Background: an optimization exercise with open tools, aiming at small area. Do not read the settings as production practice.
At most, simulation tests tie the RTL to the original design; equivalence was not proved.
Some runs may be left out. An edit can pass the tests and still lose a function that they never use.
For run 1, only the layout was checked, not whether the RTL still works.

## flow/run.sh

```bash
#!/bin/bash
# synth_recipe.tcl (not shown) runs the flow's synth.tcl, then flattens the netlist and writes it again
# the make line also repeats each setting of config.mk as NAME=value (left out here)
make -C /OpenROAD-flow-scripts/flow DESIGN_CONFIG=/design/flow/config.mk WORK_HOME=/design/flow/orfs CLKGATE_MAP_FILE= SYNTH_SCRIPT=/design/flow/synth_recipe.tcl finish
```

## flow/config.mk

```make
export PLATFORM = sky130hd
export DESIGN_NAME = exponent_multiplier
export DESIGN_NICKNAME = exponent_multiplier
export VERILOG_FILES = /design/flow/design.v
export SDC_FILE = /design/flow/constraint.sdc
export NUM_CORES = 4
export LEC_CHECK = 0
export CAP_MARGIN = 20
export CORE_MARGIN = 2
export CORE_UTILIZATION = 40
export PLACE_DENSITY = 0.6
export SLEW_MARGIN = 20
```

## flow/constraint.sdc

```tcl
create_clock -name core_clock -period 50.0 [get_ports {i_clk}]
set_input_delay 10.0000 -clock core_clock [delete_from_list [all_inputs] [get_ports {i_clk}]]
set_output_delay 10.0000 -clock core_clock [all_outputs]
set_load 0.01 [all_outputs]
```

## flow/design.v

```verilog
module exponent_multiplier (
    i_clk, i_rst_n,
    i_load, i_start, i_select,
    i_A, i_B,
    o_done, led_select, o_P,
	seg_i_A_ten, seg_i_A_unit, 
	seg_i_B_ten, seg_i_B_unit, 
	seg_o_P_thousand, seg_o_P_hundred, seg_o_P_ten, seg_o_P_unit
);
    input wire i_clk, i_rst_n;
    input wire i_load, i_start, i_select;
    input [3:0] i_A, i_B;
    output reg o_done, led_select;
    output reg [29:0] o_P;
	output reg [6:0] seg_i_A_ten, seg_i_A_unit;
	output reg [6:0] seg_i_B_ten, seg_i_B_unit;
	output reg [6:0] seg_o_P_thousand, seg_o_P_hundred, seg_o_P_ten, seg_o_P_unit;
    parameter IDLE = 3'b000, LOAD = 3'b001, CALC = 3'b010, FINISH = 3'b011;
    reg [2:0] current_state;
    reg [3:0] reg_A, reg_B;
	reg [3:0] led_reg_A, led_reg_B;
    reg [19:0] reg_A_shift;
    reg [29:0] reg_P_exp;
    reg [7:0] reg_P_mul;
    reg [3:0] counter_exp;
    reg [2:0] index_bit_B;
    reg exp_done, mul_done;
    always @(posedge i_clk or negedge i_rst_n) begin
        if (!i_rst_n) begin
            reg_A <= 4'b0;
            reg_B <= 4'b0;
            reg_P_exp <= 30'b1;
            reg_P_mul <= 8'b0;
            reg_A_shift <= 20'b0;
			led_reg_A <= 4'b0;	
			led_reg_B <= 4'b0;	
            o_done <= 0;
			led_select <= 0;
            o_P <= 30'b0;
            counter_exp <= 4'b0;
            index_bit_B <= 3'b0;
            exp_done <= 0;
            mul_done <= 0;
            current_state <= IDLE;
        end
        else begin
            case (current_state)
                IDLE: begin
                    reg_A <= 4'b0;
                    reg_B <= 4'b0;
                    reg_P_exp <= 30'b1;
                    reg_P_mul <= 8'b0;
                    reg_A_shift <= 20'b0;
                    o_done <= 0;
					led_select <= 0;
                    o_P <= 30'b0;
                    counter_exp <= 4'b0;
                    index_bit_B <= 3'b0;
                    exp_done <= 0;
                    mul_done <= 0;
                    if (!i_load) begin 
                        reg_A <= i_A;
						led_reg_A <= i_A;
                        reg_B <= i_B;
						led_reg_B <= i_B;
                        reg_A_shift <= {16'b0, i_A};
                        current_state <= LOAD;
                    end                    
                end    
                LOAD: begin                    
                    current_state <= (!i_start) ? CALC : LOAD;
                end
                CALC: begin
                    if (i_start) begin
                        if (!exp_done) begin
                            if (counter_exp < reg_B) begin
                                reg_P_exp <= reg_P_exp * reg_A;
                                counter_exp <= counter_exp + 1;
                            end
                            else begin
                                exp_done <= 1;
                            end
                        end
                        if (!mul_done) begin
                            if (index_bit_B < 4) begin
                                if (reg_B[index_bit_B]) begin
                                    reg_P_mul <= reg_P_mul + reg_A_shift[7:0];
                                end
                                reg_A_shift <= reg_A_shift << 1;
                                index_bit_B <= index_bit_B + 1;
                            end
                            else begin
                                mul_done <= 1;
                            end
                        end
                        if (exp_done && mul_done) begin
                            current_state <= FINISH;
                        end
                    end
                end
                FINISH: begin
                    o_done <= 1;
                    led_select <= !i_select;
                    if (!i_select) begin
                        o_P <= reg_P_exp;
                    end
                    else if (i_select) begin
                        o_P <= {22'b0, reg_P_mul};
                    end
                    if (!i_start) begin
                        current_state <= IDLE;
                    end
                end
            endcase
        end
    end
	always @(*) begin                 
		case (led_reg_A % 10)
			4'd0: seg_i_A_unit = 7'b1000000;
			4'd1: seg_i_A_unit = 7'b1111001;
			4'd2: seg_i_A_unit = 7'b0100100;
			4'd3: seg_i_A_unit = 7'b0110000;
			4'd4: seg_i_A_unit = 7'b0011001;
			4'd5: seg_i_A_unit = 7'b0010010;
			4'd6: seg_i_A_unit = 7'b0000010;
			4'd7: seg_i_A_unit = 7'b1111000;
			4'd8: seg_i_A_unit = 7'b0000000;
			4'd9: seg_i_A_unit = 7'b0010000;
			default: seg_i_A_unit = 7'b1000000;
		endcase
		case (led_reg_A / 10)
			4'd0: seg_i_A_ten = 7'b1000000;
			4'd1: seg_i_A_ten = 7'b1111001;
			4'd2: seg_i_A_ten = 7'b0100100;
			4'd3: seg_i_A_ten = 7'b0110000;
			4'd4: seg_i_A_ten = 7'b0011001;
			4'd5: seg_i_A_ten = 7'b0010010;
			4'd6: seg_i_A_ten = 7'b0000010;
			4'd7: seg_i_A_ten = 7'b1111000;
			4'd8: seg_i_A_ten = 7'b0000000;
			4'd9: seg_i_A_ten = 7'b0010000;
			default: seg_i_A_ten = 7'b1000000;
		endcase
		case (led_reg_B % 10)
			4'd0: seg_i_B_unit = 7'b1000000;
			4'd1: seg_i_B_unit = 7'b1111001;
			4'd2: seg_i_B_unit = 7'b0100100;
			4'd3: seg_i_B_unit = 7'b0110000;
			4'd4: seg_i_B_unit = 7'b0011001;
			4'd5: seg_i_B_unit = 7'b0010010;
			4'd6: seg_i_B_unit = 7'b0000010;
			4'd7: seg_i_B_unit = 7'b1111000;
			4'd8: seg_i_B_unit = 7'b0000000;
			4'd9: seg_i_B_unit = 7'b0010000;
			default: seg_i_B_unit = 7'b1000000;
		endcase
		case (led_reg_B / 10)
			4'd0: seg_i_B_ten = 7'b1000000;
			4'd1: seg_i_B_ten = 7'b1111001;
			4'd2: seg_i_B_ten = 7'b0100100;
			4'd3: seg_i_B_ten = 7'b0110000;
			4'd4: seg_i_B_ten = 7'b0011001;
			4'd5: seg_i_B_ten = 7'b0010010;
			4'd6: seg_i_B_ten = 7'b0000010;
			4'd7: seg_i_B_ten = 7'b1111000;
			4'd8: seg_i_B_ten = 7'b0000000;
			4'd9: seg_i_B_ten = 7'b0010000;
			default: seg_i_B_ten = 7'b1000000;
		endcase
		case (o_P % 10)
			4'd0: seg_o_P_unit = 7'b1000000;
			4'd1: seg_o_P_unit = 7'b1111001;
			4'd2: seg_o_P_unit = 7'b0100100;
			4'd3: seg_o_P_unit = 7'b0110000;
			4'd4: seg_o_P_unit = 7'b0011001;
			4'd5: seg_o_P_unit = 7'b0010010;
			4'd6: seg_o_P_unit = 7'b0000010;
			4'd7: seg_o_P_unit = 7'b1111000;
			4'd8: seg_o_P_unit = 7'b0000000;
			4'd9: seg_o_P_unit = 7'b0010000;
			default: seg_o_P_unit = 7'b1000000;
		endcase
		case ((o_P / 10) % 10)
			4'd0: seg_o_P_ten = 7'b1000000;
			4'd1: seg_o_P_ten = 7'b1111001;
			4'd2: seg_o_P_ten = 7'b0100100;
			4'd3: seg_o_P_ten = 7'b0110000;
			4'd4: seg_o_P_ten = 7'b0011001;
			4'd5: seg_o_P_ten = 7'b0010010;
			4'd6: seg_o_P_ten = 7'b0000010;
			4'd7: seg_o_P_ten = 7'b1111000;
			4'd8: seg_o_P_ten = 7'b0000000;
			4'd9: seg_o_P_ten = 7'b0010000;
			default: seg_o_P_ten = 7'b1000000;
		endcase
		case ((o_P / 100) % 10)
			4'd0: seg_o_P_hundred = 7'b1000000;
			4'd1: seg_o_P_hundred = 7'b1111001;
			4'd2: seg_o_P_hundred = 7'b0100100;
			4'd3: seg_o_P_hundred = 7'b0110000;
			4'd4: seg_o_P_hundred = 7'b0011001;
			4'd5: seg_o_P_hundred = 7'b0010010;
			4'd6: seg_o_P_hundred = 7'b0000010;
			4'd7: seg_o_P_hundred = 7'b1111000;
			4'd8: seg_o_P_hundred = 7'b0000000;
			4'd9: seg_o_P_hundred = 7'b0010000;
			default: seg_o_P_hundred = 7'b1000000;
		endcase
		case ((o_P / 1000) % 10)
			4'd0: seg_o_P_thousand = 7'b1000000;
			4'd1: seg_o_P_thousand = 7'b1111001;
			4'd2: seg_o_P_thousand = 7'b0100100;
			4'd3: seg_o_P_thousand = 7'b0110000;
			4'd4: seg_o_P_thousand = 7'b0011001;
			4'd5: seg_o_P_thousand = 7'b0010010;
			4'd6: seg_o_P_thousand = 7'b0000010;
			4'd7: seg_o_P_thousand = 7'b1111000;
			4'd8: seg_o_P_thousand = 7'b0000000;
			4'd9: seg_o_P_thousand = 7'b0010000;
			default: seg_o_P_thousand = 7'b1000000;		
		endcase
    end
endmodule
```

### Wire density map, run 1

Scale bar: 100 um. 30 x 30 tiles, from dark blue (low) to red (high), scaled to the fullest tile. Values are wire area over tile area, all layers added.
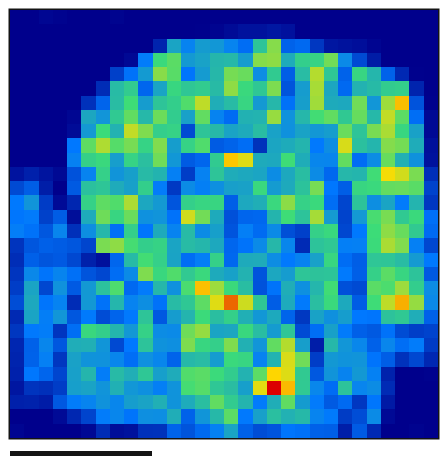
nearly empty tiles: 17%
fullest tile: 0.76
emptiest ninth of the die: upper left

### Cell density map, run 1

30 x 30 tiles, from dark blue (low) to red (high), 0 to 100% covered.
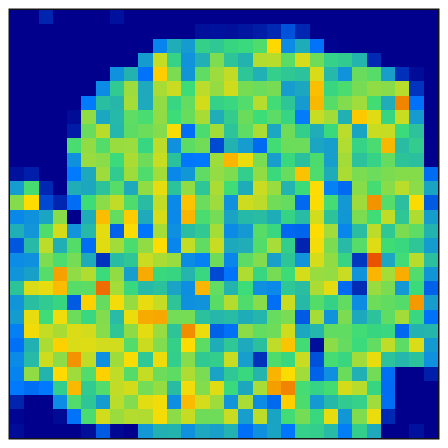
emptiest ninth of the die: upper left
mean over tiles: 41%
tiles over 75% full: 4.2%

### Logic cells by family, run 1

Scale bar: 100 um.
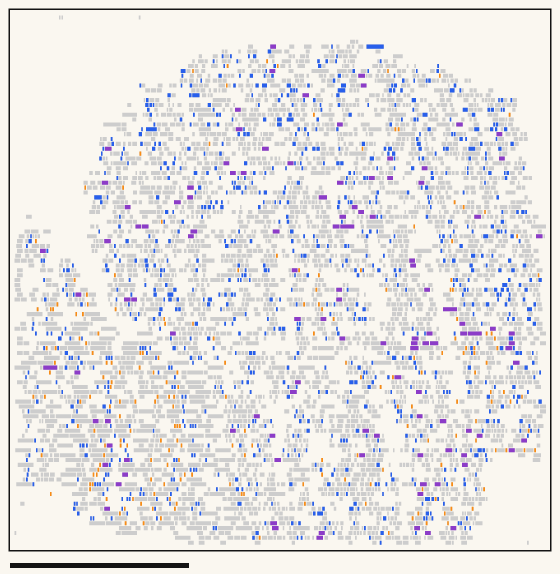
| family | color | cells |
|---|---|---|
| multiplexers | purple | 114 |
| NAND gates | blue | 919 |
| inverters | orange | 204 |

### Clock routing, run 1

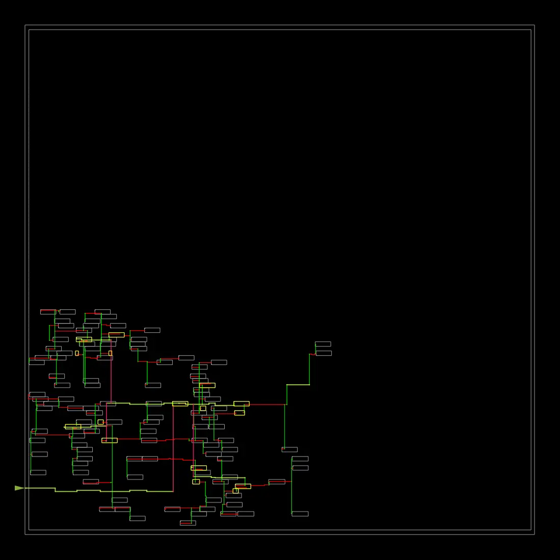
Num CTS Buffers: 9
clock latency on the worst-skew pair: 370 ps
clkbuf count: 9
clock sink count: 105
clock skew: 8.89 ps

==> run_results.csv, run 1 <==
group,metric,value,unit
status,outcome,"finished clean",
worst_setup_path,path_class,"register to output port",
sta,clock.fmax,20.9,MHz
synth,yosysSeqAreaShare,7.40,%
cells_and_area,clk_share,0.746,%
worst_setup_path,crit_end,"seg_o_P_thousand[6]",
worst_setup_path,r2r_cells,34,
floorplanning,tap_cells,1165,
floorplanning,rows,109,
synth,ys_ff_latch,105,
drt,routedWlPerCell,19.7,um
worst_setup_path,crit_fanout,22,
place,dpl.cell_count,6217,
run,maxCapViolCount,0,
sta,fin_crit,47900,ps
synth,synth_compound_area_share,35.4,%
worst_hold_path,hold_path.class,"register to register",
synth,synth_ff_type,"dfrtp_1",
synth,synthTopCellsByArea,"dfrtp_1 7.3%, xnor2_1 6.5%, nand2_1 5.9%",
sta,setup_viol,0,
sta,hold_viol_final,0,
sta,worst_slew_pin_slew,1130,ps
synth,synthXorXnorAreaFrac,9.51,%
cells_and_area,area_growth,9.10,%
synth,netlist_area,35500,um2
synth,netlist_instances,5108,
grt,grt_pass1_wl,197,mm
grt,antenna_found_initial,0,
synth,muxShareOfSynthArea,3.44,%
cells_and_area,multi_input_gates,4494,
clock_tree,clkSlewWorstSetupHoldPaths,80,ps
cells_and_area,top_regs,"o_P x30, reg_P_exp x30",
synth,synth_area_per_cell,6.95,um2
drt,firstDrtPassIters,6,
worst_setup_path,cp.buffers_inverters,11,
worst_setup_path,crit_top_cell,"buf_4",
worst_setup_path,critPathLaunchType,"register",
cells_and_area,diodes,0,
grt,grt_pass1_vias,36451,
place,gp_congestion,0.956,
synth,synth_fa_ha_area_share,6.89,%
drt,via_per_inst,6.42,
cells_and_area,final_common_cell,"nand2_1",
cells_and_area,seq_share,6.80,%
clock_tree,cts_setup_buffers,3,
cells_and_area,fin_nets,5251,
drt,vias,40198,
synth,yosysWarnings,1,
cells_and_area,regArea,2630,um2
cells_and_area,instances_no_fill,6257,
floorplanning,start_util,40.3,%
synth,synth_cell_types,160,
grt,grt.total_usage,25.8,%
drt,routed_wl,123,mm
cells_and_area,drive_gt1_share,10.3,%
worst_setup_path,startpoint,"o_P[24]",
synth,synth_top_area_cell,"dfrtp_1",
grt,overflow,0,
drt,ant_nets,0,
synth,synth_top_family_by_area,"compound AO/OA/AOI/OAI gates",
clock_tree,cts-resized-gates,4,
worst_setup_path,cp-end-kind,"output port",
worst_setup_path,cp.arrival,37900,ps
worst_hold_path,min_from,"led_select",
cells_and_area,buf_share,5.95,%
clock_tree,cts_tree,"built",
clock_tree,clock-root-buffer,"clkbuf_16",
floorplanning,fp.dieW,302,um
worst_hold_path,whs_path_depth,1,
## run 1: cell usage after synthesis, types with 79 or more instances
| master | n |
|---|---|
| nand2_1 | 554 |
| xor2_1 | 99 |
| ha_1 | 97 |
| a31oi_1 | 82 |
| inv_1 | 195 |
| nor4_1 | 86 |
| o21ai_0 | 277 |
| nand4_1 | 79 |
| nor3_1 | 184 |
| nor2_1 | 425 |
| a21oi_1 | 327 |
| and2_1 | 108 |
| xnor2_1 | 265 |
| nand3_1 | 193 |
| dfrtp_1 | 104 |
| clkbuf_1 | 202 |
## run 1: metrics by stage
stage          instance area [um2]  hold slack [ps]  setup TNS, ps  setup WS (ps)
3_3_place_gp                 37800              464              0            708
5_1_grt                      38700              502          -48.6          -45.0
4_1_cts                      38100              494              0           65.6
2_1_floorplan                35500              469              0           7520
3_5_place_dp                 37800              477              0            197
6_report                     38700              488              0           2100
## run 1: metal layers
layer | GRT usage [%] | vias to the layer above | part of all wire [%]
met3 | 2.59 | 199 | 6.2
met2 | 42.0 | 1498 | 46
met1 | 36.4 | 19135 | 46
met4 | 6.18 | 0 | 2.2
met5 | 0 | - | 0
li1 | - | 19366 | -
### Signal wires on met3, run 1

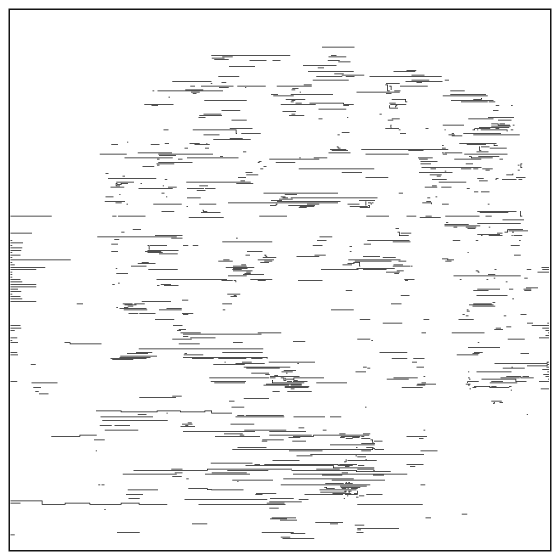

--- run 2: outline of the changes from run 1 ---
flow/design.v: 223 -> 1958 lines; modules unchanged: 0
  exponent_multiplier: edited, 223 -> 139 lines
  rom_e: new, 1819 lines
==> module exponent_multiplier as of run 2 <==
module exponent_multiplier (
    i_clk, i_rst_n,
    i_load, i_start, i_select,
    i_A, i_B,
    o_done, led_select, o_P,
    seg_i_A_ten, seg_i_A_unit,
    seg_i_B_ten, seg_i_B_unit,
    seg_o_P_thousand, seg_o_P_hundred, seg_o_P_ten, seg_o_P_unit
);
    input wire i_clk, i_rst_n;
    input wire i_load, i_start, i_select;
    input [3:0] i_A, i_B;
    output reg o_done, led_select;
    output wire [29:0] o_P;
    output wire [6:0] seg_i_A_ten, seg_i_A_unit;
    output wire [6:0] seg_i_B_ten, seg_i_B_unit;
    output wire [6:0] seg_o_P_thousand, seg_o_P_hundred, seg_o_P_ten, seg_o_P_unit;
    reg [1:0] state;
    reg [4:0] cnt;
    reg [3:0] reg_A, reg_B;
    reg [15:0] dexp;
    wire [29:0] pexp;
    rom_e u_rom (.a(reg_A), .b(reg_B), .e(pexp));
    always @(posedge i_clk or negedge i_rst_n) begin
        if (!i_rst_n) begin
            state <= 2'd0;
            reg_A <= 4'd0;
            reg_B <= 4'd0;
            o_done <= 1'b0;
            led_select <= 1'b0;
        end else begin
            case (state)
            2'd0: begin
                o_done <= 1'b0;
                led_select <= 1'b0;
                if (!i_load) begin
                    reg_A <= i_A;
                    reg_B <= i_B;
                    state <= 2'd1;
                end
            end
            2'd1: if (!i_start) state <= 2'd2;
            2'd2: if (i_start && cnt > {1'b0, reg_B} && cnt >= 5'd5) state <= 2'd3;
            2'd3: begin
                o_done <= 1'b1;
                led_select <= !i_select;
                if (!i_start) state <= 2'd0;
            end
            endcase
        end
    end
    always @(posedge i_clk) begin
        if (state == 2'd0) cnt <= 5'd0;
        else if (state == 2'd2 && i_start) cnt <= cnt + 5'd1;
    end
    function [3:0] add3(input [3:0] d);
        add3 = (d >= 4'd5) ? d + 4'd3 : d;
    endfunction
    function [15:0] dd4(input [15:0] d, input [3:0] c);
        integer i;
        reg [15:0] t;
        begin
            t = d;
            for (i = 3; i >= 0; i = i - 1) begin
                t = {add3(t[15:12]), add3(t[11:8]), add3(t[7:4]), add3(t[3:0])};
                t = {t[14:0], c[i]};
            end
            dd4 = t;
        end
    endfunction
    function [7:0] bcd6(input [5:0] v);
        integer i;
        reg [7:0] t;
        begin
            t = 8'd0;
            for (i = 5; i >= 0; i = i - 1) begin
                t = {add3(t[7:4]), add3(t[3:0])};
                t = {t[6:0], v[i]};
            end
            bcd6 = t;
        end
    endfunction
    reg [3:0] chunk;
    always @(*) begin
        case (cnt[2:0])
            3'd0: chunk = pexp[23:20];
            3'd1: chunk = pexp[19:16];
            3'd2: chunk = pexp[15:12];
            3'd3: chunk = pexp[11:8];
            3'd4: chunk = pexp[7:4];
            default: chunk = pexp[3:0];
        endcase
    end
    always @(posedge i_clk) begin
        if (!state[1]) dexp <= {8'd0, bcd6(pexp[29:24])};
        else if (state == 2'd2 && i_start && cnt < 5'd6) dexp <= dd4(dexp, chunk);
    end
    wire [7:0] pmul = reg_A * reg_B;
    assign o_P = o_done ? (led_select ? pexp : {22'd0, pmul}) : 30'd0;
    function [11:0] bcd8(input [7:0] v);
        integer i;
        reg [11:0] t;
        begin
            t = 12'd0;
            for (i = 7; i >= 0; i = i - 1) begin
                t = {add3(t[11:8]), add3(t[7:4]), add3(t[3:0])};
                t = {t[10:0], v[i]};
            end
            bcd8 = t;
        end
    endfunction
    wire [11:0] dmul = bcd8(pmul);
    wire [15:0] dig = o_done ? (led_select ? dexp : {4'd0, dmul}) : 16'h0000;
    function [6:0] seg7(input [3:0] d);
        case (d)
            4'd0: seg7 = 7'b1000000;
            4'd1: seg7 = 7'b1111001;
            4'd2: seg7 = 7'b0100100;
            4'd3: seg7 = 7'b0110000;
            4'd4: seg7 = 7'b0011001;
            4'd5: seg7 = 7'b0010010;
            4'd6: seg7 = 7'b0000010;
            4'd7: seg7 = 7'b1111000;
            4'd8: seg7 = 7'b0000000;
            4'd9: seg7 = 7'b0010000;
            default: seg7 = 7'b1000000;
        endcase
    endfunction
    assign seg_o_P_thousand = seg7(dig[15:12]);
    assign seg_o_P_hundred  = seg7(dig[11:8]);
    assign seg_o_P_ten      = seg7(dig[7:4]);
    assign seg_o_P_unit     = seg7(dig[3:0]);
    wire a_ge10 = reg_A[3] & (reg_A[2] | reg_A[1]);
    wire b_ge10 = reg_B[3] & (reg_B[2] | reg_B[1]);
    assign seg_i_A_unit = seg7(a_ge10 ? reg_A - 4'd10 : reg_A);
    assign seg_i_A_ten  = seg7({3'd0, a_ge10});
    assign seg_i_B_unit = seg7(b_ge10 ? reg_B - 4'd10 : reg_B);
    assign seg_i_B_ten  = seg7({3'd0, b_ge10});
endmodule
--- a/flow/config.mk
+++ b/flow/config.mk
@@ -6,4 +6,6 @@
 export NUM_CORES = 4
 export LEC_CHECK = 0
+export ABC_AREA = 1
+export ABC_CLOCK_PERIOD_IN_PS = 50000
 export CAP_MARGIN = 20
 export CORE_MARGIN = 2
### Signal wires on met3, run 2

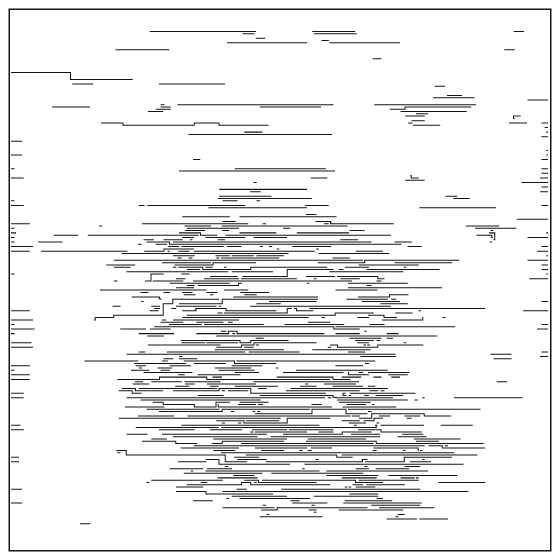
main direction: horizontal
longest straight run: 79.6 um
wire length on this layer: 6740 um
nets with wire on the layer: 339

### Wire density map, run 2

Scale bar: 50 um. 32 x 32 tiles, from dark blue (low) to red (high), scaled to the fullest tile. Values are wire area over tile area, all layers added.
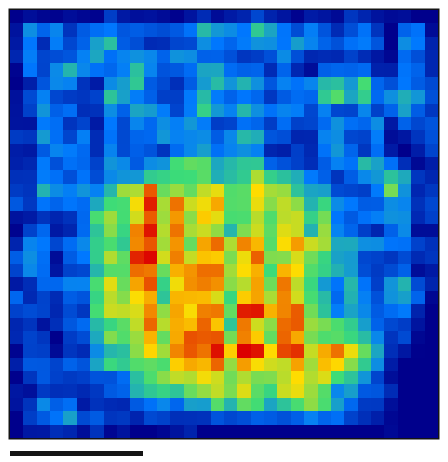
densest ninth of the die: center
mean over tiles: 0.35
nearly empty tiles: 6.5%

### Clock routing, run 2

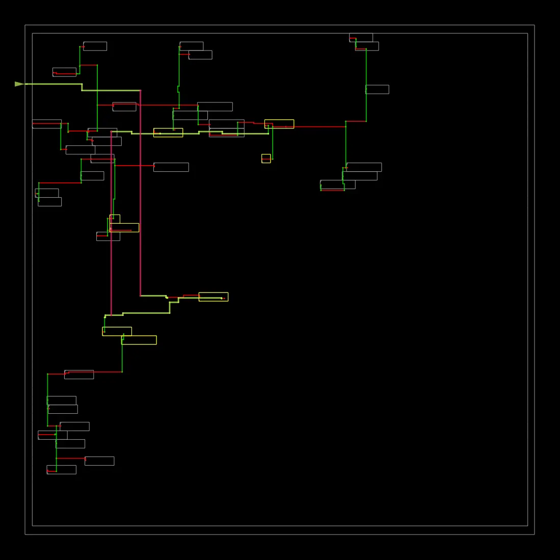
clock sink count: 33
clock latency on the worst-skew pair: 300 ps
clkbuf count: 5
clock skew: 10.3 ps

==> run_results.csv, run 2 <==
group,metric,value,unit
cells_and_area,final_common_cell,"nand2_1",
worst_hold_path,hold_path.class,"register to register",
synth,synthTopCellsByArea,"ha_1 17%, nand2_1 15%, inv_1 11%",
drt,met3WireLength,6.74,mm
place,port_buffers,94,
synth,netlist_area,9780,um2
cells_and_area,top_regs,"dexp x16, cnt x5",
floorplanning,fp.dieW,160,um
clock_tree,cts_tree,"built",
synth,muxShareOfSynthArea,0,%
drt,vias,12748,
sta,final.period_utilization,37.8,%
clock_tree,h-tree-depth,2,
cells_and_area,diodes,0,
status,outcome,"finished clean",
clock_tree,cts_buffer_depth,2,
clock_tree,clkSlewWorstSetupHoldPaths,60,ps
sta,hold_viol_final,0,
synth,yosysSeqAreaShare,8.19,%
worst_setup_path,crit_fanout,25,
clock_tree,clock-root-buffer,"clkbuf_16",
cells_and_area,largest_reg_flops,16,
sta,max_slew_margin,28.5,%
sta,hold_ws,501,ps
synth,synth_ff_type,"dfxtp_1",
drt,via_per_inst,6.04,
sta,clock.fmax,52.9,MHz
floorplanning,num_io_pins,101,
cells_and_area,utilization,46.1,%
drt,top_layer,"met4",
place,gp_congestion,1.16,
worst_setup_path,critPathLaunchType,"register",
grt,grt_pass1_wl,73.2,mm
grt,grt_pass1_vias,12041,
worst_setup_path,cp_top_family,"adder cells",
worst_setup_path,slowest_delay,610,ps
synth,synth_top_family_by_area,"simple AND/OR/NAND/NOR gates",
place,postPlaceCellArea,11000,um2
synth,synth_common_cells,"384 x nand2_1, 291 x inv_1, 183 x nor2_1",
synth,synth-async-reset-ratio,36.4,%
synth,synth_top_cell_area_share,17.0,%
floorplanning,die_h,160,um
grt,grt.busiest_layer,"met2",
cells_and_area,area_growth,14.1,%
drt,firstDrtPassIters,8,
sta,fin_crit,18900,ps
worst_setup_path,cp-end-kind,"output port",
drt,ant_nets,0,
sta,worst_slew_pin_slew,1060,ps
place,dp_hpwl,38.9,mm
cells_and_area,final_cell_area,11200,um2
grt,grt.total_usage,37.8,%
worst_setup_path,path_class,"register to output port",
grt,met3_usage,13.2,%
synth,synth_top_area_cell,"ha_1",
cells_and_area,final_cell_mix,"384 x nand2_1, 291 x inv_1, 183 x nor2_1",
drt,drt-initial-drc-count,1840,
cells_and_area,fin_nets,1936,
cells_and_area,top_register,"dexp",
synth,synth_cell_types,64,
worst_setup_path,cp.required,40000,ps
worst_setup_path,cp.arrival,8900,ps
clock_tree,cts_made_buffers,5,
floorplanning,core-area,24200,um2
drt,remaining_drc_errors,0,
synth,yosysWarnings,1,
floorplanning,rows,57,
place,dp_slack,31600,ps
worst_setup_path,cpMaxStageDelayCell,"fa_1",
synth,yosysMostFrequentCell,"nand2_1",
grt,antenna_found_initial,0,
drt,routedWlPerCell,23.5,um
synth,synthSimpleGateAreaFrac,35.0,%
synth,synth_compound_area_share,22.3,%
cells_and_area,drive_gt1_share,5.26,%
place,dpl.cell_count,2103,
drt,routed_wl,49.6,mm
floorplanning,start_util,40.5,%
worst_setup_path,crit_top_cell,"nand2_1",
synth,synth_area_per_cell,5.71,um2
run,maxCapViolCount,0,
sta,report.final.slew_viol_count,0,
sta,setup_ws,31100,ps
clock_tree,hold_buffers,0,
drt,dr_wl_met2,19.4,mm
worst_setup_path,cp.buffers_inverters,15,
grt,grt_max_degree,31,
sta,setup_viol,0,
floorplanning,dieArea,25700,um2
drt,routedLengthMet1,20.2,mm
synth,synth_edf_count,8,
grt,overflow,0,
clock_tree,cts_setup_buffers,0,
sta,rsz0062_at_grt,"false",
synth,synthXorXnorAreaFrac,1.96,%
synth,netlist_instances,1713,
grt,use_met2,54.5,%
clock_tree,cts-resized-gates,0,
synth,ys_ff_latch,33,
cells_and_area,instances_no_fill,2111,
synth,synth_fa_ha_area_share,17.8,%
grt,use_met1,49.4,%
sta,tns,0,ps
run 2: changes by cell type in the layout (fill, tap and decap cells not counted), moves of 141 or more:
cell / previous run / this run
a21oi_1: 324 / 110
xnor2_1: 258 / 5
o21ai_0: 275 / 133
nand2_1: 553 / 384
nor3_1: 179 / 38
nor2_1: 422 / 183
buf_4: 178 / 17
run 2: cell families after synthesis:
kind of cell / after synthesis
flops: 33
fa+ha+maj: 137
xor+xnor: 21
compound gates: 376
other cells: 2
simple gates: 788
buf+inv: 356
run 2: path summary, 6_finish.rpt:
check / from / endpoint / slack [ps] / cells after the start
max in group asynchronous: i_rst_n / reg_A[1] / 39510 / 1
setup reg to reg: reg_B[0] / dexp[2] / 42650 / 32
setup / recovery: reg_B[2] / seg_o_P_ten[4] / 31100 / 54
hold / removal: cnt[3] / cnt[3] / 500 / 1
min in group asynchronous: i_rst_n / state[0] / 10080 / 1
hold reg to reg: cnt[3] / cnt[3] / 500 / 1
run 2: final cells by class:
type | count | area (um2)
clock inverters | 3 | 46.3
clock buffers | 5 | 125
repair buffers | 111 | 1070
multi-input cells | 1328 | 7560
inverters | 307 | 1150
fillers | 2657 | 13000
well taps | 324 | 405
flip-flops and latches | 33 | 801
### Logic cells by family, run 2

Scale bar: 50 um.
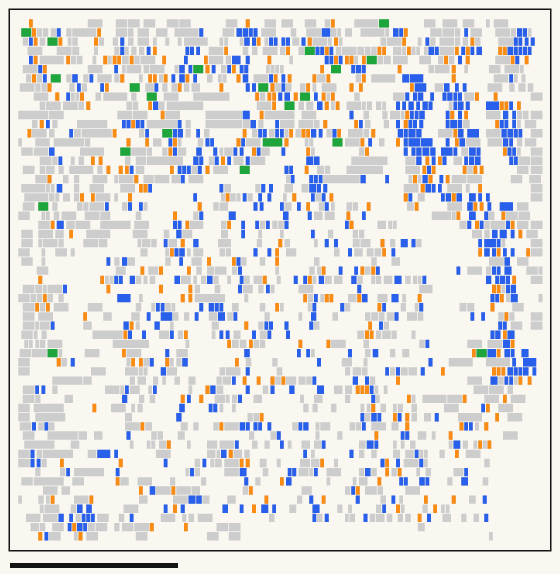

==> run 3: changes to the inputs <==
==> flow/flow/run.sh (new file) <==
#!/bin/bash
# Standard synthesis, then the combinational logic between the standard
# synthesis's registers is re-mapped by ABC for area (registers, their names
# and cell types are kept), then the standard flow from floorplan to finish.
set -euo pipefail
W=$(pwd)
R=$W/orfs/results/$FLOW_PLATFORM/exponent_multiplier/base
YOSYS=$FLOW_HOME/../tools/install/yosys/bin/yosys
bash standard.sh "$R/1_2_yosys.v" > "$W/1_standard_synth.log" 2>&1
cp "$R/1_2_yosys.v" "$W/1_2_yosys.standard.v"
LIBFILE=$FLOW_HOME/platforms/$FLOW_PLATFORM/lib/sky130_fd_sc_hd__tt_025C_1v80.lib \
IN_V=$W/1_2_yosys.standard.v OUT_V=$W/1_2_yosys.reopt.v \
ABC_SCRIPT=$W/flow/area.abc ABC_CONSTR=$W/flow/abc.constr STAT_OUT=$W/reopt_stat.txt \
  "$YOSYS" -c "$W/flow/reopt.tcl" > "$W/2_reopt.log" 2>&1
cp "$W/1_2_yosys.reopt.v" "$R/1_2_yosys.v"
rm -f "$R/1_synth.odb" "$R/1_synth.sdc"
bash standard.sh finish > "$W/3_standard_finish.log" 2>&1
==> flow/flow/abc.constr (new file) <==
set_driving_cell sky130_fd_sc_hd__buf_1
set_load 5
==> flow/flow/area.abc (new file) <==
strash; dc2; &get -n; &deepsyn -T 120; &put; dch; amap; topo; dnsize
==> flow/flow/reopt.tcl (new file) <==
# Re-optimise the combinational logic of the standard synthesis netlist.
# Registers (and tie cells) stay the same instances with the same names.
set lib $::env(LIBFILE)
yosys read_liberty -ignore_miss_func $lib
yosys read_verilog $::env(IN_V)
yosys hierarchy -top exponent_multiplier
yosys select -module exponent_multiplier
yosys select -clear
foreach pat {sky130_fd_sc_hd__df* sky130_fd_sc_hd__edf* sky130_fd_sc_hd__sdf* sky130_fd_sc_hd__conb_1} {
  yosys setattr -mod -set keep_hierarchy 1 $pat
}
yosys flatten
yosys opt_clean -purge
yosys stat
yosys opt -purge
yosys abc -script $::env(ABC_SCRIPT) -liberty $lib -dont_use *probe* -dont_use *lpflow* -dont_use *clkbuf* -dont_use *clkinv* -dont_use *dly* -dont_use *ha_* -dont_use *fa_* -dont_use *fah* -constr $::env(ABC_CONSTR) -D 50000 exponent_multiplier
yosys opt_clean -purge
yosys hilomap -singleton -hicell sky130_fd_sc_hd__conb_1 HI -locell sky130_fd_sc_hd__conb_1 LO exponent_multiplier
yosys splitnets
yosys opt_clean -purge
yosys tee -o $::env(STAT_OUT) stat -liberty $lib exponent_multiplier
yosys select exponent_multiplier
yosys write_verilog -noattr -noexpr -nohex -nodec -selected $::env(OUT_V)
==> flow/standard.sh (new file) <==
#!/bin/bash
# synth_recipe.tcl (not shown) runs the flow's synth.tcl, then flattens the netlist and writes it again
# the make line also repeats each setting of config.mk as NAME=value (left out here)
make -C /OpenROAD-flow-scripts/flow DESIGN_CONFIG=/design/flow/config.mk WORK_HOME=/design/flow/orfs CLKGATE_MAP_FILE= SYNTH_SCRIPT=/design/flow/synth_recipe.tcl "${@:-finish}"
removed: flow/run.sh
### Logic cells by family, run 3

Scale bar: 50 um.
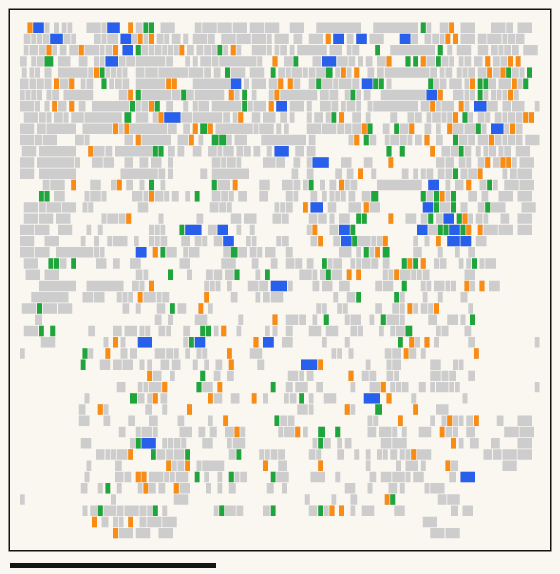
fraction of area in multi-input gates: 63.1%
most common cell after layout, fill and taps aside: nor2_1

### Signal wires on met3, run 3

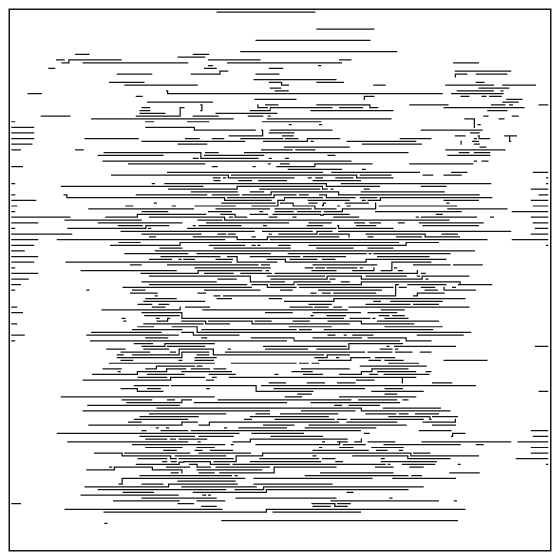
main direction: horizontal
share of all routed wire: 18%
longest straight run: 77.3 um
wire length on this layer: 7770 um

### Clock routing, run 3

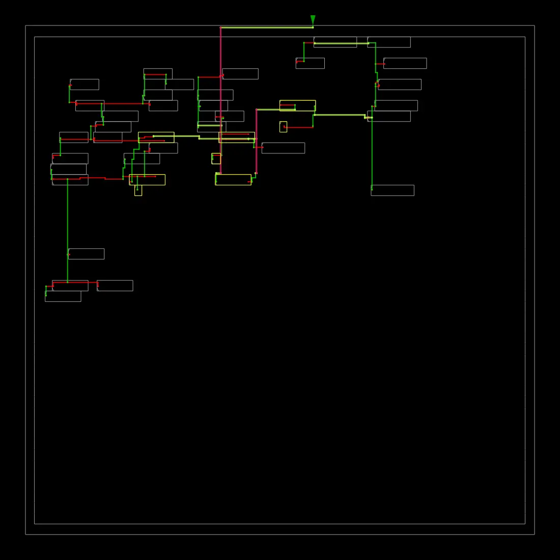
seq_cells: 33
Num CTS Buffers: 5
clock skew: 6.19 ps

==> run_results.csv, run 3 <==
group,metric,value,unit
worst_setup_path,crit_top_cell,"nor2_1",
sta,tns,0,ps
place,port_buffers,94,
cells_and_area,drive_gt1_share,3.07,%
place,dpl.cell_count,1544,
worst_hold_path,hold_path.class,"register to register",
cells_and_area,fin_nets,1349,
worst_setup_path,path_class,"register to output port",
grt,grt.total_usage,48.3,%
grt,antenna_found_initial,4,
grt,grt_pass1_wl,60.2,mm
clock_tree,cts_setup_buffers,0,
cells_and_area,multi_input_area,5080,um2
status,outcome,"finished clean",
cells_and_area,clkbuf_count,5,
floorplanning,core-area,15800,um2
cells_and_area,top_register,"dexp",
sta,clock.fmax,52.8,MHz
cells_and_area,clk_share,1.76,%
sta,rsz0062_at_grt,"false",
run,maxCapViolCount,0,
worst_setup_path,cp.arrival,8930,ps
clock_tree,insertion_delay,280,ps
cells_and_area,instances_no_fill,1554,
cells_and_area,utilization,51.0,%
sta,max_slew_margin,15.7,%
floorplanning,start_util,40.8,%
worst_setup_path,critPathLaunchType,"register",
clock_tree,h-tree-depth,2,
worst_setup_path,cp.required,40000,ps
sta,hold_ws,501,ps
floorplanning,die_h,131,um
synth,yosysWarnings,1,
cells_and_area,final_cell_area,8050,um2
sta,hold_viol_final,0,
place,gp_congestion,1.18,
clock_tree,hold_buffers,0,
floorplanning,tap_cells,216,
cells_and_area,largest_reg_flops,16,
sta,setup_ws,31070,ps
drt,remaining_drc_errors,0,
cells_and_area,fillers,1683,
drt,routed_wl,42.4,mm
clock_tree,cts-resized-gates,0,
grt,overflow,0,
clock_tree,cts_tree,"built",
cells_and_area,inv_count,153,
drt,vias,10790,
cells_and_area,area_dominant_class,"multi-input combinational cells",
sta,final.period_utilization,37.9,%
sta,setup_viol,0,
cells_and_area,final_cell_mix,"377 x nor2_1, 153 x inv_1, 120 x o21ai_0",
floorplanning,rows,46,
clock_tree,clock-root-buffer,"clkbuf_16",
cells_and_area,seq_share,9.95,%
clock_tree,cts.sinks,33,
drt,routedWlPerCell,27.3,um
sta,report.final.slew_viol_count,0,
cells_and_area,top_regs,"dexp x16, cnt x5",
sta,fin_crit,18930,ps
drt,ant_nets,0,
cells_and_area,regArea,801,um2
cells_and_area,diodes,1,
## run 3: worst max-delay path, delay by kind of cell (launching register included)
family | cells | cell delay (ps)
flops | 1 | 320
compound gates | 17 | 3590
simple gates | 20 | 2770
buf+inv | 8 | 1950
## run 3: path summary, 6_finish.rpt
| kind | startpoint | endpoint | slack, ps | cells past startpoint |
|---|---|---|---|---|
| max in group asynchronous | i_rst_n | led_select | 39510 | 1 |
| worst max-delay path | reg_B[3] | seg_o_P_unit[2] | 31070 | 45 |
| min in group asynchronous | i_rst_n | reg_B[1] | 10100 | 1 |
| worst max register to register | reg_A[3] | dexp[1] | 42340 | 34 |
| worst min-delay path | cnt[4] | cnt[4] | 500 | 1 |
| worst min register to register | cnt[4] | cnt[4] | 500 | 1 |
## run 3: metal layers
metal,GRT usage [%],vias up,part of all wire [%]
met5,0,-,0.16
met4,28.0,6,8.7
met3,25.4,329,18
met2,64.7,1140,38
met1,61.1,4786,35
li1,-,4529,-
### Cell density map, run 3

13 x 13 tiles, from dark blue (low) to red (high), 0 to 100% covered.
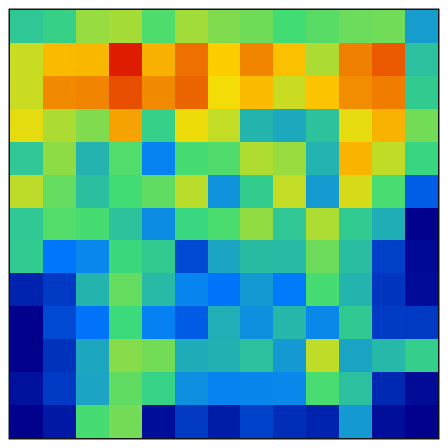

==> run 4: changes to the inputs <==
--- a/flow/design.v
+++ b/flow/design.v
@@ -55,5 +55,10 @@
     end
     function [3:0] add3(input [3:0] d);
-        add3 = (d >= 4'd5) ? d + 4'd3 : d;
+        reg ge5;
+        begin
+            ge5 = d[3] | (d[2] & (d[1] | d[0]));
+            add3 = {ge5, (d[2] & ~ge5) | (d[3] & d[0]),
+                    ge5 ? ((d[1] & d[0]) | (d[3] & ~d[0])) : d[1], d[0] ^ ge5};
+        end
     endfunction
     function [15:0] dd4(input [15:0] d, input [3:0] c);
--- a/flow/flow/run.sh
+++ b/flow/flow/run.sh
@@ -15,3 +15,3 @@
 cp "$W/1_2_yosys.reopt.v" "$R/1_2_yosys.v"
 rm -f "$R/1_synth.odb" "$R/1_synth.sdc"
-bash standard.sh finish > "$W/3_standard_finish.log" 2>&1
+bash standard.sh "BUFFER_PORTS_ARGS=-buffer_cell sky130_fd_sc_hd__buf_1" finish > "$W/3_standard_finish.log" 2>&1
--- a/flow/config.mk
+++ b/flow/config.mk
@@ -11,4 +11,5 @@
 export CORE_MARGIN = 2
 export CORE_UTILIZATION = 40
+export CTS_BUF_LIST = sky130_fd_sc_hd__clkbuf_2 sky130_fd_sc_hd__clkbuf_4 sky130_fd_sc_hd__clkbuf_8
 export PLACE_DENSITY = 0.6
 export SLEW_MARGIN = 20
### Cell density map, run 4

13 x 13 tiles, from dark blue (low) to red (high), 0 to 100% covered.
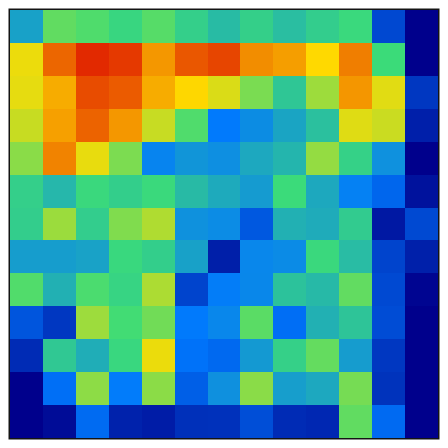
fullest tile: 95%
mean over tiles: 42%
nearly empty tiles: 5.9%
densest ninth of the die: upper left
tiles over 75% full: 12%
emptiest ninth of the die: lower right

### Clock routing, run 4

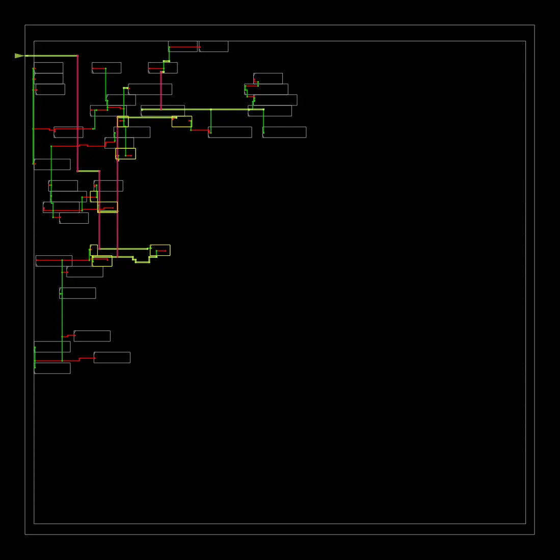
clkbuf count: 6
clock skew: 11.7 ps

### Signal wires on met3, run 4

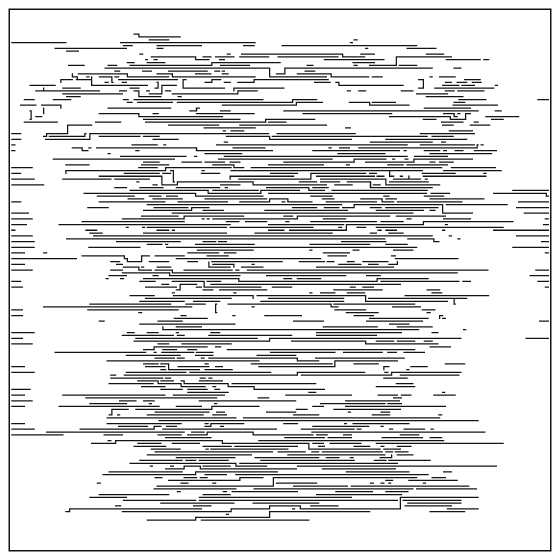
wire length on this layer: 8320 um
longest straight run: 81.0 um
main direction: horizontal

==> run_results.csv, run 4 <==
group,metric,value,unit
drt,drt-initial-drc-count,2343,
cells_and_area,instances_no_fill,1505,
worst_hold_path,hold_path.class,"register to register",
clock_tree,h-tree-depth,2,
floorplanning,core-area,15300,um2
sta,setup_ws,31190,ps
drt,ant_nets,0,
grt,grt.busiest_layer,"met2",
sta,worst_slew_pin_slew,1190,ps
floorplanning,start_util,41.1,%
grt,use_met2,69.7,%
place,dpl.cell_count,1497,
grt,grt_max_degree,33,
grt,use_met1,64.4,%
floorplanning,rows,45,
cells_and_area,area_growth,15.3,%
cells_and_area,top_regs,"dexp x16, cnt x5",
drt,routed_wl,44.0,mm
grt,antenna_found_initial,0,
floorplanning,dieArea,16700,um2
sta,report.final.slew_viol_count,0,
worst_setup_path,crit_fanout,18,
floorplanning,die_h,129,um
synth,synth_area_per_cell,5.42,um2
synth,yosysWarnings,1,
floorplanning,fp.dieW,129,um
clock_tree,cts.sinks,33,
sta,fin_crit,18810,ps
worst_setup_path,cp.required,40000,ps
cells_and_area,final_cell_area,7230,um2
cells_and_area,utilization,47.4,%
drt,via_per_inst,7.21,
drt,met3WireLength,8.32,mm
cells_and_area,top_register,"dexp",
grt,met3_usage,24.9,%
drt,dr_wl_met2,16.4,mm
drt,firstDrtPassIters,13,
worst_setup_path,reg2reg_from,"reg_B[3]",
sta,tns,0,ps
worst_hold_path,min_from,"cnt[4]",
drt,vias,10852,
worst_setup_path,cpMaxStageDelayCell,"inv_1",
grt,grt.total_usage,51.3,%
place,dp_slack,32070,ps
cells_and_area,fin_nets,1306,
sta,clock.fmax,53.2,MHz
drt,remaining_drc_errors,0,
sta,final.period_utilization,37.6,%
place,gp_congestion,1.19,
worst_setup_path,cp-end-kind,"output port",
worst_setup_path,path_class,"register to output port",
drt,routedWlPerCell,29.2,um
sta,hold_viol_final,0,
clock_tree,insertion_delay,300,ps
worst_setup_path,startpoint,"reg_B[3]",
sta,max_slew_margin,19.5,%
sta,setup_viol,0,
cells_and_area,diodes,0,
clock_tree,cts-resized-gates,0,
cells_and_area,fillers,1669,
worst_setup_path,crit_top_cell,"o21ai_0",
drt,routedLengthMet1,15.1,mm
worst_hold_path,whs_path_depth,1,
clock_tree,cts_buffer_depth,2,
synth,netlist_instances,1157,
grt,grt_pass1_wl,62.4,mm
worst_setup_path,critPathLaunchType,"register",
drt,top_layer,"met5",
clock_tree,cts_made_buffers,5,
cells_and_area,final_cell_mix,"346 x nor2_1, 162 x inv_1, 99 x nand2_1",
clock_tree,clock-root-buffer,"clkbuf_8",
place,dp_hpwl,32.9,mm
cells_and_area,drive_gt1_share,3.09,%
worst_setup_path,cp.arrival,8810,ps
cells_and_area,final_common_cell,"nor2_1",
floorplanning,num_io_pins,101,
worst_setup_path,r2r_cells,31,
worst_setup_path,slowest_delay,570,ps
clock_tree,cts_tree,"built",
synth,netlist_area,6270,um2
clock_tree,hold_buffers,0,
grt,grt_pass1_vias,9582,
status,outcome,"finished clean",
cells_and_area,largest_reg_flops,16,
sta,rsz0062_at_grt,"false",
run,maxCapViolCount,0,
sta,hold_ws,485,ps
clock_tree,cts_setup_buffers,0,
place,port_buffers,94,
clock_tree,clkSlewWorstSetupHoldPaths,70,ps
place,postPlaceCellArea,7130,um2
grt,overflow,0,
-- run 4: final timing paths --
| kind | to | slack, ps |
|---|---|---|
| setup / recovery | seg_o_P_unit[2] | 31190 |
| hold / removal | cnt[4] | 480 |
| setup reg to reg | dexp[2] | 42210 |
| hold reg to reg | cnt[4] | 480 |
| max in group asynchronous | reg_B[2] | 39810 |
| min in group asynchronous | state[0] | 9730 |
-- run 4: critical path, delay by kind of cell (launching register included) --
kind | cells | cell delay (ps)
AOI/OAI and AO/OA | 18 | 3630
xor gates and xnor gates | 1 | 420
buffers and inverters | 8 | 1890
DFF | 1 | 360
and+or+nand+nor | 17 | 2210
-- run 4: cell type report --
cell class / count / area, um2 / share of cell area (%)
Multi-Input combinational cell: 966 / 4890 / 67.7
Sequential cell: 33 / 791 / 10.9
Inverter: 162 / 608 / 8.41
Timing Repair Buffer: 125 / 586 / 8.10
Tap cell: 211 / 264 / 3.65
Clock buffer: 6 / 76.3 / 1.06
Clock inverter: 2 / 10.0 / 0.138
### Wire density map, run 4

Scale bar: 50 um. 26 x 26 tiles, from dark blue (low) to red (high), scaled to the fullest tile. Values are wire area over tile area, all layers added.
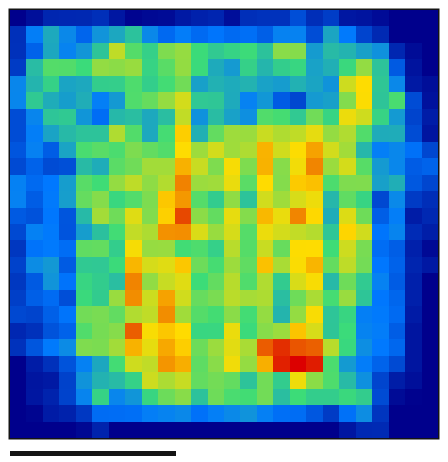

--- run 5: outline of the changes from run 4 ---
flow/design.v: 1963 -> 1881 lines; modules unchanged: 0
  exponent_multiplier: edited, 144 -> 150 lines
  rom_e: edited, 1819 -> 1731 lines
==> module exponent_multiplier as of run 5 <==
module exponent_multiplier (
    i_clk, i_rst_n,
    i_load, i_start, i_select,
    i_A, i_B,
    o_done, led_select, o_P,
    seg_i_A_ten, seg_i_A_unit,
    seg_i_B_ten, seg_i_B_unit,
    seg_o_P_thousand, seg_o_P_hundred, seg_o_P_ten, seg_o_P_unit
);
    input wire i_clk, i_rst_n;
    input wire i_load, i_start, i_select;
    input [3:0] i_A, i_B;
    output reg o_done, led_select;
    output wire [29:0] o_P;
    output wire [6:0] seg_i_A_ten, seg_i_A_unit;
    output wire [6:0] seg_i_B_ten, seg_i_B_unit;
    output wire [6:0] seg_o_P_thousand, seg_o_P_hundred, seg_o_P_ten, seg_o_P_unit;
    reg [1:0] state;
    reg [4:0] cnt;
    reg [3:0] reg_A, reg_B;
    reg [15:0] dexp;
    wire [29:0] pexp;
    rom_e u_rom (.a(reg_A), .b(reg_B), .e(pexp));
    always @(posedge i_clk or negedge i_rst_n) begin
        if (!i_rst_n) begin
            state <= 2'd0;
            reg_A <= 4'd0;
            reg_B <= 4'd0;
            o_done <= 1'b0;
            led_select <= 1'b0;
        end else begin
            case (state)
            2'd0: begin
                o_done <= 1'b0;
                led_select <= 1'b0;
                if (!i_load) begin
                    reg_A <= i_A;
                    reg_B <= i_B;
                    state <= 2'd1;
                end
            end
            2'd1: if (!i_start) state <= 2'd2;
            2'd2: if (i_start && cnt > {1'b0, reg_B} && cnt >= 5'd5) state <= 2'd3;
            2'd3: begin
                o_done <= 1'b1;
                led_select <= !i_select;
                if (!i_start) state <= 2'd0;
            end
            endcase
        end
    end
    always @(posedge i_clk) begin
        if (state == 2'd0) cnt <= 5'd0;
        else if (state == 2'd2 && i_start) cnt <= cnt + 5'd1;
    end
    function [3:0] add3(input [3:0] d);
        reg ge5;
        begin
            ge5 = d[3] | (d[2] & (d[1] | d[0]));
            add3 = {ge5, (d[2] & ~ge5) | (d[3] & d[0]),
                    ge5 ? ((d[1] & d[0]) | (d[3] & ~d[0])) : d[1], d[0] ^ ge5};
        end
    endfunction
    function [15:0] dd4(input [15:0] d, input [3:0] c);
        integer i;
        reg [15:0] t;
        begin
            t = d;
            for (i = 3; i >= 0; i = i - 1) begin
                t = {add3(t[15:12]), add3(t[11:8]), add3(t[7:4]), add3(t[3:0])};
                t = {t[14:0], c[i]};
            end
            dd4 = t;
        end
    endfunction
    function [7:0] bcd6(input [5:0] v);
        integer i;
        reg [7:0] t;
        begin
            t = 8'd0;
            for (i = 5; i >= 0; i = i - 1) begin
                t = {add3(t[7:4]), add3(t[3:0])};
                t = {t[6:0], v[i]};
            end
            bcd6 = t;
        end
    endfunction
    reg [3:0] chunk;
    always @(*) begin
        case (cnt[2:0])
            3'd0: chunk = pexp[23:20];
            3'd1: chunk = pexp[19:16];
            3'd2: chunk = pexp[15:12];
            3'd3: chunk = pexp[11:8];
            3'd4: chunk = pexp[7:4];
            default: chunk = pexp[3:0];
        endcase
    end
    always @(posedge i_clk) begin
        if (!state[1]) dexp <= {8'd0, bcd6(pexp[29:24])};
        else if (state == 2'd2 && i_start && cnt < 5'd6) dexp <= dd4(dexp, chunk);
    end
    wire [7:0] pmul = reg_A * reg_B;
    assign o_P = led_select ? pexp : (o_done ? {22'd0, pmul} : 30'd0);
    function [11:0] bcd8(input [7:0] v);
        integer i;
        reg [11:0] t;
        begin
            t = 12'd0;
            for (i = 7; i >= 0; i = i - 1) begin
                t = {add3(t[11:8]), add3(t[7:4]), add3(t[3:0])};
                t = {t[10:0], v[i]};
            end
            bcd8 = t;
        end
    endfunction
    wire [11:0] dmul = bcd8(pmul);
    wire [15:0] dig = led_select ? dexp : (o_done ? {4'd0, dmul} : 16'h0000);
    function [6:0] seg7(input [3:0] d);
        case (d)
            4'd0: seg7 = 7'b1000000;
            4'd1: seg7 = 7'b1111001;
            4'd2: seg7 = 7'b0100100;
            4'd3: seg7 = 7'b0110000;
            4'd4: seg7 = 7'b0011001;
            4'd5: seg7 = 7'b0010010;
            4'd6: seg7 = 7'b0000010;
            4'd7: seg7 = 7'b1111000;
            4'd8: seg7 = 7'b0000000;
            4'd9: seg7 = 7'b0010000;
            4'd10: seg7 = 7'b0100100;
            4'd11: seg7 = 7'b0110000;
            4'd12: seg7 = 7'b0011001;
            4'd13: seg7 = 7'b0010010;
            4'd14: seg7 = 7'b0000010;
            4'd15: seg7 = 7'b1111000;
            default: seg7 = 7'b1000000;
        endcase
    endfunction
    assign seg_o_P_thousand = seg7(dig[15:12]);
    assign seg_o_P_hundred  = seg7(dig[11:8]);
    assign seg_o_P_ten      = seg7(dig[7:4]);
    assign seg_o_P_unit     = seg7(dig[3:0]);
    wire a_ge10 = reg_A[3] & (reg_A[2] | reg_A[1]);
    wire b_ge10 = reg_B[3] & (reg_B[2] | reg_B[1]);
    assign seg_i_A_unit = seg7(a_ge10 ? reg_A - 4'd10 : reg_A);
    assign seg_i_A_ten  = seg7({3'd0, a_ge10});
    assign seg_i_B_unit = seg7(b_ge10 ? reg_B - 4'd10 : reg_B);
    assign seg_i_B_ten  = seg7({3'd0, b_ge10});
endmodule
--- a/flow/config.mk
+++ b/flow/config.mk
@@ -10,6 +10,6 @@
 export CAP_MARGIN = 20
 export CORE_MARGIN = 2
-export CORE_UTILIZATION = 40
+export CORE_UTILIZATION = 30
 export CTS_BUF_LIST = sky130_fd_sc_hd__clkbuf_2 sky130_fd_sc_hd__clkbuf_4 sky130_fd_sc_hd__clkbuf_8
-export PLACE_DENSITY = 0.6
+export PLACE_DENSITY = 0.5
 export SLEW_MARGIN = 20
### Wire density map, run 5

Scale bar: 50 um. 29 x 29 tiles, from dark blue (low) to red (high), scaled to the fullest tile. Values are wire area over tile area, all layers added.
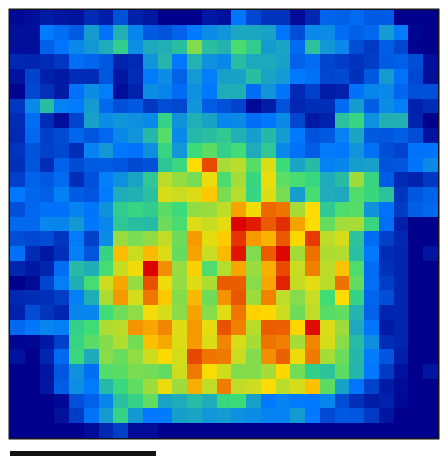
tiles over half the peak: 29%
nearly empty tiles: 9.6%
densest ninth of the die: center
per-cell routed wire length: 28.3 um
Overall Global Routing Usage: 39.1%
vias: 10.0k

### Cell density map, run 5

15 x 15 tiles, from dark blue (low) to red (high), 0 to 100% covered.
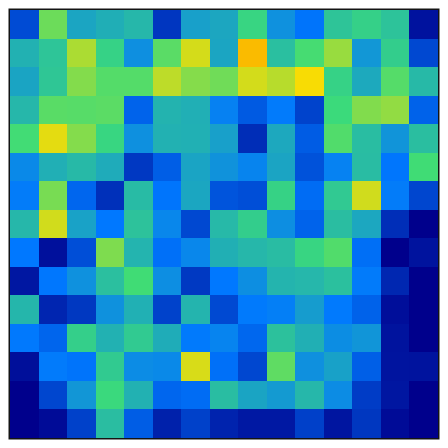
tiles over 75% full: 0.40%
emptiest ninth of the die: lower right
fullest tile: 79%
nearly empty tiles: 4.0%
core area: 20100 um2
fin util: 36.2%
Starting Density: 30.5%

==> run_results.csv, run 5 <==
group,metric,value,unit
cells_and_area,drive_gt1_share,3.99,%
worst_setup_path,cp_top_family,"compound AO/OA/AOI/OAI gates",
worst_setup_path,cp-end-kind,"output port",
worst_setup_path,cp.required,40000,ps
drt,drt-initial-drc-count,1527,
floorplanning,rows,52,
worst_setup_path,cp.buffers_inverters,11,
worst_setup_path,reg2reg_from,"reg_A[1]",
drt,remaining_drc_errors,0,
drt,via_per_inst,6.48,
cells_and_area,fin_nets,1289,
cells_and_area,final_cell_mix,"331 x nor2_1, 150 x inv_1, 115 x o21ai_0",
clock_tree,h-tree-depth,2,
worst_setup_path,crit_end,"seg_o_P_unit[5]",
worst_setup_path,startpoint,"reg_A[1]",
grt,grt_pass1_wl,61.9,mm
sta,report.final.slew_viol_count,0,
cells_and_area,top_register,"dexp",
synth,yosysWarnings,1,
cells_and_area,fillers,2342,
sta,max_slew_margin,12.7,%
synth,synth_area_per_cell,5.43,um2
place,postPlaceCellArea,7160,um2
sta,tns,0,ps
place,port_buffers,94,
clock_tree,cts-resized-gates,0,
cells_and_area,instances_no_fill,1549,
sta,rsz0062_at_grt,"false",
place,dp_hpwl,34.2,mm
grt,antenna_found_initial,2,
sta,hold_ws,475,ps
floorplanning,fp.dieW,147,um
synth,netlist_instances,1128,
place,dp_slack,32240,ps
worst_hold_path,hold_path.class,"register to register",
worst_hold_path,hold_end,"cnt[4]",
sta,final.period_utilization,36.6,%
clock_tree,cts_buffer_depth,2,
clock_tree,cts_made_buffers,5,
worst_setup_path,cpMaxStageDelayCell,"o21ai_0",
worst_setup_path,slowest_delay,470,ps
clock_tree,clock-root-buffer,"clkbuf_8",
status,outcome,"finished clean",
grt,grt_max_degree,40,
clock_tree,cts_tree,"built",
clock_tree,hold_buffers,0,
cells_and_area,area_growth,18.8,%
sta,setup_ws,31710,ps
cells_and_area,final_cell_area,7270,um2
clock_tree,cts_setup_buffers,0,
worst_hold_path,min_from,"cnt[4]",
cells_and_area,final_common_cell,"nor2_1",
sta,worst_slew_pin_slew,1300,ps
worst_setup_path,r2r-end,"dexp[3]",
worst_hold_path,whs_path_depth,1,
clock_tree,clkSlewWorstSetupHoldPaths,80,ps
place,dpl.cell_count,1539,
sta,setup_viol,0,
grt,grt_pass1_vias,8934,
drt,routed_wl,43.8,mm
sta,hold_viol_final,0,
floorplanning,num_io_pins,101,
cells_and_area,largest_reg_flops,16,
worst_setup_path,critPathLaunchType,"register",
drt,ant_nets,0,
worst_setup_path,worst-path-stages,44,
floorplanning,dieArea,21600,um2
worst_setup_path,cp.arrival,8290,ps
clock_tree,cts.sinks,33,
sta,clock.fmax,54.7,MHz
sta,fin_crit,18290,ps
worst_setup_path,path_class,"register to output port",
worst_setup_path,r2r_setup_slack,40550,ps
synth,netlist_area,6130,um2
worst_setup_path,crit_fanout,19,
floorplanning,die_h,147,um
worst_setup_path,r2r_cells,34,
drt,firstDrtPassIters,7,
place,gp_congestion,1.17,
grt,overflow,0,
run,maxCapViolCount,0,
cells_and_area,top_regs,"dexp x16, cnt x5",
### Clock routing, run 5

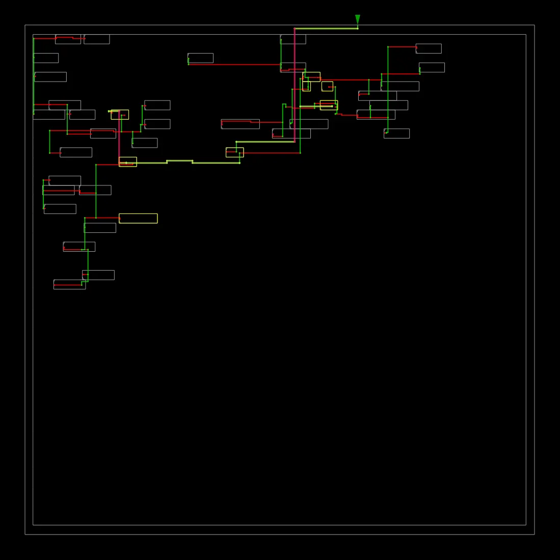
clock skew: 7.52 ps
clock latency on the worst-skew pair: 310 ps

[run 5: routing by layer]
layer | global-route usage, % | up-vias | routed length (um)
li1 | - | 4310 | -
met1 | 53.6 | 4621 | 17600
met2 | 51.3 | 848 | 16100
met3 | 17.1 | 263 | 7100
met4 | 20.0 | 2 | 3030
met5 | 0 | - | 10
[run 5: final cells by class]
| class | count | area (um2) | area share (%) |
|---|---|---|---|
| Timing Repair Buffer | 137 | 676 | 9.29 |
| Clock inverter | 3 | 45.0 | 0.619 |
| Inverter | 150 | 563 | 7.74 |
| Tap cell | 270 | 338 | 4.64 |
| Antenna cell | 2 | 5.00 | 0.0688 |
| Clock buffer | 5 | 68.8 | 0.946 |
| Sequential cell | 33 | 791 | 10.9 |
| Multi-Input combinational cell | 949 | 4790 | 65.8 |
### Logic cells by family, run 5

Scale bar: 50 um.
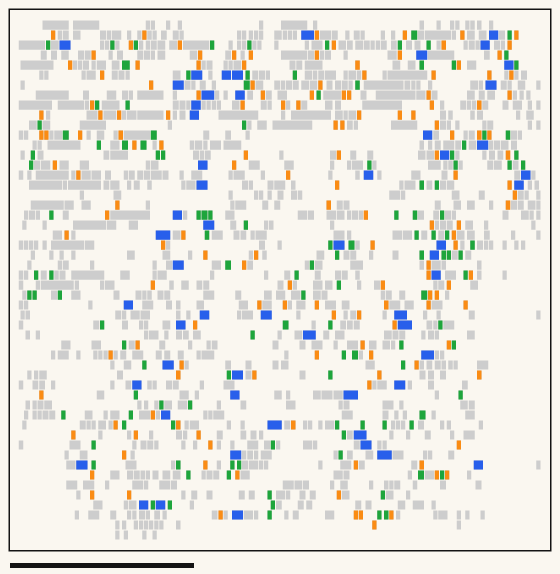

==> run 6: changes to the inputs <==
--- a/flow/config.mk
+++ b/flow/config.mk
@@ -11,5 +11,8 @@
 export CORE_MARGIN = 2
 export CORE_UTILIZATION = 30
-export CTS_BUF_LIST = sky130_fd_sc_hd__clkbuf_2 sky130_fd_sc_hd__clkbuf_4 sky130_fd_sc_hd__clkbuf_8
+export CTS_BUF_LIST = sky130_fd_sc_hd__clkbuf_4 sky130_fd_sc_hd__clkbuf_8
+export CTS_CLUSTER_DIAMETER = 300
+export CTS_CLUSTER_SIZE = 40
+export GPL_TIMING_DRIVEN = 0
 export PLACE_DENSITY = 0.5
 export SLEW_MARGIN = 20
### Logic cells by family, run 6

Scale bar: 50 um.
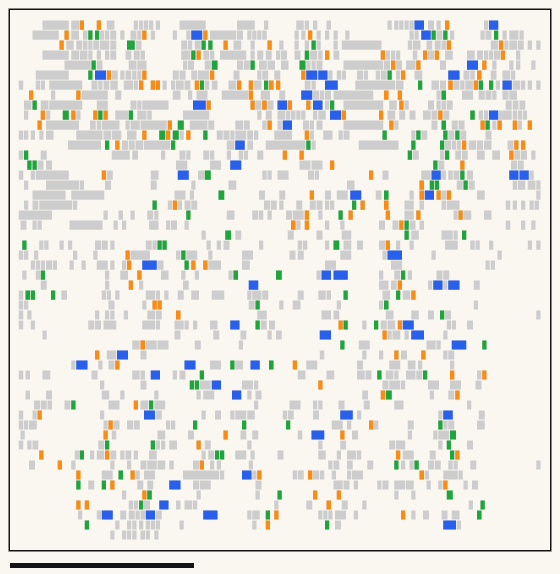
| family | color | cells |
|---|---|---|
| AND-OR and OR-AND gates | blue | 56 |
| NAND gates | green | 124 |
| inverters | orange | 150 |
non-filler cells, final: 1510
fraction of area in multi-input gates: 68.4%

### Signal wires on met3, run 6

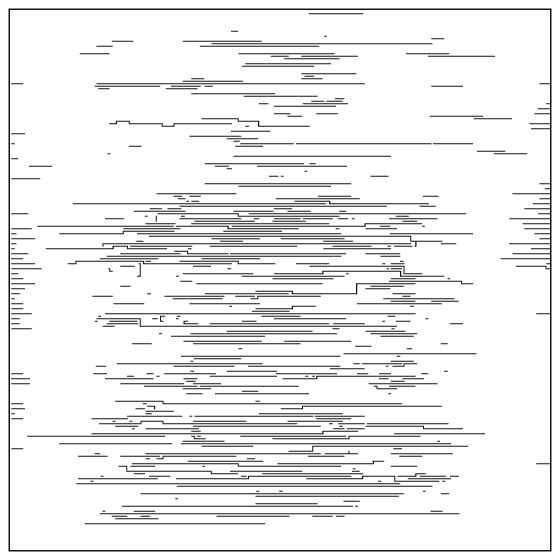
nets with wire on the layer: 289
main direction: horizontal
longest straight run: 97.5 um
share of all routed wire: 14%
wire length on this layer: 5900 um
met3 usage: 12.8%
final wirelength: 42.5 mm
vias: 9648

==> run_results.csv, run 6 <==
group,metric,value,unit
floorplanning,rows,52,
synth,synth_area_per_cell,5.43,um2
cells_and_area,area_dominant_class,"multi-input combinational cells",
sta,tns,0,ps
clock_tree,cts_buffer_depth,2,
clock_tree,cts_tree,"built",
sta,fin_skew,9.05,ps
grt,use_met2,53.3,%
cells_and_area,buffers_excl_clock,99,
cells_and_area,seq_share,11.3,%
clock_tree,clkSlewWorstSetupHoldPaths,70,ps
drt,top_layer,"met4",
place,postPlaceCellArea,6910,um2
cells_and_area,drive_gt1_share,1.21,%
floorplanning,dieArea,21600,um2
worst_hold_path,hold_path.class,"register to register",
worst_setup_path,cp-end-kind,"output port",
cells_and_area,top_register,"dexp",
cells_and_area,clkbuf_count,6,
cells_and_area,final_common_cell,"nor2_1",
floorplanning,tap_cells,270,
drt,drt-initial-drc-count,1265,
grt,grt_pass1_wl,60.1,mm
sta,fin_crit,20060,ps
clock_tree,cts-resized-gates,0,
drt,dr_wl_met2,16.6,mm
cells_and_area,area_growth,14.6,%
sta,clock.fmax,49.8,MHz
worst_setup_path,cp.arrival,10060,ps
cells_and_area,final_cell_area,7020,um2
grt,grt.busiest_layer,"met2",
cells_and_area,largest_reg_flops,16,
drt,via_per_inst,6.39,
worst_setup_path,cp_top_family,"compound AO/OA/AOI/OAI gates",
cells_and_area,inv_count,150,
sta,rsz0062_at_grt,"false",
cells_and_area,fillers,2405,
cells_and_area,buf_share,5.90,%
clock_tree,cts_setup_buffers,0,
worst_setup_path,path_class,"register to output port",
floorplanning,num_io_pins,101,
drt,remaining_drc_errors,0,
worst_setup_path,cpMaxStageDelayCell,"dfrtp_1",
clock_tree,cts.sinks,33,
grt,grt_max_degree,41,
worst_setup_path,crit_fanout,24,
worst_setup_path,cp.buffers_inverters,10,
floorplanning,fp.dieW,147,um
floorplanning,die_h,147,um
drt,firstDrtPassIters,6,
sta,hold_viol_final,0,
worst_setup_path,slowest_delay,1060,ps
place,dp_hpwl,33.3,mm
sta,max_slew_margin,17.3,%
grt,use_met1,51.6,%
sta,worst_slew_pin_slew,1240,ps
clock_tree,cts_made_buffers,5,
worst_setup_path,crit_top_cell,"inv_1",
drt,ant_nets,0,
cells_and_area,final_cell_mix,"328 x nor2_1, 149 x inv_1, 114 x o21ai_0",
status,outcome,"finished clean",
floorplanning,start_util,30.5,%
grt,antenna_found_initial,2,
cells_and_area,clk_share,1.59,%
cells_and_area,diodes,1,
worst_setup_path,critPathLaunchType,"register",
cells_and_area,fin_nets,1251,
cells_and_area,regArea,791,um2
clock_tree,clock-root-buffer,"clkbuf_8",
worst_setup_path,cp.required,40000,ps
clock_tree,insertion_delay,290,ps
cells_and_area,nFlopsAndLatches,33,
synth,yosysWarnings,1,
place,gp_congestion,1.07,
grt,overflow,0,
sta,final.period_utilization,40.1,%
drt,met3WireLength,5.90,mm
sta,report.final.slew_viol_count,0,
synth,netlist_area,6130,um2
floorplanning,core-area,20100,um2
clock_tree,hold_buffers,0,
synth,netlist_instances,1128,
grt,grt_pass1_vias,8769,
place,port_buffers,94,
sta,setup_viol,0,
clock_tree,h-tree-depth,2,
run,maxCapViolCount,0,
cells_and_area,top_regs,"dexp x16, cnt x5",
cells_and_area,multi_input_area,4800,um2
drt,routedLengthMet1,17.3,mm
cells_and_area,multi_input_gates,949,
### Wire density map, run 6

Scale bar: 50 um. 29 x 29 tiles, from dark blue (low) to red (high), scaled to the fullest tile. Values are wire area over tile area, all layers added.
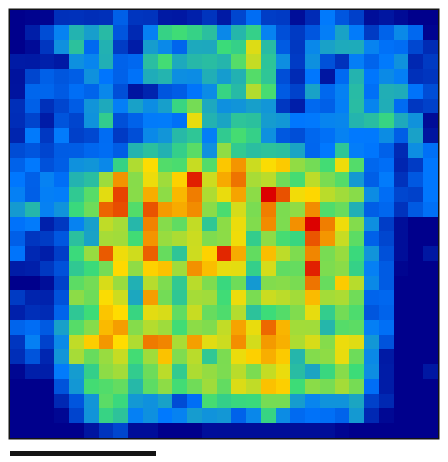
Overall Global Routing Usage: 38.1%
per-cell routed wire length: 28.2 um

-- run 6: through the flow --
stage | instances | hold WS (ps) | util, % | setup WS [ps]
floorplan | 1132 | 443 | - | 32840
global placement | 1496 | 461 | 34.0 | 30180
detailed placement | 1501 | 477 | 34.4 | 30580
CTS | 1509 | 487 | 34.9 | 30220
global route | 1509 | 505 | 34.9 | 29000
finish | 1510 | 485 | 34.9 | 29940
-- run 6: path summary, 6_finish.rpt --
| path | startpoint | slack (ps) | to | depth (start not counted) |
|---|---|---|---|---|
| min in group asynchronous | i_rst_n | 9690 | reg_A[1] | 1 |
| min | cnt[4] | 480 | cnt[4] | 1 |
| max | reg_B[2] | 29940 | seg_o_P_unit[5] | 43 |
| min reg2reg | cnt[4] | 480 | cnt[4] | 1 |
| max reg2reg | reg_B[2] | 39260 | dexp[3] | 32 |
| max in group asynchronous | i_rst_n | 39900 | o_done | 1 |
### Clock routing, run 6

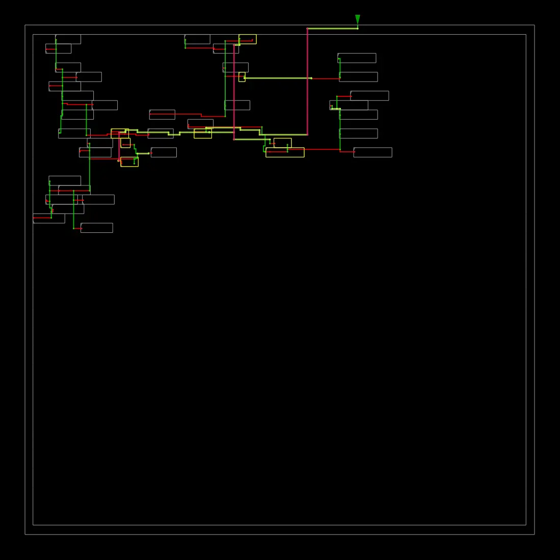

==> run 7: too many edits to list; what changed since run 6 <==
flow/design.v: 1881 -> 1829 lines; modules unchanged: 1
  rom_e: edited, 1731 -> 1679 lines
--- a/flow/flow/run.sh
+++ b/flow/flow/run.sh
@@ -15,3 +15,6 @@
 cp "$W/1_2_yosys.reopt.v" "$R/1_2_yosys.v"
 rm -f "$R/1_synth.odb" "$R/1_synth.sdc"
-bash standard.sh "BUFFER_PORTS_ARGS=-buffer_cell sky130_fd_sc_hd__buf_1" finish > "$W/3_standard_finish.log" 2>&1
+# Port buffers: the smallest buffer. Clock tree: clkbuf_4 buffers, no dummy loads.
+bash standard.sh "BUFFER_PORTS_ARGS=-buffer_cell sky130_fd_sc_hd__buf_1" \
+  "CTS_ARGS=-sink_clustering_enable -repair_clock_nets -dont_use_dummy_load -buf_list sky130_fd_sc_hd__clkbuf_4 -root_buf sky130_fd_sc_hd__clkbuf_4" \
+  finish > "$W/3_standard_finish.log" 2>&1
==> flow/flow/area.abc (replaced) <==
strash; dc2; &get -n; &deepsyn -T 120; &put; dch -f; amap; topo; dnsize
--- a/flow/config.mk
+++ b/flow/config.mk
@@ -11,7 +11,4 @@
 export CORE_MARGIN = 2
 export CORE_UTILIZATION = 30
-export CTS_BUF_LIST = sky130_fd_sc_hd__clkbuf_4 sky130_fd_sc_hd__clkbuf_8
-export CTS_CLUSTER_DIAMETER = 300
-export CTS_CLUSTER_SIZE = 40
 export GPL_TIMING_DRIVEN = 0
 export PLACE_DENSITY = 0.5
### Clock routing, run 7

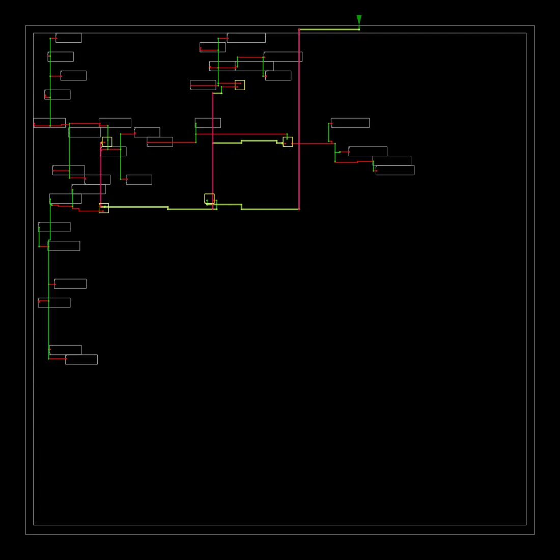
clkbuf count: 5

### Signal wires on met3, run 7

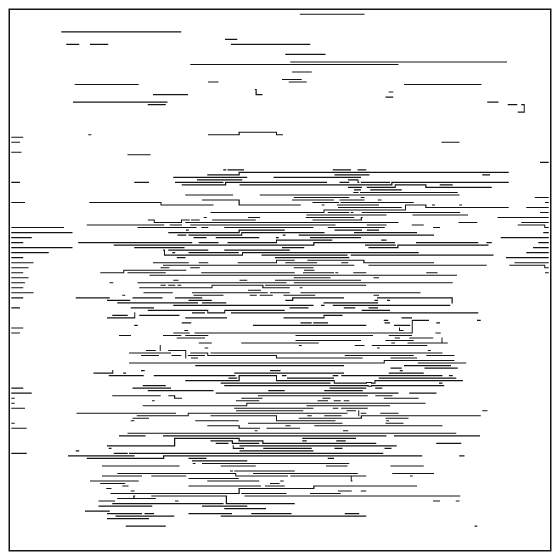
nets with wire on the layer: 288
main direction: horizontal
longest straight run: 88.8 um
share of all routed wire: 15%
wire length on this layer: 6000 um
met3 usage: 14.4%
vias: 9541
final wirelength: 41.2 mm

==> run_results.csv, run 7 <==
group,metric,value,unit
drt,routedLengthMet1,17.3,mm
cells_and_area,instances_no_fill,1492,
synth,synth_area_per_cell,5.44,um2
sta,hold_viol_final,0,
worst_setup_path,cp.arrival,11700,ps
grt,grt_pass1_vias,8672,
place,dpl.cell_count,1486,
grt,grt.busiest_layer,"met1",
clock_tree,cts_setup_buffers,0,
floorplanning,dieArea,21400,um2
worst_setup_path,cp.buffers_inverters,5,
grt,grt_pass1_wl,58.7,mm
synth,yosysWarnings,1,
clock_tree,clkSlewWorstSetupHoldPaths,120,ps
place,gp_congestion,1.10,
sta,fin_skew,32.2,ps
clock_tree,cts.sinks,33,
worst_setup_path,cpMaxStageDelayCell,"nor2_1",
sta,worst_slew_pin_slew,1190,ps
clock_tree,cts_made_buffers,5,
drt,met3WireLength,6.00,mm
sta,final.period_utilization,43.4,%
floorplanning,rows,52,
cells_and_area,final_cell_mix,"321 x nor2_1, 157 x inv_1, 95 x buf_1",
cells_and_area,top_regs,"dexp x16, cnt x5",
drt,via_per_inst,6.39,
drt,routedWlPerCell,27.6,um
floorplanning,num_io_pins,101,
sta,rsz0062_at_grt,"false",
clock_tree,cts-resized-gates,0,
grt,antenna_found_initial,1,
clock_tree,cts_buffer_depth,2,
grt,overflow,0,
sta,max_slew_margin,20.5,%
worst_setup_path,crit_top_cell,"o21ai_0",
clock_tree,h-tree-depth,2,
worst_setup_path,critPathLaunchType,"register",
sta,setup_viol,0,
worst_hold_path,hold_path.class,"register to register",
drt,ant_nets,0,
worst_setup_path,cp_top_family,"simple AND/OR/NAND/NOR gates",
clock_tree,cts_tree,"built",
worst_setup_path,slowest_delay,1300,ps
cells_and_area,drive_gt1_share,0.901,%
place,dp_slack,30000,ps
drt,top_layer,"met4",
worst_setup_path,crit_fanout,25,
status,outcome,"finished clean",
place,port_buffers,94,
synth,netlist_instances,1117,
synth,netlist_area,6080,um2
cells_and_area,fin_nets,1236,
sta,setup_ws,28300,ps
cells_and_area,largest_reg_flops,16,
cells_and_area,top_register,"dexp",
drt,remaining_drc_errors,0,
grt,grt.total_usage,37.1,%
sta,tns,0,ps
drt,dr_wl_met2,15.4,mm
cells_and_area,area_growth,12.6,%
cells_and_area,fillers,2440,
floorplanning,start_util,30.3,%
sta,clock.fmax,46.1,MHz
worst_setup_path,cp-end-kind,"output port",
drt,firstDrtPassIters,5,
grt,grt_max_degree,43,
cells_and_area,final_common_cell,"nor2_1",
worst_setup_path,cp.required,40000,ps
worst_setup_path,path_class,"register to output port",
sta,fin_crit,21700,ps
drt,drt-initial-drc-count,1270,
floorplanning,die_h,146,um
clock_tree,hold_buffers,0,
clock_tree,clock-root-buffer,"clkbuf_4",
run,maxCapViolCount,0,
floorplanning,fp.dieW,146,um
sta,report.final.slew_viol_count,0,
grt,use_met1,51.3,%
floorplanning,core-area,20000,um2
place,dp_hpwl,31.7,mm
grt,use_met2,49.5,%
clock_tree,insertion_delay,370,ps
### Cell density map, run 7

15 x 15 tiles, from dark blue (low) to red (high), 0 to 100% covered.
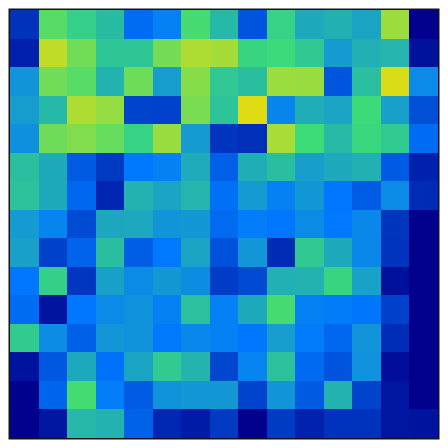
nearly empty tiles: 4.9%
emptiest ninth of the die: lower right
fullest tile: 71%

==> run 7: metrics by stage <==
stage          util (%)  cell area (um2)  hold WS (ps)
2_1_floorplan         -             6090           453
3_3_place_gp       33.9             6780           470
3_5_place_dp       33.9             6800           472
4_1_cts            34.1             6830           490
5_1_grt            34.1             6840           510
6_report           34.1             6840           489
==> run 7: area by class of cell <==
class	instances	area [um2]	share of cell area (%)
Antenna cell	1	2.50	0.0366
Clock buffer	5	37.5	0.549
Inverter	160	601	8.78
Multi-Input combinational cell	928	4720	68.9
Sequential cell	33	792	11.6
Tap cell	270	338	4.94
Timing Repair Buffer	95	357	5.21
==> run 7: final timing paths <==
kind	start	to	slack [ps]	depth (start not counted)
worst max-delay path	reg_B[0]	o_P[8]	28300	28
min in group asynchronous	i_rst_n	state[1]	9620	1
worst max register to register	reg_B[0]	dexp[2]	36190	42
max in group asynchronous	i_rst_n	reg_B[2]	39880	1
worst min register to register	cnt[4]	cnt[4]	490	1
worst min-delay path	cnt[4]	cnt[4]	490	1
### Wire density map, run 7

Scale bar: 50 um. 29 x 29 tiles, from dark blue (low) to red (high), scaled to the fullest tile. Values are wire area over tile area, all layers added.
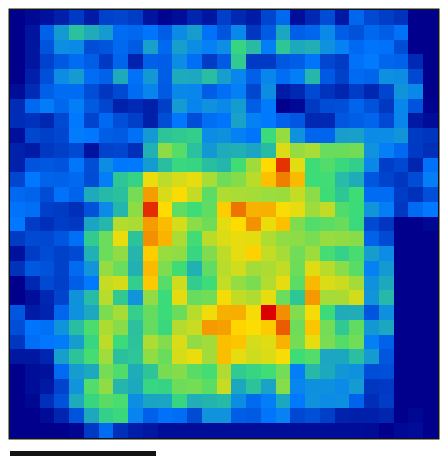

==> run 8: changes to the inputs <==
--- a/flow/design.v
+++ b/flow/design.v
@@ -74,30 +74,20 @@
         end
     endfunction
-    function [7:0] bcd6(input [5:0] v);
-        integer i;
-        reg [7:0] t;
-        begin
-            t = 8'd0;
-            for (i = 5; i >= 0; i = i - 1) begin
-                t = {add3(t[7:4]), add3(t[3:0])};
-                t = {t[6:0], v[i]};
-            end
-            bcd6 = t;
-        end
-    endfunction
     reg [3:0] chunk;
     always @(*) begin
-        case (cnt[2:0])
-            3'd0: chunk = pexp[23:20];
-            3'd1: chunk = pexp[19:16];
-            3'd2: chunk = pexp[15:12];
-            3'd3: chunk = pexp[11:8];
-            3'd4: chunk = pexp[7:4];
-            default: chunk = pexp[3:0];
+        if (state[0]) chunk = pexp[3:0];
+        else case (cnt[2:0])
+            3'd0: chunk = pexp[27:24];
+            3'd1: chunk = pexp[23:20];
+            3'd2: chunk = pexp[19:16];
+            3'd3: chunk = pexp[15:12];
+            3'd4: chunk = pexp[11:8];
+            default: chunk = pexp[7:4];
         endcase
     end
     always @(posedge i_clk) begin
-        if (!state[1]) dexp <= {8'd0, bcd6(pexp[29:24])};
-        else if (state == 2'd2 && i_start && cnt < 5'd6) dexp <= dd4(dexp, chunk);
+        if (!state[1]) dexp <= {14'd0, pexp[29:28]};
+        else if ((state == 2'd2 && i_start && cnt < 5'd6) || (state == 2'd3 && !o_done))
+            dexp <= dd4(dexp, chunk);
     end
     wire [7:0] pmul = reg_A * reg_B;
### Wire density map, run 8

Scale bar: 50 um. 29 x 29 tiles, from dark blue (low) to red (high), scaled to the fullest tile. Values are wire area over tile area, all layers added.
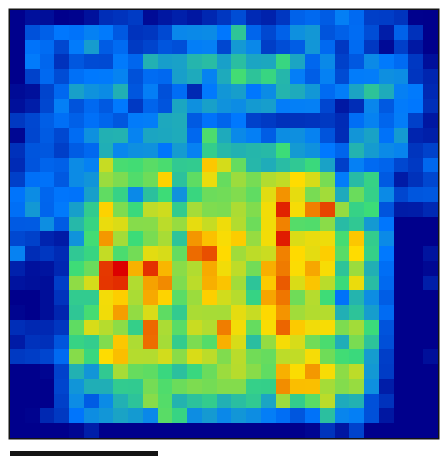
densest ninth of the die: center
fullest tile: 1.0
mean over tiles: 0.35
vias: 9406
Overall Global Routing Usage: 38.7%
per-cell routed wire length: 28.3 um

### Logic cells by family, run 8

Scale bar: 50 um.
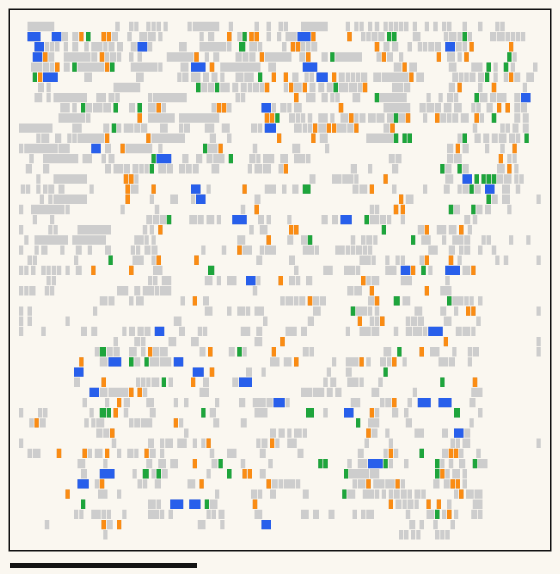
non-filler cells, final: 1474
fraction of area in multi-input gates: 68.6%

==> run_results.csv, run 8 <==
group,metric,value,unit
status,outcome,"finished clean",
worst_setup_path,cp.required,40000,ps
clock_tree,cts.sinks,33,
floorplanning,num_io_pins,101,
floorplanning,die_h,144,um
clock_tree,hold_buffers,0,
sta,clock.fmax,48.7,MHz
grt,grt_max_degree,45,
cells_and_area,top_regs,"dexp x16, cnt x5",
worst_setup_path,cp-end-kind,"output port",
cells_and_area,largest_reg_flops,16,
grt,overflow,0,
sta,hold_ws,516,ps
cells_and_area,utilization,34.7,%
floorplanning,start_util,30.5,%
clock_tree,clock-root-buffer,"clkbuf_4",
sta,worst_slew_pin_slew,1360,ps
drt,ant_nets,0,
sta,report.final.slew_viol_count,0,
worst_setup_path,critPathLaunchType,"register",
synth,yosysWarnings,1,
sta,fin_crit,20550,ps
floorplanning,core-area,19400,um2
clock_tree,cts-resized-gates,0,
grt,grt_pass1_vias,8349,
worst_setup_path,cpMaxStageDelayCell,"a31oi_1",
cells_and_area,top_register,"dexp",
cells_and_area,final_common_cell,"nor2_1",
worst_setup_path,path_class,"register to output port",
sta,setup_ws,29450,ps
cells_and_area,final_cell_area,6730,um2
clock_tree,cts_made_buffers,5,
drt,firstDrtPassIters,7,
sta,rsz0062_at_grt,"false",
worst_setup_path,slowest_delay,840,ps
run,maxCapViolCount,0,
cells_and_area,drive_gt1_share,1.24,%
drt,drt-initial-drc-count,1670,
cells_and_area,final_cell_mix,"334 x nor2_1, 157 x inv_1, 102 x o21ai_0",
sta,final.period_utilization,41.1,%
place,dp_slack,30610,ps
clock_tree,cts_buffer_depth,2,
synth,synth_area_per_cell,5.39,um2
synth,netlist_instances,1099,
synth,netlist_area,5920,um2
place,postPlaceCellArea,6680,um2
drt,remaining_drc_errors,0,
grt,grt_pass1_wl,57.6,mm
place,port_buffers,94,
worst_setup_path,crit_top_cell,"inv_1",
floorplanning,dieArea,20900,um2
sta,tns,0,ps
cells_and_area,area_growth,13.6,%
place,dp_hpwl,32.0,mm
worst_setup_path,crit_fanout,20,
sta,hold_viol_final,0,
clock_tree,h-tree-depth,2,
floorplanning,fp.dieW,144,um
clock_tree,cts_setup_buffers,0,
clock_tree,cts_tree,"built",
sta,max_slew_margin,8.80,%
worst_hold_path,hold_path.class,"register to register",
place,dpl.cell_count,1466,
cells_and_area,fin_nets,1222,
place,gp_congestion,1.11,
floorplanning,rows,51,
sta,setup_viol,0,
grt,antenna_found_initial,2,
drt,routed_wl,41.7,mm
drt,via_per_inst,6.38,
clock_tree,clkSlewWorstSetupHoldPaths,110,ps
worst_setup_path,r2r_setup_slack,37540,ps
worst_setup_path,cp.arrival,10550,ps
### Clock routing, run 8

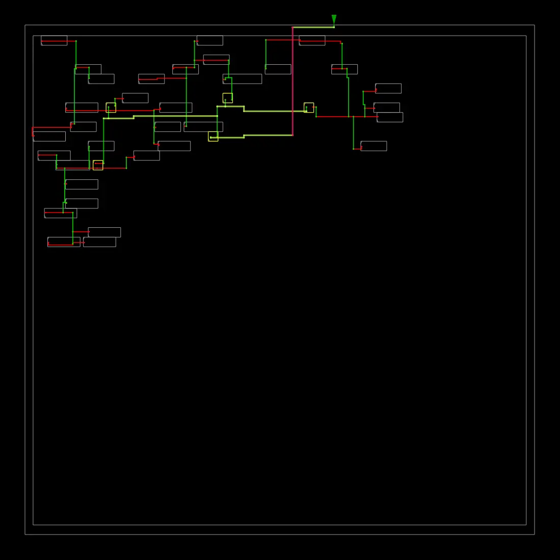
clock skew: 27.1 ps
clock latency on the worst-skew pair: 340 ps

[run 8: path summary, 6_finish.rpt]
kind / start / endpoint / cells after the start
worst min register to register: cnt[4] / cnt[4] / 1
min in group asynchronous: i_rst_n / state[0] / 1
worst max register to register: reg_A[2] / dexp[5] / 43
worst max-delay path: reg_A[2] / o_P[12] / 32
max in group asynchronous: i_rst_n / reg_B[2] / 1
worst min-delay path: cnt[4] / cnt[4] / 1
[run 8: layer usage]
metal / track usage (%) / up-vias / part of all wire [%]
li1: - / 4117 / -
met1: 54.5 / 4388 / 43
met2: 52.8 / 721 / 38
met3: 12.8 / 180 / 13
met4: 17.8 / 0 / 5.9
met5: 0 / - / 0
[run 8: final cells by class]
class | count | area (um2)
well taps | 265 | 332
diodes | 2 | 5.00
fillers | 2348 | 12700
multi-input cells | 912 | 4610
repair buffers | 99 | 404
inverters | 158 | 593
clock buffers | 5 | 37.5
flip-flops and latches | 33 | 742
[run 8: worst max-delay path: cells and delay by family (launching register included)]
kind / cells / cell delay [ps]
compound gates: 15 / 4800
buf+inv: 7 / 1750
flops: 1 / 800
simple gates: 10 / 2830
### Cell density map, run 8

14 x 14 tiles, from dark blue (low) to red (high), 0 to 100% covered.
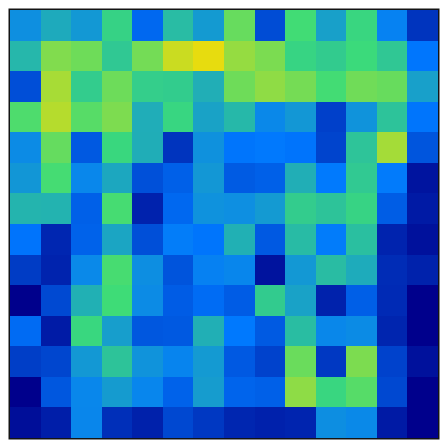

==> run 9: changes to the inputs <==
--- a/flow/flow/run.sh
+++ b/flow/flow/run.sh
@@ -15,6 +15,6 @@
 cp "$W/1_2_yosys.reopt.v" "$R/1_2_yosys.v"
 rm -f "$R/1_synth.odb" "$R/1_synth.sdc"
-# Port buffers: the smallest buffer. Clock tree: clkbuf_4 buffers, no dummy loads.
+# Port buffers: the smallest buffer. Clock tree: clkbuf_8 buffers, no dummy loads.
 bash standard.sh "BUFFER_PORTS_ARGS=-buffer_cell sky130_fd_sc_hd__buf_1" \
-  "CTS_ARGS=-sink_clustering_enable -repair_clock_nets -dont_use_dummy_load -buf_list sky130_fd_sc_hd__clkbuf_4 -root_buf sky130_fd_sc_hd__clkbuf_4" \
+  "CTS_ARGS=-sink_clustering_enable -repair_clock_nets -dont_use_dummy_load -buf_list sky130_fd_sc_hd__clkbuf_8 -root_buf sky130_fd_sc_hd__clkbuf_8" \
   finish > "$W/3_standard_finish.log" 2>&1
### Cell density map, run 9

14 x 14 tiles, from dark blue (low) to red (high), 0 to 100% covered.
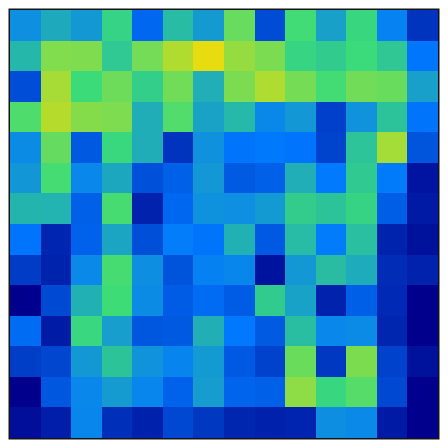
nearly empty tiles: 3.1%
mean over tiles: 31%
fullest tile: 72%
Starting Density: 30.5%
fin util: 34.8%
core area: 19400 um2

### Signal wires on met3, run 9

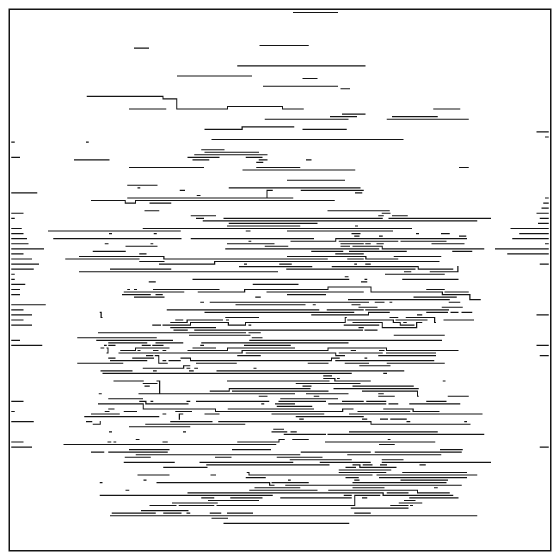
final wirelength: 41.6 mm
met3 usage: 12.8%
vias: 9408

==> run_results.csv, run 9 <==
group,metric,value,unit
worst_setup_path,critPathLaunchType,"register",
clock_tree,cts_tree,"built",
clock_tree,clock-root-buffer,"clkbuf_8",
place,port_buffers,94,
worst_setup_path,crit_fanout,20,
place,dp_slack,30610,ps
worst_setup_path,r2r_cells,43,
worst_setup_path,cp.arrival,10510,ps
clock_tree,insertion_delay,290,ps
place,dpl.cell_count,1466,
place,postPlaceCellArea,6680,um2
run,maxCapViolCount,0,
worst_setup_path,r2r-end,"dexp[5]",
clock_tree,clkSlewWorstSetupHoldPaths,70,ps
cells_and_area,top_regs,"dexp x16, cnt x5",
sta,tns,0,ps
worst_hold_path,hold_end,"cnt[4]",
drt,routedWlPerCell,28.2,um
floorplanning,dieArea,20900,um2
synth,netlist_instances,1099,
worst_setup_path,startpoint,"reg_A[2]",
floorplanning,fp.dieW,144,um
drt,firstDrtPassIters,9,
drt,drt-initial-drc-count,1781,
place,dp_hpwl,32.0,mm
cells_and_area,final_cell_mix,"334 x nor2_1, 157 x inv_1, 102 x o21ai_0",
grt,grt_pass1_wl,57.6,mm
worst_setup_path,cp_top_family,"compound AO/OA/AOI/OAI gates",
clock_tree,cts_made_buffers,5,
floorplanning,num_io_pins,101,
cells_and_area,drive_gt1_share,1.24,%
worst_setup_path,r2r_setup_slack,37520,ps
sta,final.period_utilization,41.0,%
worst_setup_path,slowest_delay,880,ps
grt,overflow,0,
sta,rsz0062_at_grt,"false",
sta,hold_viol_final,0,
worst_setup_path,worst-path-stages,32,
worst_setup_path,reg2reg_from,"reg_A[2]",
floorplanning,die_h,144,um
worst_hold_path,min_from,"cnt[4]",
sta,report.final.slew_viol_count,0,
sta,worst_slew_pin_slew,1360,ps
cells_and_area,top_register,"dexp",
clock_tree,cts-resized-gates,0,
worst_hold_path,whs_path_depth,1,
cells_and_area,largest_reg_flops,16,
cells_and_area,final_cell_area,6760,um2
drt,via_per_inst,6.39,
synth,netlist_area,5920,um2
worst_setup_path,crit_end,"o_P[12]",
synth,yosysWarnings,1,
status,outcome,"finished clean",
cells_and_area,final_common_cell,"nor2_1",
clock_tree,h-tree-depth,2,
cells_and_area,fin_nets,1222,
worst_hold_path,hold_path.class,"register to register",
worst_setup_path,cpMaxStageDelayCell,"a31oi_1",
clock_tree,cts.sinks,33,
drt,remaining_drc_errors,0,
sta,clock.fmax,48.8,MHz
grt,grt_pass1_vias,8345,
worst_setup_path,cp.buffers_inverters,7,
sta,fin_skew,15.5,ps
place,gp_congestion,1.11,
worst_setup_path,crit_top_cell,"inv_1",
worst_setup_path,cp.required,40000,ps
grt,antenna_found_initial,2,
drt,ant_nets,0,
clock_tree,cts_buffer_depth,2,
clock_tree,cts_setup_buffers,0,
sta,fin_crit,20510,ps
synth,synth_area_per_cell,5.39,um2
sta,setup_viol,0,
sta,setup_ws,29490,ps
clock_tree,hold_buffers,0,
sta,hold_ws,513,ps
worst_setup_path,cp-end-kind,"output port",
sta,max_slew_margin,8.90,%
worst_setup_path,path_class,"register to output port",
cells_and_area,area_growth,14.1,%
floorplanning,rows,51,
grt,grt_max_degree,45,
grt,grt.total_usage,38.7,%
### Logic cells by family, run 9

Scale bar: 50 um.
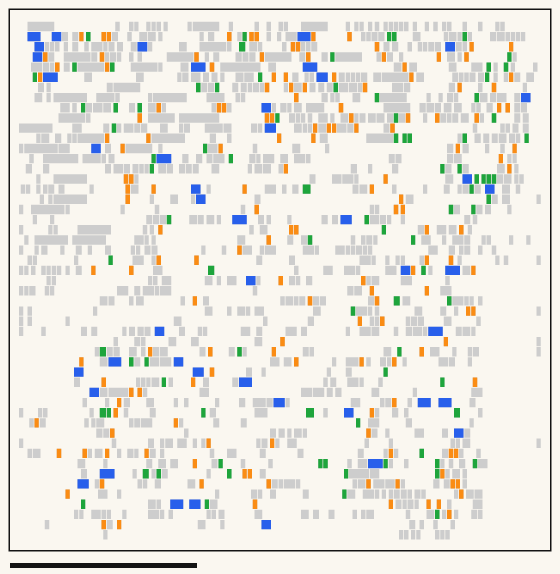
fraction of area in multi-input gates: 68.3%
non-filler cells, final: 1473

-- run 9: final cells by class --
cell class,count,area [um2]
Clock buffer,5,68.8
Inverter,158,593
Tap cell,265,332
Fill cell,2344,12600
Timing Repair Buffer,99,404
Sequential cell,33,742
Antenna cell,1,2.50
Multi-Input combinational cell,912,4610
-- run 9: per-layer routing --
| layer | up-vias | share of wire, % | track usage [%] |
|---|---|---|---|
| met5 | - | 0 | 0 |
| met4 | 0 | 6.1 | 17.8 |
| met3 | 185 | 13 | 12.8 |
| met2 | 736 | 38 | 52.8 |
| met1 | 4364 | 42 | 54.5 |
| li1 | 4123 | - | - |
-- run 9: worst register-to-register path: cells and delay by family, from the launching register on --
family / cells / cell delay (ps)
DFF: 1 / 780
buffers and inverters: 9 / 1920
AOI/OAI and AO/OA: 23 / 7390
and+or+nand+nor: 11 / 2290
### Clock routing, run 9

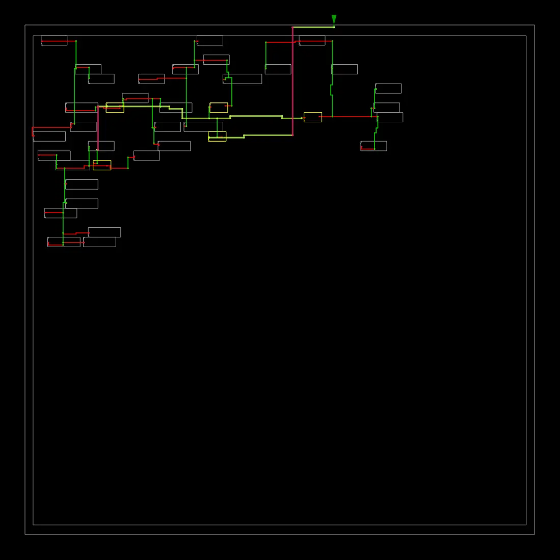

==> run 10: changes to the inputs <==
--- a/flow/flow/run.sh
+++ b/flow/flow/run.sh
@@ -9,9 +9,18 @@
 bash standard.sh "$R/1_2_yosys.v" > "$W/1_standard_synth.log" 2>&1
 cp "$R/1_2_yosys.v" "$W/1_2_yosys.standard.v"
-LIBFILE=$FLOW_HOME/platforms/$FLOW_PLATFORM/lib/sky130_fd_sc_hd__tt_025C_1v80.lib \
-IN_V=$W/1_2_yosys.standard.v OUT_V=$W/1_2_yosys.reopt.v \
-ABC_SCRIPT=$W/flow/area.abc ABC_CONSTR=$W/flow/abc.constr STAT_OUT=$W/reopt_stat.txt \
-  "$YOSYS" -c "$W/flow/reopt.tcl" > "$W/2_reopt.log" 2>&1
-cp "$W/1_2_yosys.reopt.v" "$R/1_2_yosys.v"
+# three ABC runs with different random seeds, in parallel; the smallest is kept
+for s in 0 1 2; do
+  LIBFILE=$FLOW_HOME/platforms/$FLOW_PLATFORM/lib/sky130_fd_sc_hd__tt_025C_1v80.lib \
+  IN_V=$W/1_2_yosys.standard.v OUT_V=$W/1_2_yosys.reopt$s.v \
+  ABC_SCRIPT=$W/flow/area$s.abc ABC_CONSTR=$W/flow/abc.constr STAT_OUT=$W/reopt_stat$s.txt \
+    "$YOSYS" -c "$W/flow/reopt.tcl" > "$W/2_reopt$s.log" 2>&1 &
+done
+wait
+best=$(for s in 0 1 2; do
+  a=$(awk '/Chip area/ {print $NF}' "$W/reopt_stat$s.txt")
+  [[ -n "$a" ]] && echo "$a $s"
+done | sort -g | head -1 | awk '{print $2}')
+echo "kept ABC run $best" > "$W/2_reopt_choice.log"
+cp "$W/1_2_yosys.reopt$best.v" "$R/1_2_yosys.v"
 rm -f "$R/1_synth.odb" "$R/1_synth.sdc"
 # Port buffers: the smallest buffer. Clock tree: clkbuf_8 buffers, no dummy loads.
==> flow/flow/area0.abc (new file) <==
strash; dc2; &get -n; &deepsyn -T 120 -S 0; &put; dch -f; amap; topo; dnsize
==> flow/flow/area1.abc (new file) <==
strash; dc2; &get -n; &deepsyn -T 120 -S 1; &put; dch -f; amap; topo; dnsize
==> flow/flow/area2.abc (new file) <==
strash; dc2; &get -n; &deepsyn -T 120 -S 3; &put; dch -f; amap; topo; dnsize
removed: flow/flow/area.abc
### Clock routing, run 10

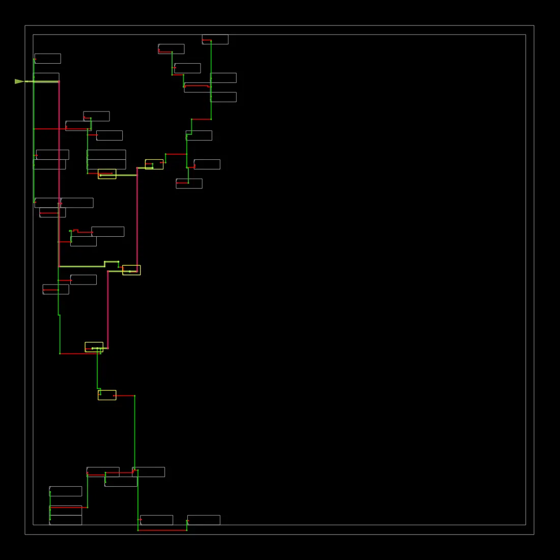
clock latency on the worst-skew pair: 290 ps
clock skew: 8.75 ps

### Cell density map, run 10

14 x 14 tiles, from dark blue (low) to red (high), 0 to 100% covered.
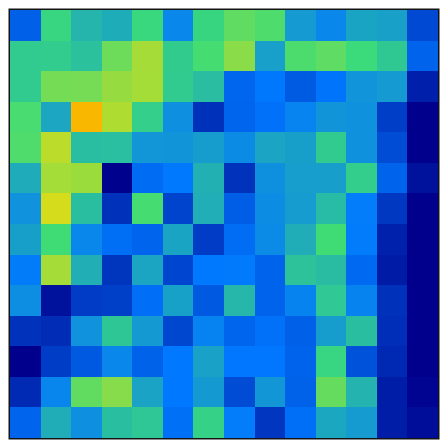
mean over tiles: 31%
tiles over 75% full: 0.50%
densest ninth of the die: upper left
fullest tile: 79%
Starting Density: 30.4%
fin util: 34.7%
core area: 19300 um2

==> run_results.csv, run 10 <==
group,metric,value,unit
worst_hold_path,whs_path_depth,1,
grt,grt_pass1_wl,57.5,mm
sta,report.final.slew_viol_count,0,
floorplanning,fp.dieW,144,um
sta,clock.fmax,48.5,MHz
clock_tree,cts_tree,"built",
drt,firstDrtPassIters,6,
place,port_buffers,94,
cells_and_area,instances_no_fill,1448,
cells_and_area,final_cell_mix,"332 x nor2_1, 146 x inv_1, 99 x a21oi_1",
cells_and_area,top_regs,"dexp x16, cnt x5",
cells_and_area,largest_reg_flops,16,
worst_setup_path,cp.required,40000,ps
worst_setup_path,slowest_delay,1100,ps
worst_setup_path,cp_top_family,"compound AO/OA/AOI/OAI gates",
drt,dr_wl_met2,16.4,mm
worst_setup_path,cpMaxStageDelayCell,"dfrtp_1",
clock_tree,cts_setup_buffers,0,
floorplanning,num_io_pins,101,
cells_and_area,diodes,0,
place,gp_congestion,1.14,
worst_setup_path,r2r-end,"dexp[5]",
place,dp_hpwl,32.1,mm
worst_setup_path,cp.arrival,10610,ps
clock_tree,h-tree-depth,2,
cells_and_area,fin_nets,1198,
drt,drt-initial-drc-count,1319,
sta,setup_viol,0,
grt,grt_max_degree,41,
clock_tree,clkSlewWorstSetupHoldPaths,70,ps
worst_hold_path,hold_end,"cnt[4]",
status,outcome,"finished clean",
floorplanning,rows,51,
worst_setup_path,worst-path-stages,26,
worst_setup_path,critPathLaunchType,"register",
worst_setup_path,path_class,"register to output port",
drt,top_layer,"met5",
cells_and_area,top_register,"dexp",
sta,fin_crit,20610,ps
cells_and_area,fillers,2291,
clock_tree,cts_made_buffers,5,
drt,met3WireLength,5.40,mm
clock_tree,hold_buffers,0,
run,maxCapViolCount,0,
synth,yosysWarnings,1,
worst_hold_path,hold_path.class,"register to register",
grt,antenna_found_initial,2,
synth,netlist_area,5880,um2
drt,ant_nets,0,
grt,grt_pass1_vias,8210,
clock_tree,cts_buffer_depth,2,
worst_setup_path,crit_top_cell,"nor2_1",
cells_and_area,final_cell_area,6710,um2
sta,setup_ws,29390,ps
worst_setup_path,crit_fanout,22,
synth,synth_area_per_cell,5.46,um2
floorplanning,die_h,144,um
drt,remaining_drc_errors,0,
sta,max_slew_margin,16.1,%
clock_tree,clock-root-buffer,"clkbuf_8",
cells_and_area,area_growth,14.0,%
drt,vias,9349,
sta,final.period_utilization,41.2,%
sta,worst_slew_pin_slew,1250,ps
worst_setup_path,cp.buffers_inverters,4,
sta,rsz0062_at_grt,"false",
place,dpl.cell_count,1443,
drt,routedLengthMet1,16.6,mm
cells_and_area,final_common_cell,"nor2_1",
worst_setup_path,crit_end,"o_P[12]",
worst_setup_path,reg2reg_from,"reg_A[0]",
clock_tree,cts-resized-gates,0,
worst_setup_path,r2r_setup_slack,38320,ps
sta,tns,0,ps
cells_and_area,drive_gt1_share,1.35,%
worst_setup_path,r2r_cells,42,
drt,via_per_inst,6.46,
worst_setup_path,startpoint,"reg_A[0]",
clock_tree,cts.sinks,33,
sta,hold_ws,479,ps
worst_setup_path,cp-end-kind,"output port",
worst_hold_path,min_from,"cnt[4]",
floorplanning,dieArea,20700,um2
grt,overflow,0,
place,postPlaceCellArea,6630,um2
synth,netlist_instances,1078,
sta,hold_viol_final,0,
place,dp_slack,30530,ps
### Wire density map, run 10

Scale bar: 50 um. 29 x 29 tiles, from dark blue (low) to red (high), scaled to the fullest tile. Values are wire area over tile area, all layers added.
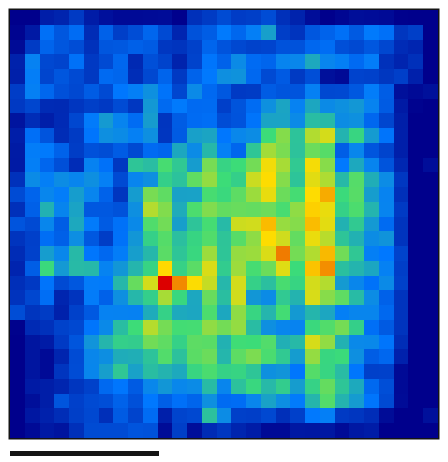
mean over tiles: 0.36
densest ninth of the die: center
nearly empty tiles: 8.1%
per-cell routed wire length: 28.5 um
final wirelength: 41.3 mm
Overall Global Routing Usage: 39.1%

run 10: cell count changes in the layout (fill, tap and decap cells not counted), sizes merged, moves of 4 or more:
cell,change
o221a,-5
nor3,-8
or4,-4
nand2,-10
nand3,+10
inv,-10
or2,+5
o21ai,-31
a21oi,+15
run 10: area by class of cell:
type	instances	area, um2	area share, %
Sequential cell	33	741	11.0
Timing Repair Buffer	96	373	5.56
Inverter	148	556	8.29
Multi-Input combinational cell	901	4640	69.1
Clock buffer	5	68.8	1.03
Tap cell	265	332	4.94
run 10: metal layers:
metal	up-vias	global-route usage, %
met5	-	0
met2	686	55.1
met4	4	22.5
met3	200	11.7
li1	4089	-
met1	4370	52.4
### Signal wires on met3, run 10

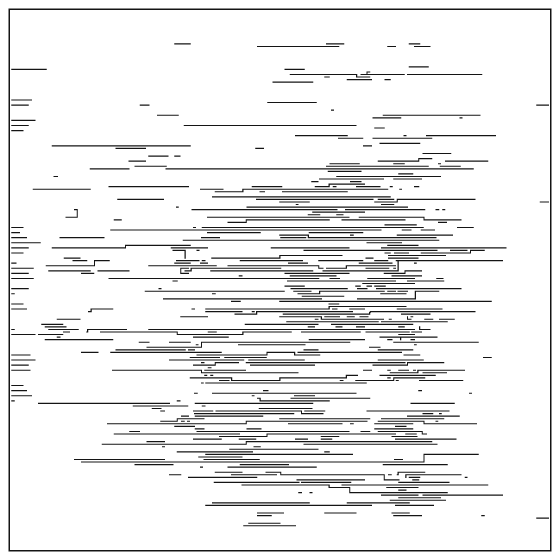

==> run 11: too many edits to list; what changed since run 10 <==
flow/design.v: 1819 -> 1803 lines; modules unchanged: 1
  rom_e: edited, 1679 -> 1663 lines
--- a/flow/flow/run.sh
+++ b/flow/flow/run.sh
@@ -9,17 +9,26 @@
 bash standard.sh "$R/1_2_yosys.v" > "$W/1_standard_synth.log" 2>&1
 cp "$R/1_2_yosys.v" "$W/1_2_yosys.standard.v"
-# three ABC runs with different random seeds, in parallel; the smallest is kept
-for s in 0 1 2; do
+# ABC runs with different random seeds (four at a time); the smallest is kept
+reopt() {
+  sed "s/SEED/$1/" "$W/flow/area.abc" > "$W/area$1.abc"
   LIBFILE=$FLOW_HOME/platforms/$FLOW_PLATFORM/lib/sky130_fd_sc_hd__tt_025C_1v80.lib \
-  IN_V=$W/1_2_yosys.standard.v OUT_V=$W/1_2_yosys.reopt$s.v \
-  ABC_SCRIPT=$W/flow/area$s.abc ABC_CONSTR=$W/flow/abc.constr STAT_OUT=$W/reopt_stat$s.txt \
-    "$YOSYS" -c "$W/flow/reopt.tcl" > "$W/2_reopt$s.log" 2>&1 &
+  IN_V=$W/1_2_yosys.standard.v OUT_V=$W/1_2_yosys.reopt$1.v \
+  ABC_SCRIPT=$W/area$1.abc ABC_CONSTR=$W/flow/abc.constr STAT_OUT=$W/reopt_stat$1.txt \
+    "$YOSYS" -c "$W/flow/reopt.tcl" > "$W/2_reopt$1.log" 2>&1
+}
+SEEDS="0 1 2 3 4 5 6 8"
+n=0
+for s in $SEEDS; do
+  reopt $s &
+  n=$((n + 1))
+  if (( n % 4 == 0 )); then wait; fi
 done
 wait
-best=$(for s in 0 1 2; do
-  a=$(awk '/Chip area/ {print $NF}' "$W/reopt_stat$s.txt")
+best=$(for s in $SEEDS; do
+  a=$(awk '/Chip area/ {print $NF}' "$W/reopt_stat$s.txt" 2>/dev/null || true)
   [[ -n "$a" ]] && echo "$a $s"
 done | sort -g | head -1 | awk '{print $2}')
-echo "kept ABC run $best" > "$W/2_reopt_choice.log"
+grep -H "Chip area" "$W"/reopt_stat*.txt > "$W/2_reopt_choice.log" || true
+echo "kept ABC run $best" >> "$W/2_reopt_choice.log"
 cp "$W/1_2_yosys.reopt$best.v" "$R/1_2_yosys.v"
 rm -f "$R/1_synth.odb" "$R/1_synth.sdc"
==> flow/flow/area.abc (new file) <==
strash; dc2; &get -n; &deepsyn -T 120 -S SEED; &put; dch -f; amap; topo; dnsize
removed: flow/flow/area0.abc
removed: flow/flow/area1.abc
removed: flow/flow/area2.abc
### Signal wires on met3, run 11

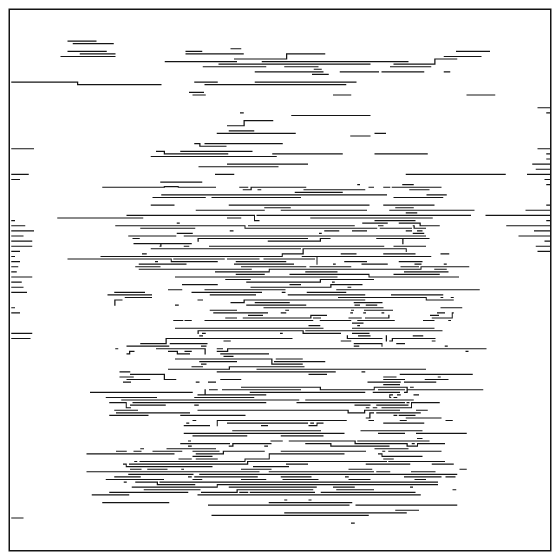
vias: 9350
met3 usage: 11.4%
final wirelength: 40.8 mm

### Cell density map, run 11

14 x 14 tiles, from dark blue (low) to red (high), 0 to 100% covered.
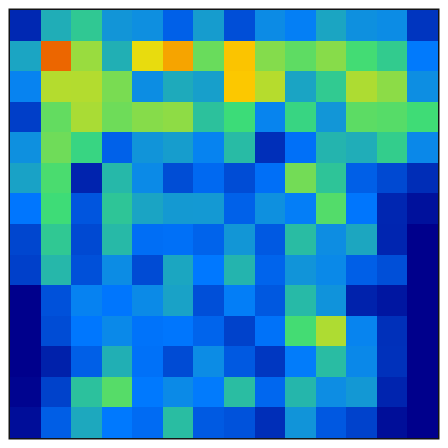
nearly empty tiles: 5.6%
tiles over 75% full: 2.0%
fullest tile: 88%

==> run_results.csv, run 11 <==
group,metric,value,unit
worst_setup_path,reg2reg_from,"reg_A[0]",
sta,hold_viol_final,0,
sta,max_slew_margin,9.20,%
sta,rsz0062_at_grt,"false",
place,gp_congestion,1.08,
cells_and_area,instances_no_fill,1421,
clock_tree,insertion_delay,290,ps
sta,hold_ws,454,ps
grt,use_met2,52.8,%
clock_tree,cts_setup_buffers,0,
synth,netlist_instances,1053,
floorplanning,rows,50,
worst_setup_path,cp.buffers_inverters,6,
floorplanning,dieArea,20500,um2
sta,fin_crit,23380,ps
grt,overflow,0,
place,port_buffers,94,
cells_and_area,drive_gt1_share,1.12,%
grt,grt.busiest_layer,"met1",
sta,final.period_utilization,46.8,%
grt,use_met1,54.7,%
synth,netlist_area,5820,um2
worst_setup_path,cp-end-kind,"output port",
sta,tns,0,ps
drt,via_per_inst,6.58,
cells_and_area,area_growth,14.2,%
worst_setup_path,r2r_setup_slack,34580,ps
clock_tree,clkSlewWorstSetupHoldPaths,70,ps
sta,worst_slew_pin_slew,1330,ps
clock_tree,hold_buffers,0,
worst_setup_path,crit_fanout,22,
clock_tree,cts-resized-gates,0,
cells_and_area,top_register,"dexp",
worst_setup_path,crit_top_cell,"nor2_1",
worst_setup_path,cp.required,40000,ps
floorplanning,fp.dieW,143,um
sta,clock.fmax,42.8,MHz
worst_setup_path,r2r-end,"dexp[6]",
place,dp_slack,28310,ps
floorplanning,num_io_pins,101,
synth,yosysWarnings,1,
cells_and_area,top_regs,"dexp x16, cnt x5",
grt,antenna_found_initial,0,
place,dp_hpwl,31.6,mm
cells_and_area,largest_reg_flops,16,
drt,remaining_drc_errors,0,
cells_and_area,final_cell_area,6640,um2
worst_setup_path,worst-path-stages,35,
cells_and_area,fillers,2252,
clock_tree,cts_buffer_depth,2,
cells_and_area,final_common_cell,"nor2_1",
worst_setup_path,cp_top_family,"compound AO/OA/AOI/OAI gates",
sta,setup_viol,0,
clock_tree,cts_tree,"built",
worst_setup_path,slowest_delay,1040,ps
sta,report.final.slew_viol_count,0,
worst_setup_path,critPathLaunchType,"register",
clock_tree,cts_made_buffers,5,
drt,drt-initial-drc-count,1728,
cells_and_area,fin_nets,1175,
drt,ant_nets,0,
place,postPlaceCellArea,6560,um2
worst_setup_path,cp.arrival,13380,ps
clock_tree,h-tree-depth,2,
floorplanning,start_util,30.8,%
worst_hold_path,hold_path.class,"register to register",
status,outcome,"finished clean",
sta,fin_skew,15.9,ps
worst_setup_path,crit_end,"o_P[13]",
cells_and_area,utilization,35.2,%
worst_setup_path,path_class,"register to output port",
cells_and_area,final_cell_mix,"293 x nor2_1, 149 x inv_1, 97 x o21ai_0",
worst_setup_path,startpoint,"reg_A[0]",
floorplanning,core-area,18900,um2
drt,firstDrtPassIters,8,
place,dpl.cell_count,1414,
grt,grt_max_degree,46,
grt,grt_pass1_wl,56.7,mm
synth,synth_area_per_cell,5.52,um2
floorplanning,die_h,143,um
clock_tree,cts.sinks,33,
worst_setup_path,cpMaxStageDelayCell,"dfrtp_1",
worst_hold_path,whs_path_depth,1,
worst_setup_path,r2r_cells,46,
clock_tree,clock-root-buffer,"clkbuf_8",
sta,setup_ws,26620,ps
run,maxCapViolCount,0,
grt,grt_pass1_vias,8172,
### Wire density map, run 11

Scale bar: 50 um. 29 x 29 tiles, from dark blue (low) to red (high), scaled to the fullest tile. Values are wire area over tile area, all layers added.
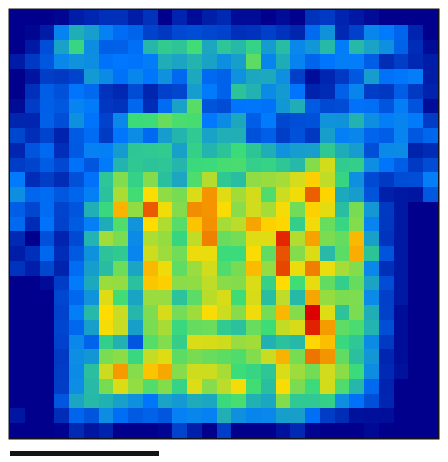
Overall Global Routing Usage: 38.6%
per-cell routed wire length: 28.7 um

==> run 11: cell count changes in the layout (fill, tap and decap cells not counted), sizes merged, moves of 3 or more <==
cell	before	now
o211ai	4	7
or2	11	7
o21ai	73	98
o31ai	8	4
nor3	49	69
nor2b	6	10
o221a	2	5
o32ai	14	10
a21oi	99	74
a211oi	10	17
a221oi	7	10
nand3	17	10
nor2	335	293
==> run 11: worst min-delay path by stage <==
stage	startpoint	end	slack [ps]
finish	cnt[4]	cnt[4]	450
global route	cnt[4]	cnt[4]	480
CTS	cnt[4]	cnt[4]	460
detailed placement	cnt[4]	cnt[4]	440
global placement	cnt[4]	cnt[4]	440
floorplan	cnt[4]	cnt[4]	430
==> run 11: final cells by class <==
class                      count  area, um2  area share (%)
multi-input combinational    874       4550            68.4
sequential                    33        741            11.2
inverter                     150        563            8.48
timing repair buffer          98        395            5.95
tap                          260        325            4.90
clock buffer                   5       68.8            1.04
antenna                        1       2.50          0.0377
==> run 11: per-layer routing <==
metal | wire length [um] | part of all wire [%]
met4 | 2400 | 5.9
met1 | 17100 | 42
met2 | 15700 | 38
met3 | 5580 | 14
met5 | 0 | 0

[re-timing with driven ports]
The results above use ideal ports. As a check the final layouts listed here were re-extracted and re-timed, cells and wires unchanged.
Step 1 (the two cells are an assumption about what drives the block):
set clk [get_ports {i_clk}]
set_driving_cell -lib_cell sky130_fd_sc_hd__clkbuf_16 $clk
set_driving_cell -lib_cell sky130_fd_sc_hd__buf_2 [delete_from_list [all_inputs] $clk]
Step 2 adds t to the input delays and takes it off the output delays; t is the mean of the earliest and latest rising clock arrival at the registers after step 1. Input paths then give back, and output paths get back, about the clock's delay inside the block.
Three values: ideal ports, drivers, drivers and shift; two values: the first two.
run	t (ns)	slack for setup (ns)	hold slack, ns	latest minus earliest clock arrival (ns)
run 1	0.413	2.099 / 2.052 / 2.466	0.488 / 0.488 / 0.488	0.009 / 0.009
run 2	0.345	31.102 / 31.056 / 31.401	0.501 / 0.501 / 0.501	0.011 / 0.011
run 3	0.311	31.073 / 31.040 / 31.351	0.501 / 0.501 / 0.501	0.007 / 0.006
run 4	0.324	31.192 / 31.158 / 31.482	0.485 / 0.485 / 0.485	0.011 / 0.011
run 5	0.333	31.710 / 31.681 / 32.013	0.475 / 0.475 / 0.475	0.008 / 0.007
run 6	0.321	29.939 / 29.907 / 30.228	0.485 / 0.485 / 0.485	0.009 / 0.009
run 7	0.389	28.302 / 28.270 / 28.659	0.489 / 0.489 / 0.489	0.032 / 0.032
run 8	0.356	29.451 / 29.425 / 29.780	0.516 / 0.516 / 0.516	0.027 / 0.027
run 9	0.311	29.490 / 29.462 / 29.773	0.513 / 0.513 / 0.513	0.015 / 0.016
run 10	0.320	29.389 / 29.355 / 29.675	0.479 / 0.479 / 0.479	0.008 / 0.009
run 11	0.313	26.620 / 26.588 / 26.901	0.454 / 0.454 / 0.454	0.016 / 0.016
After both steps every run listed still meets setup and hold.
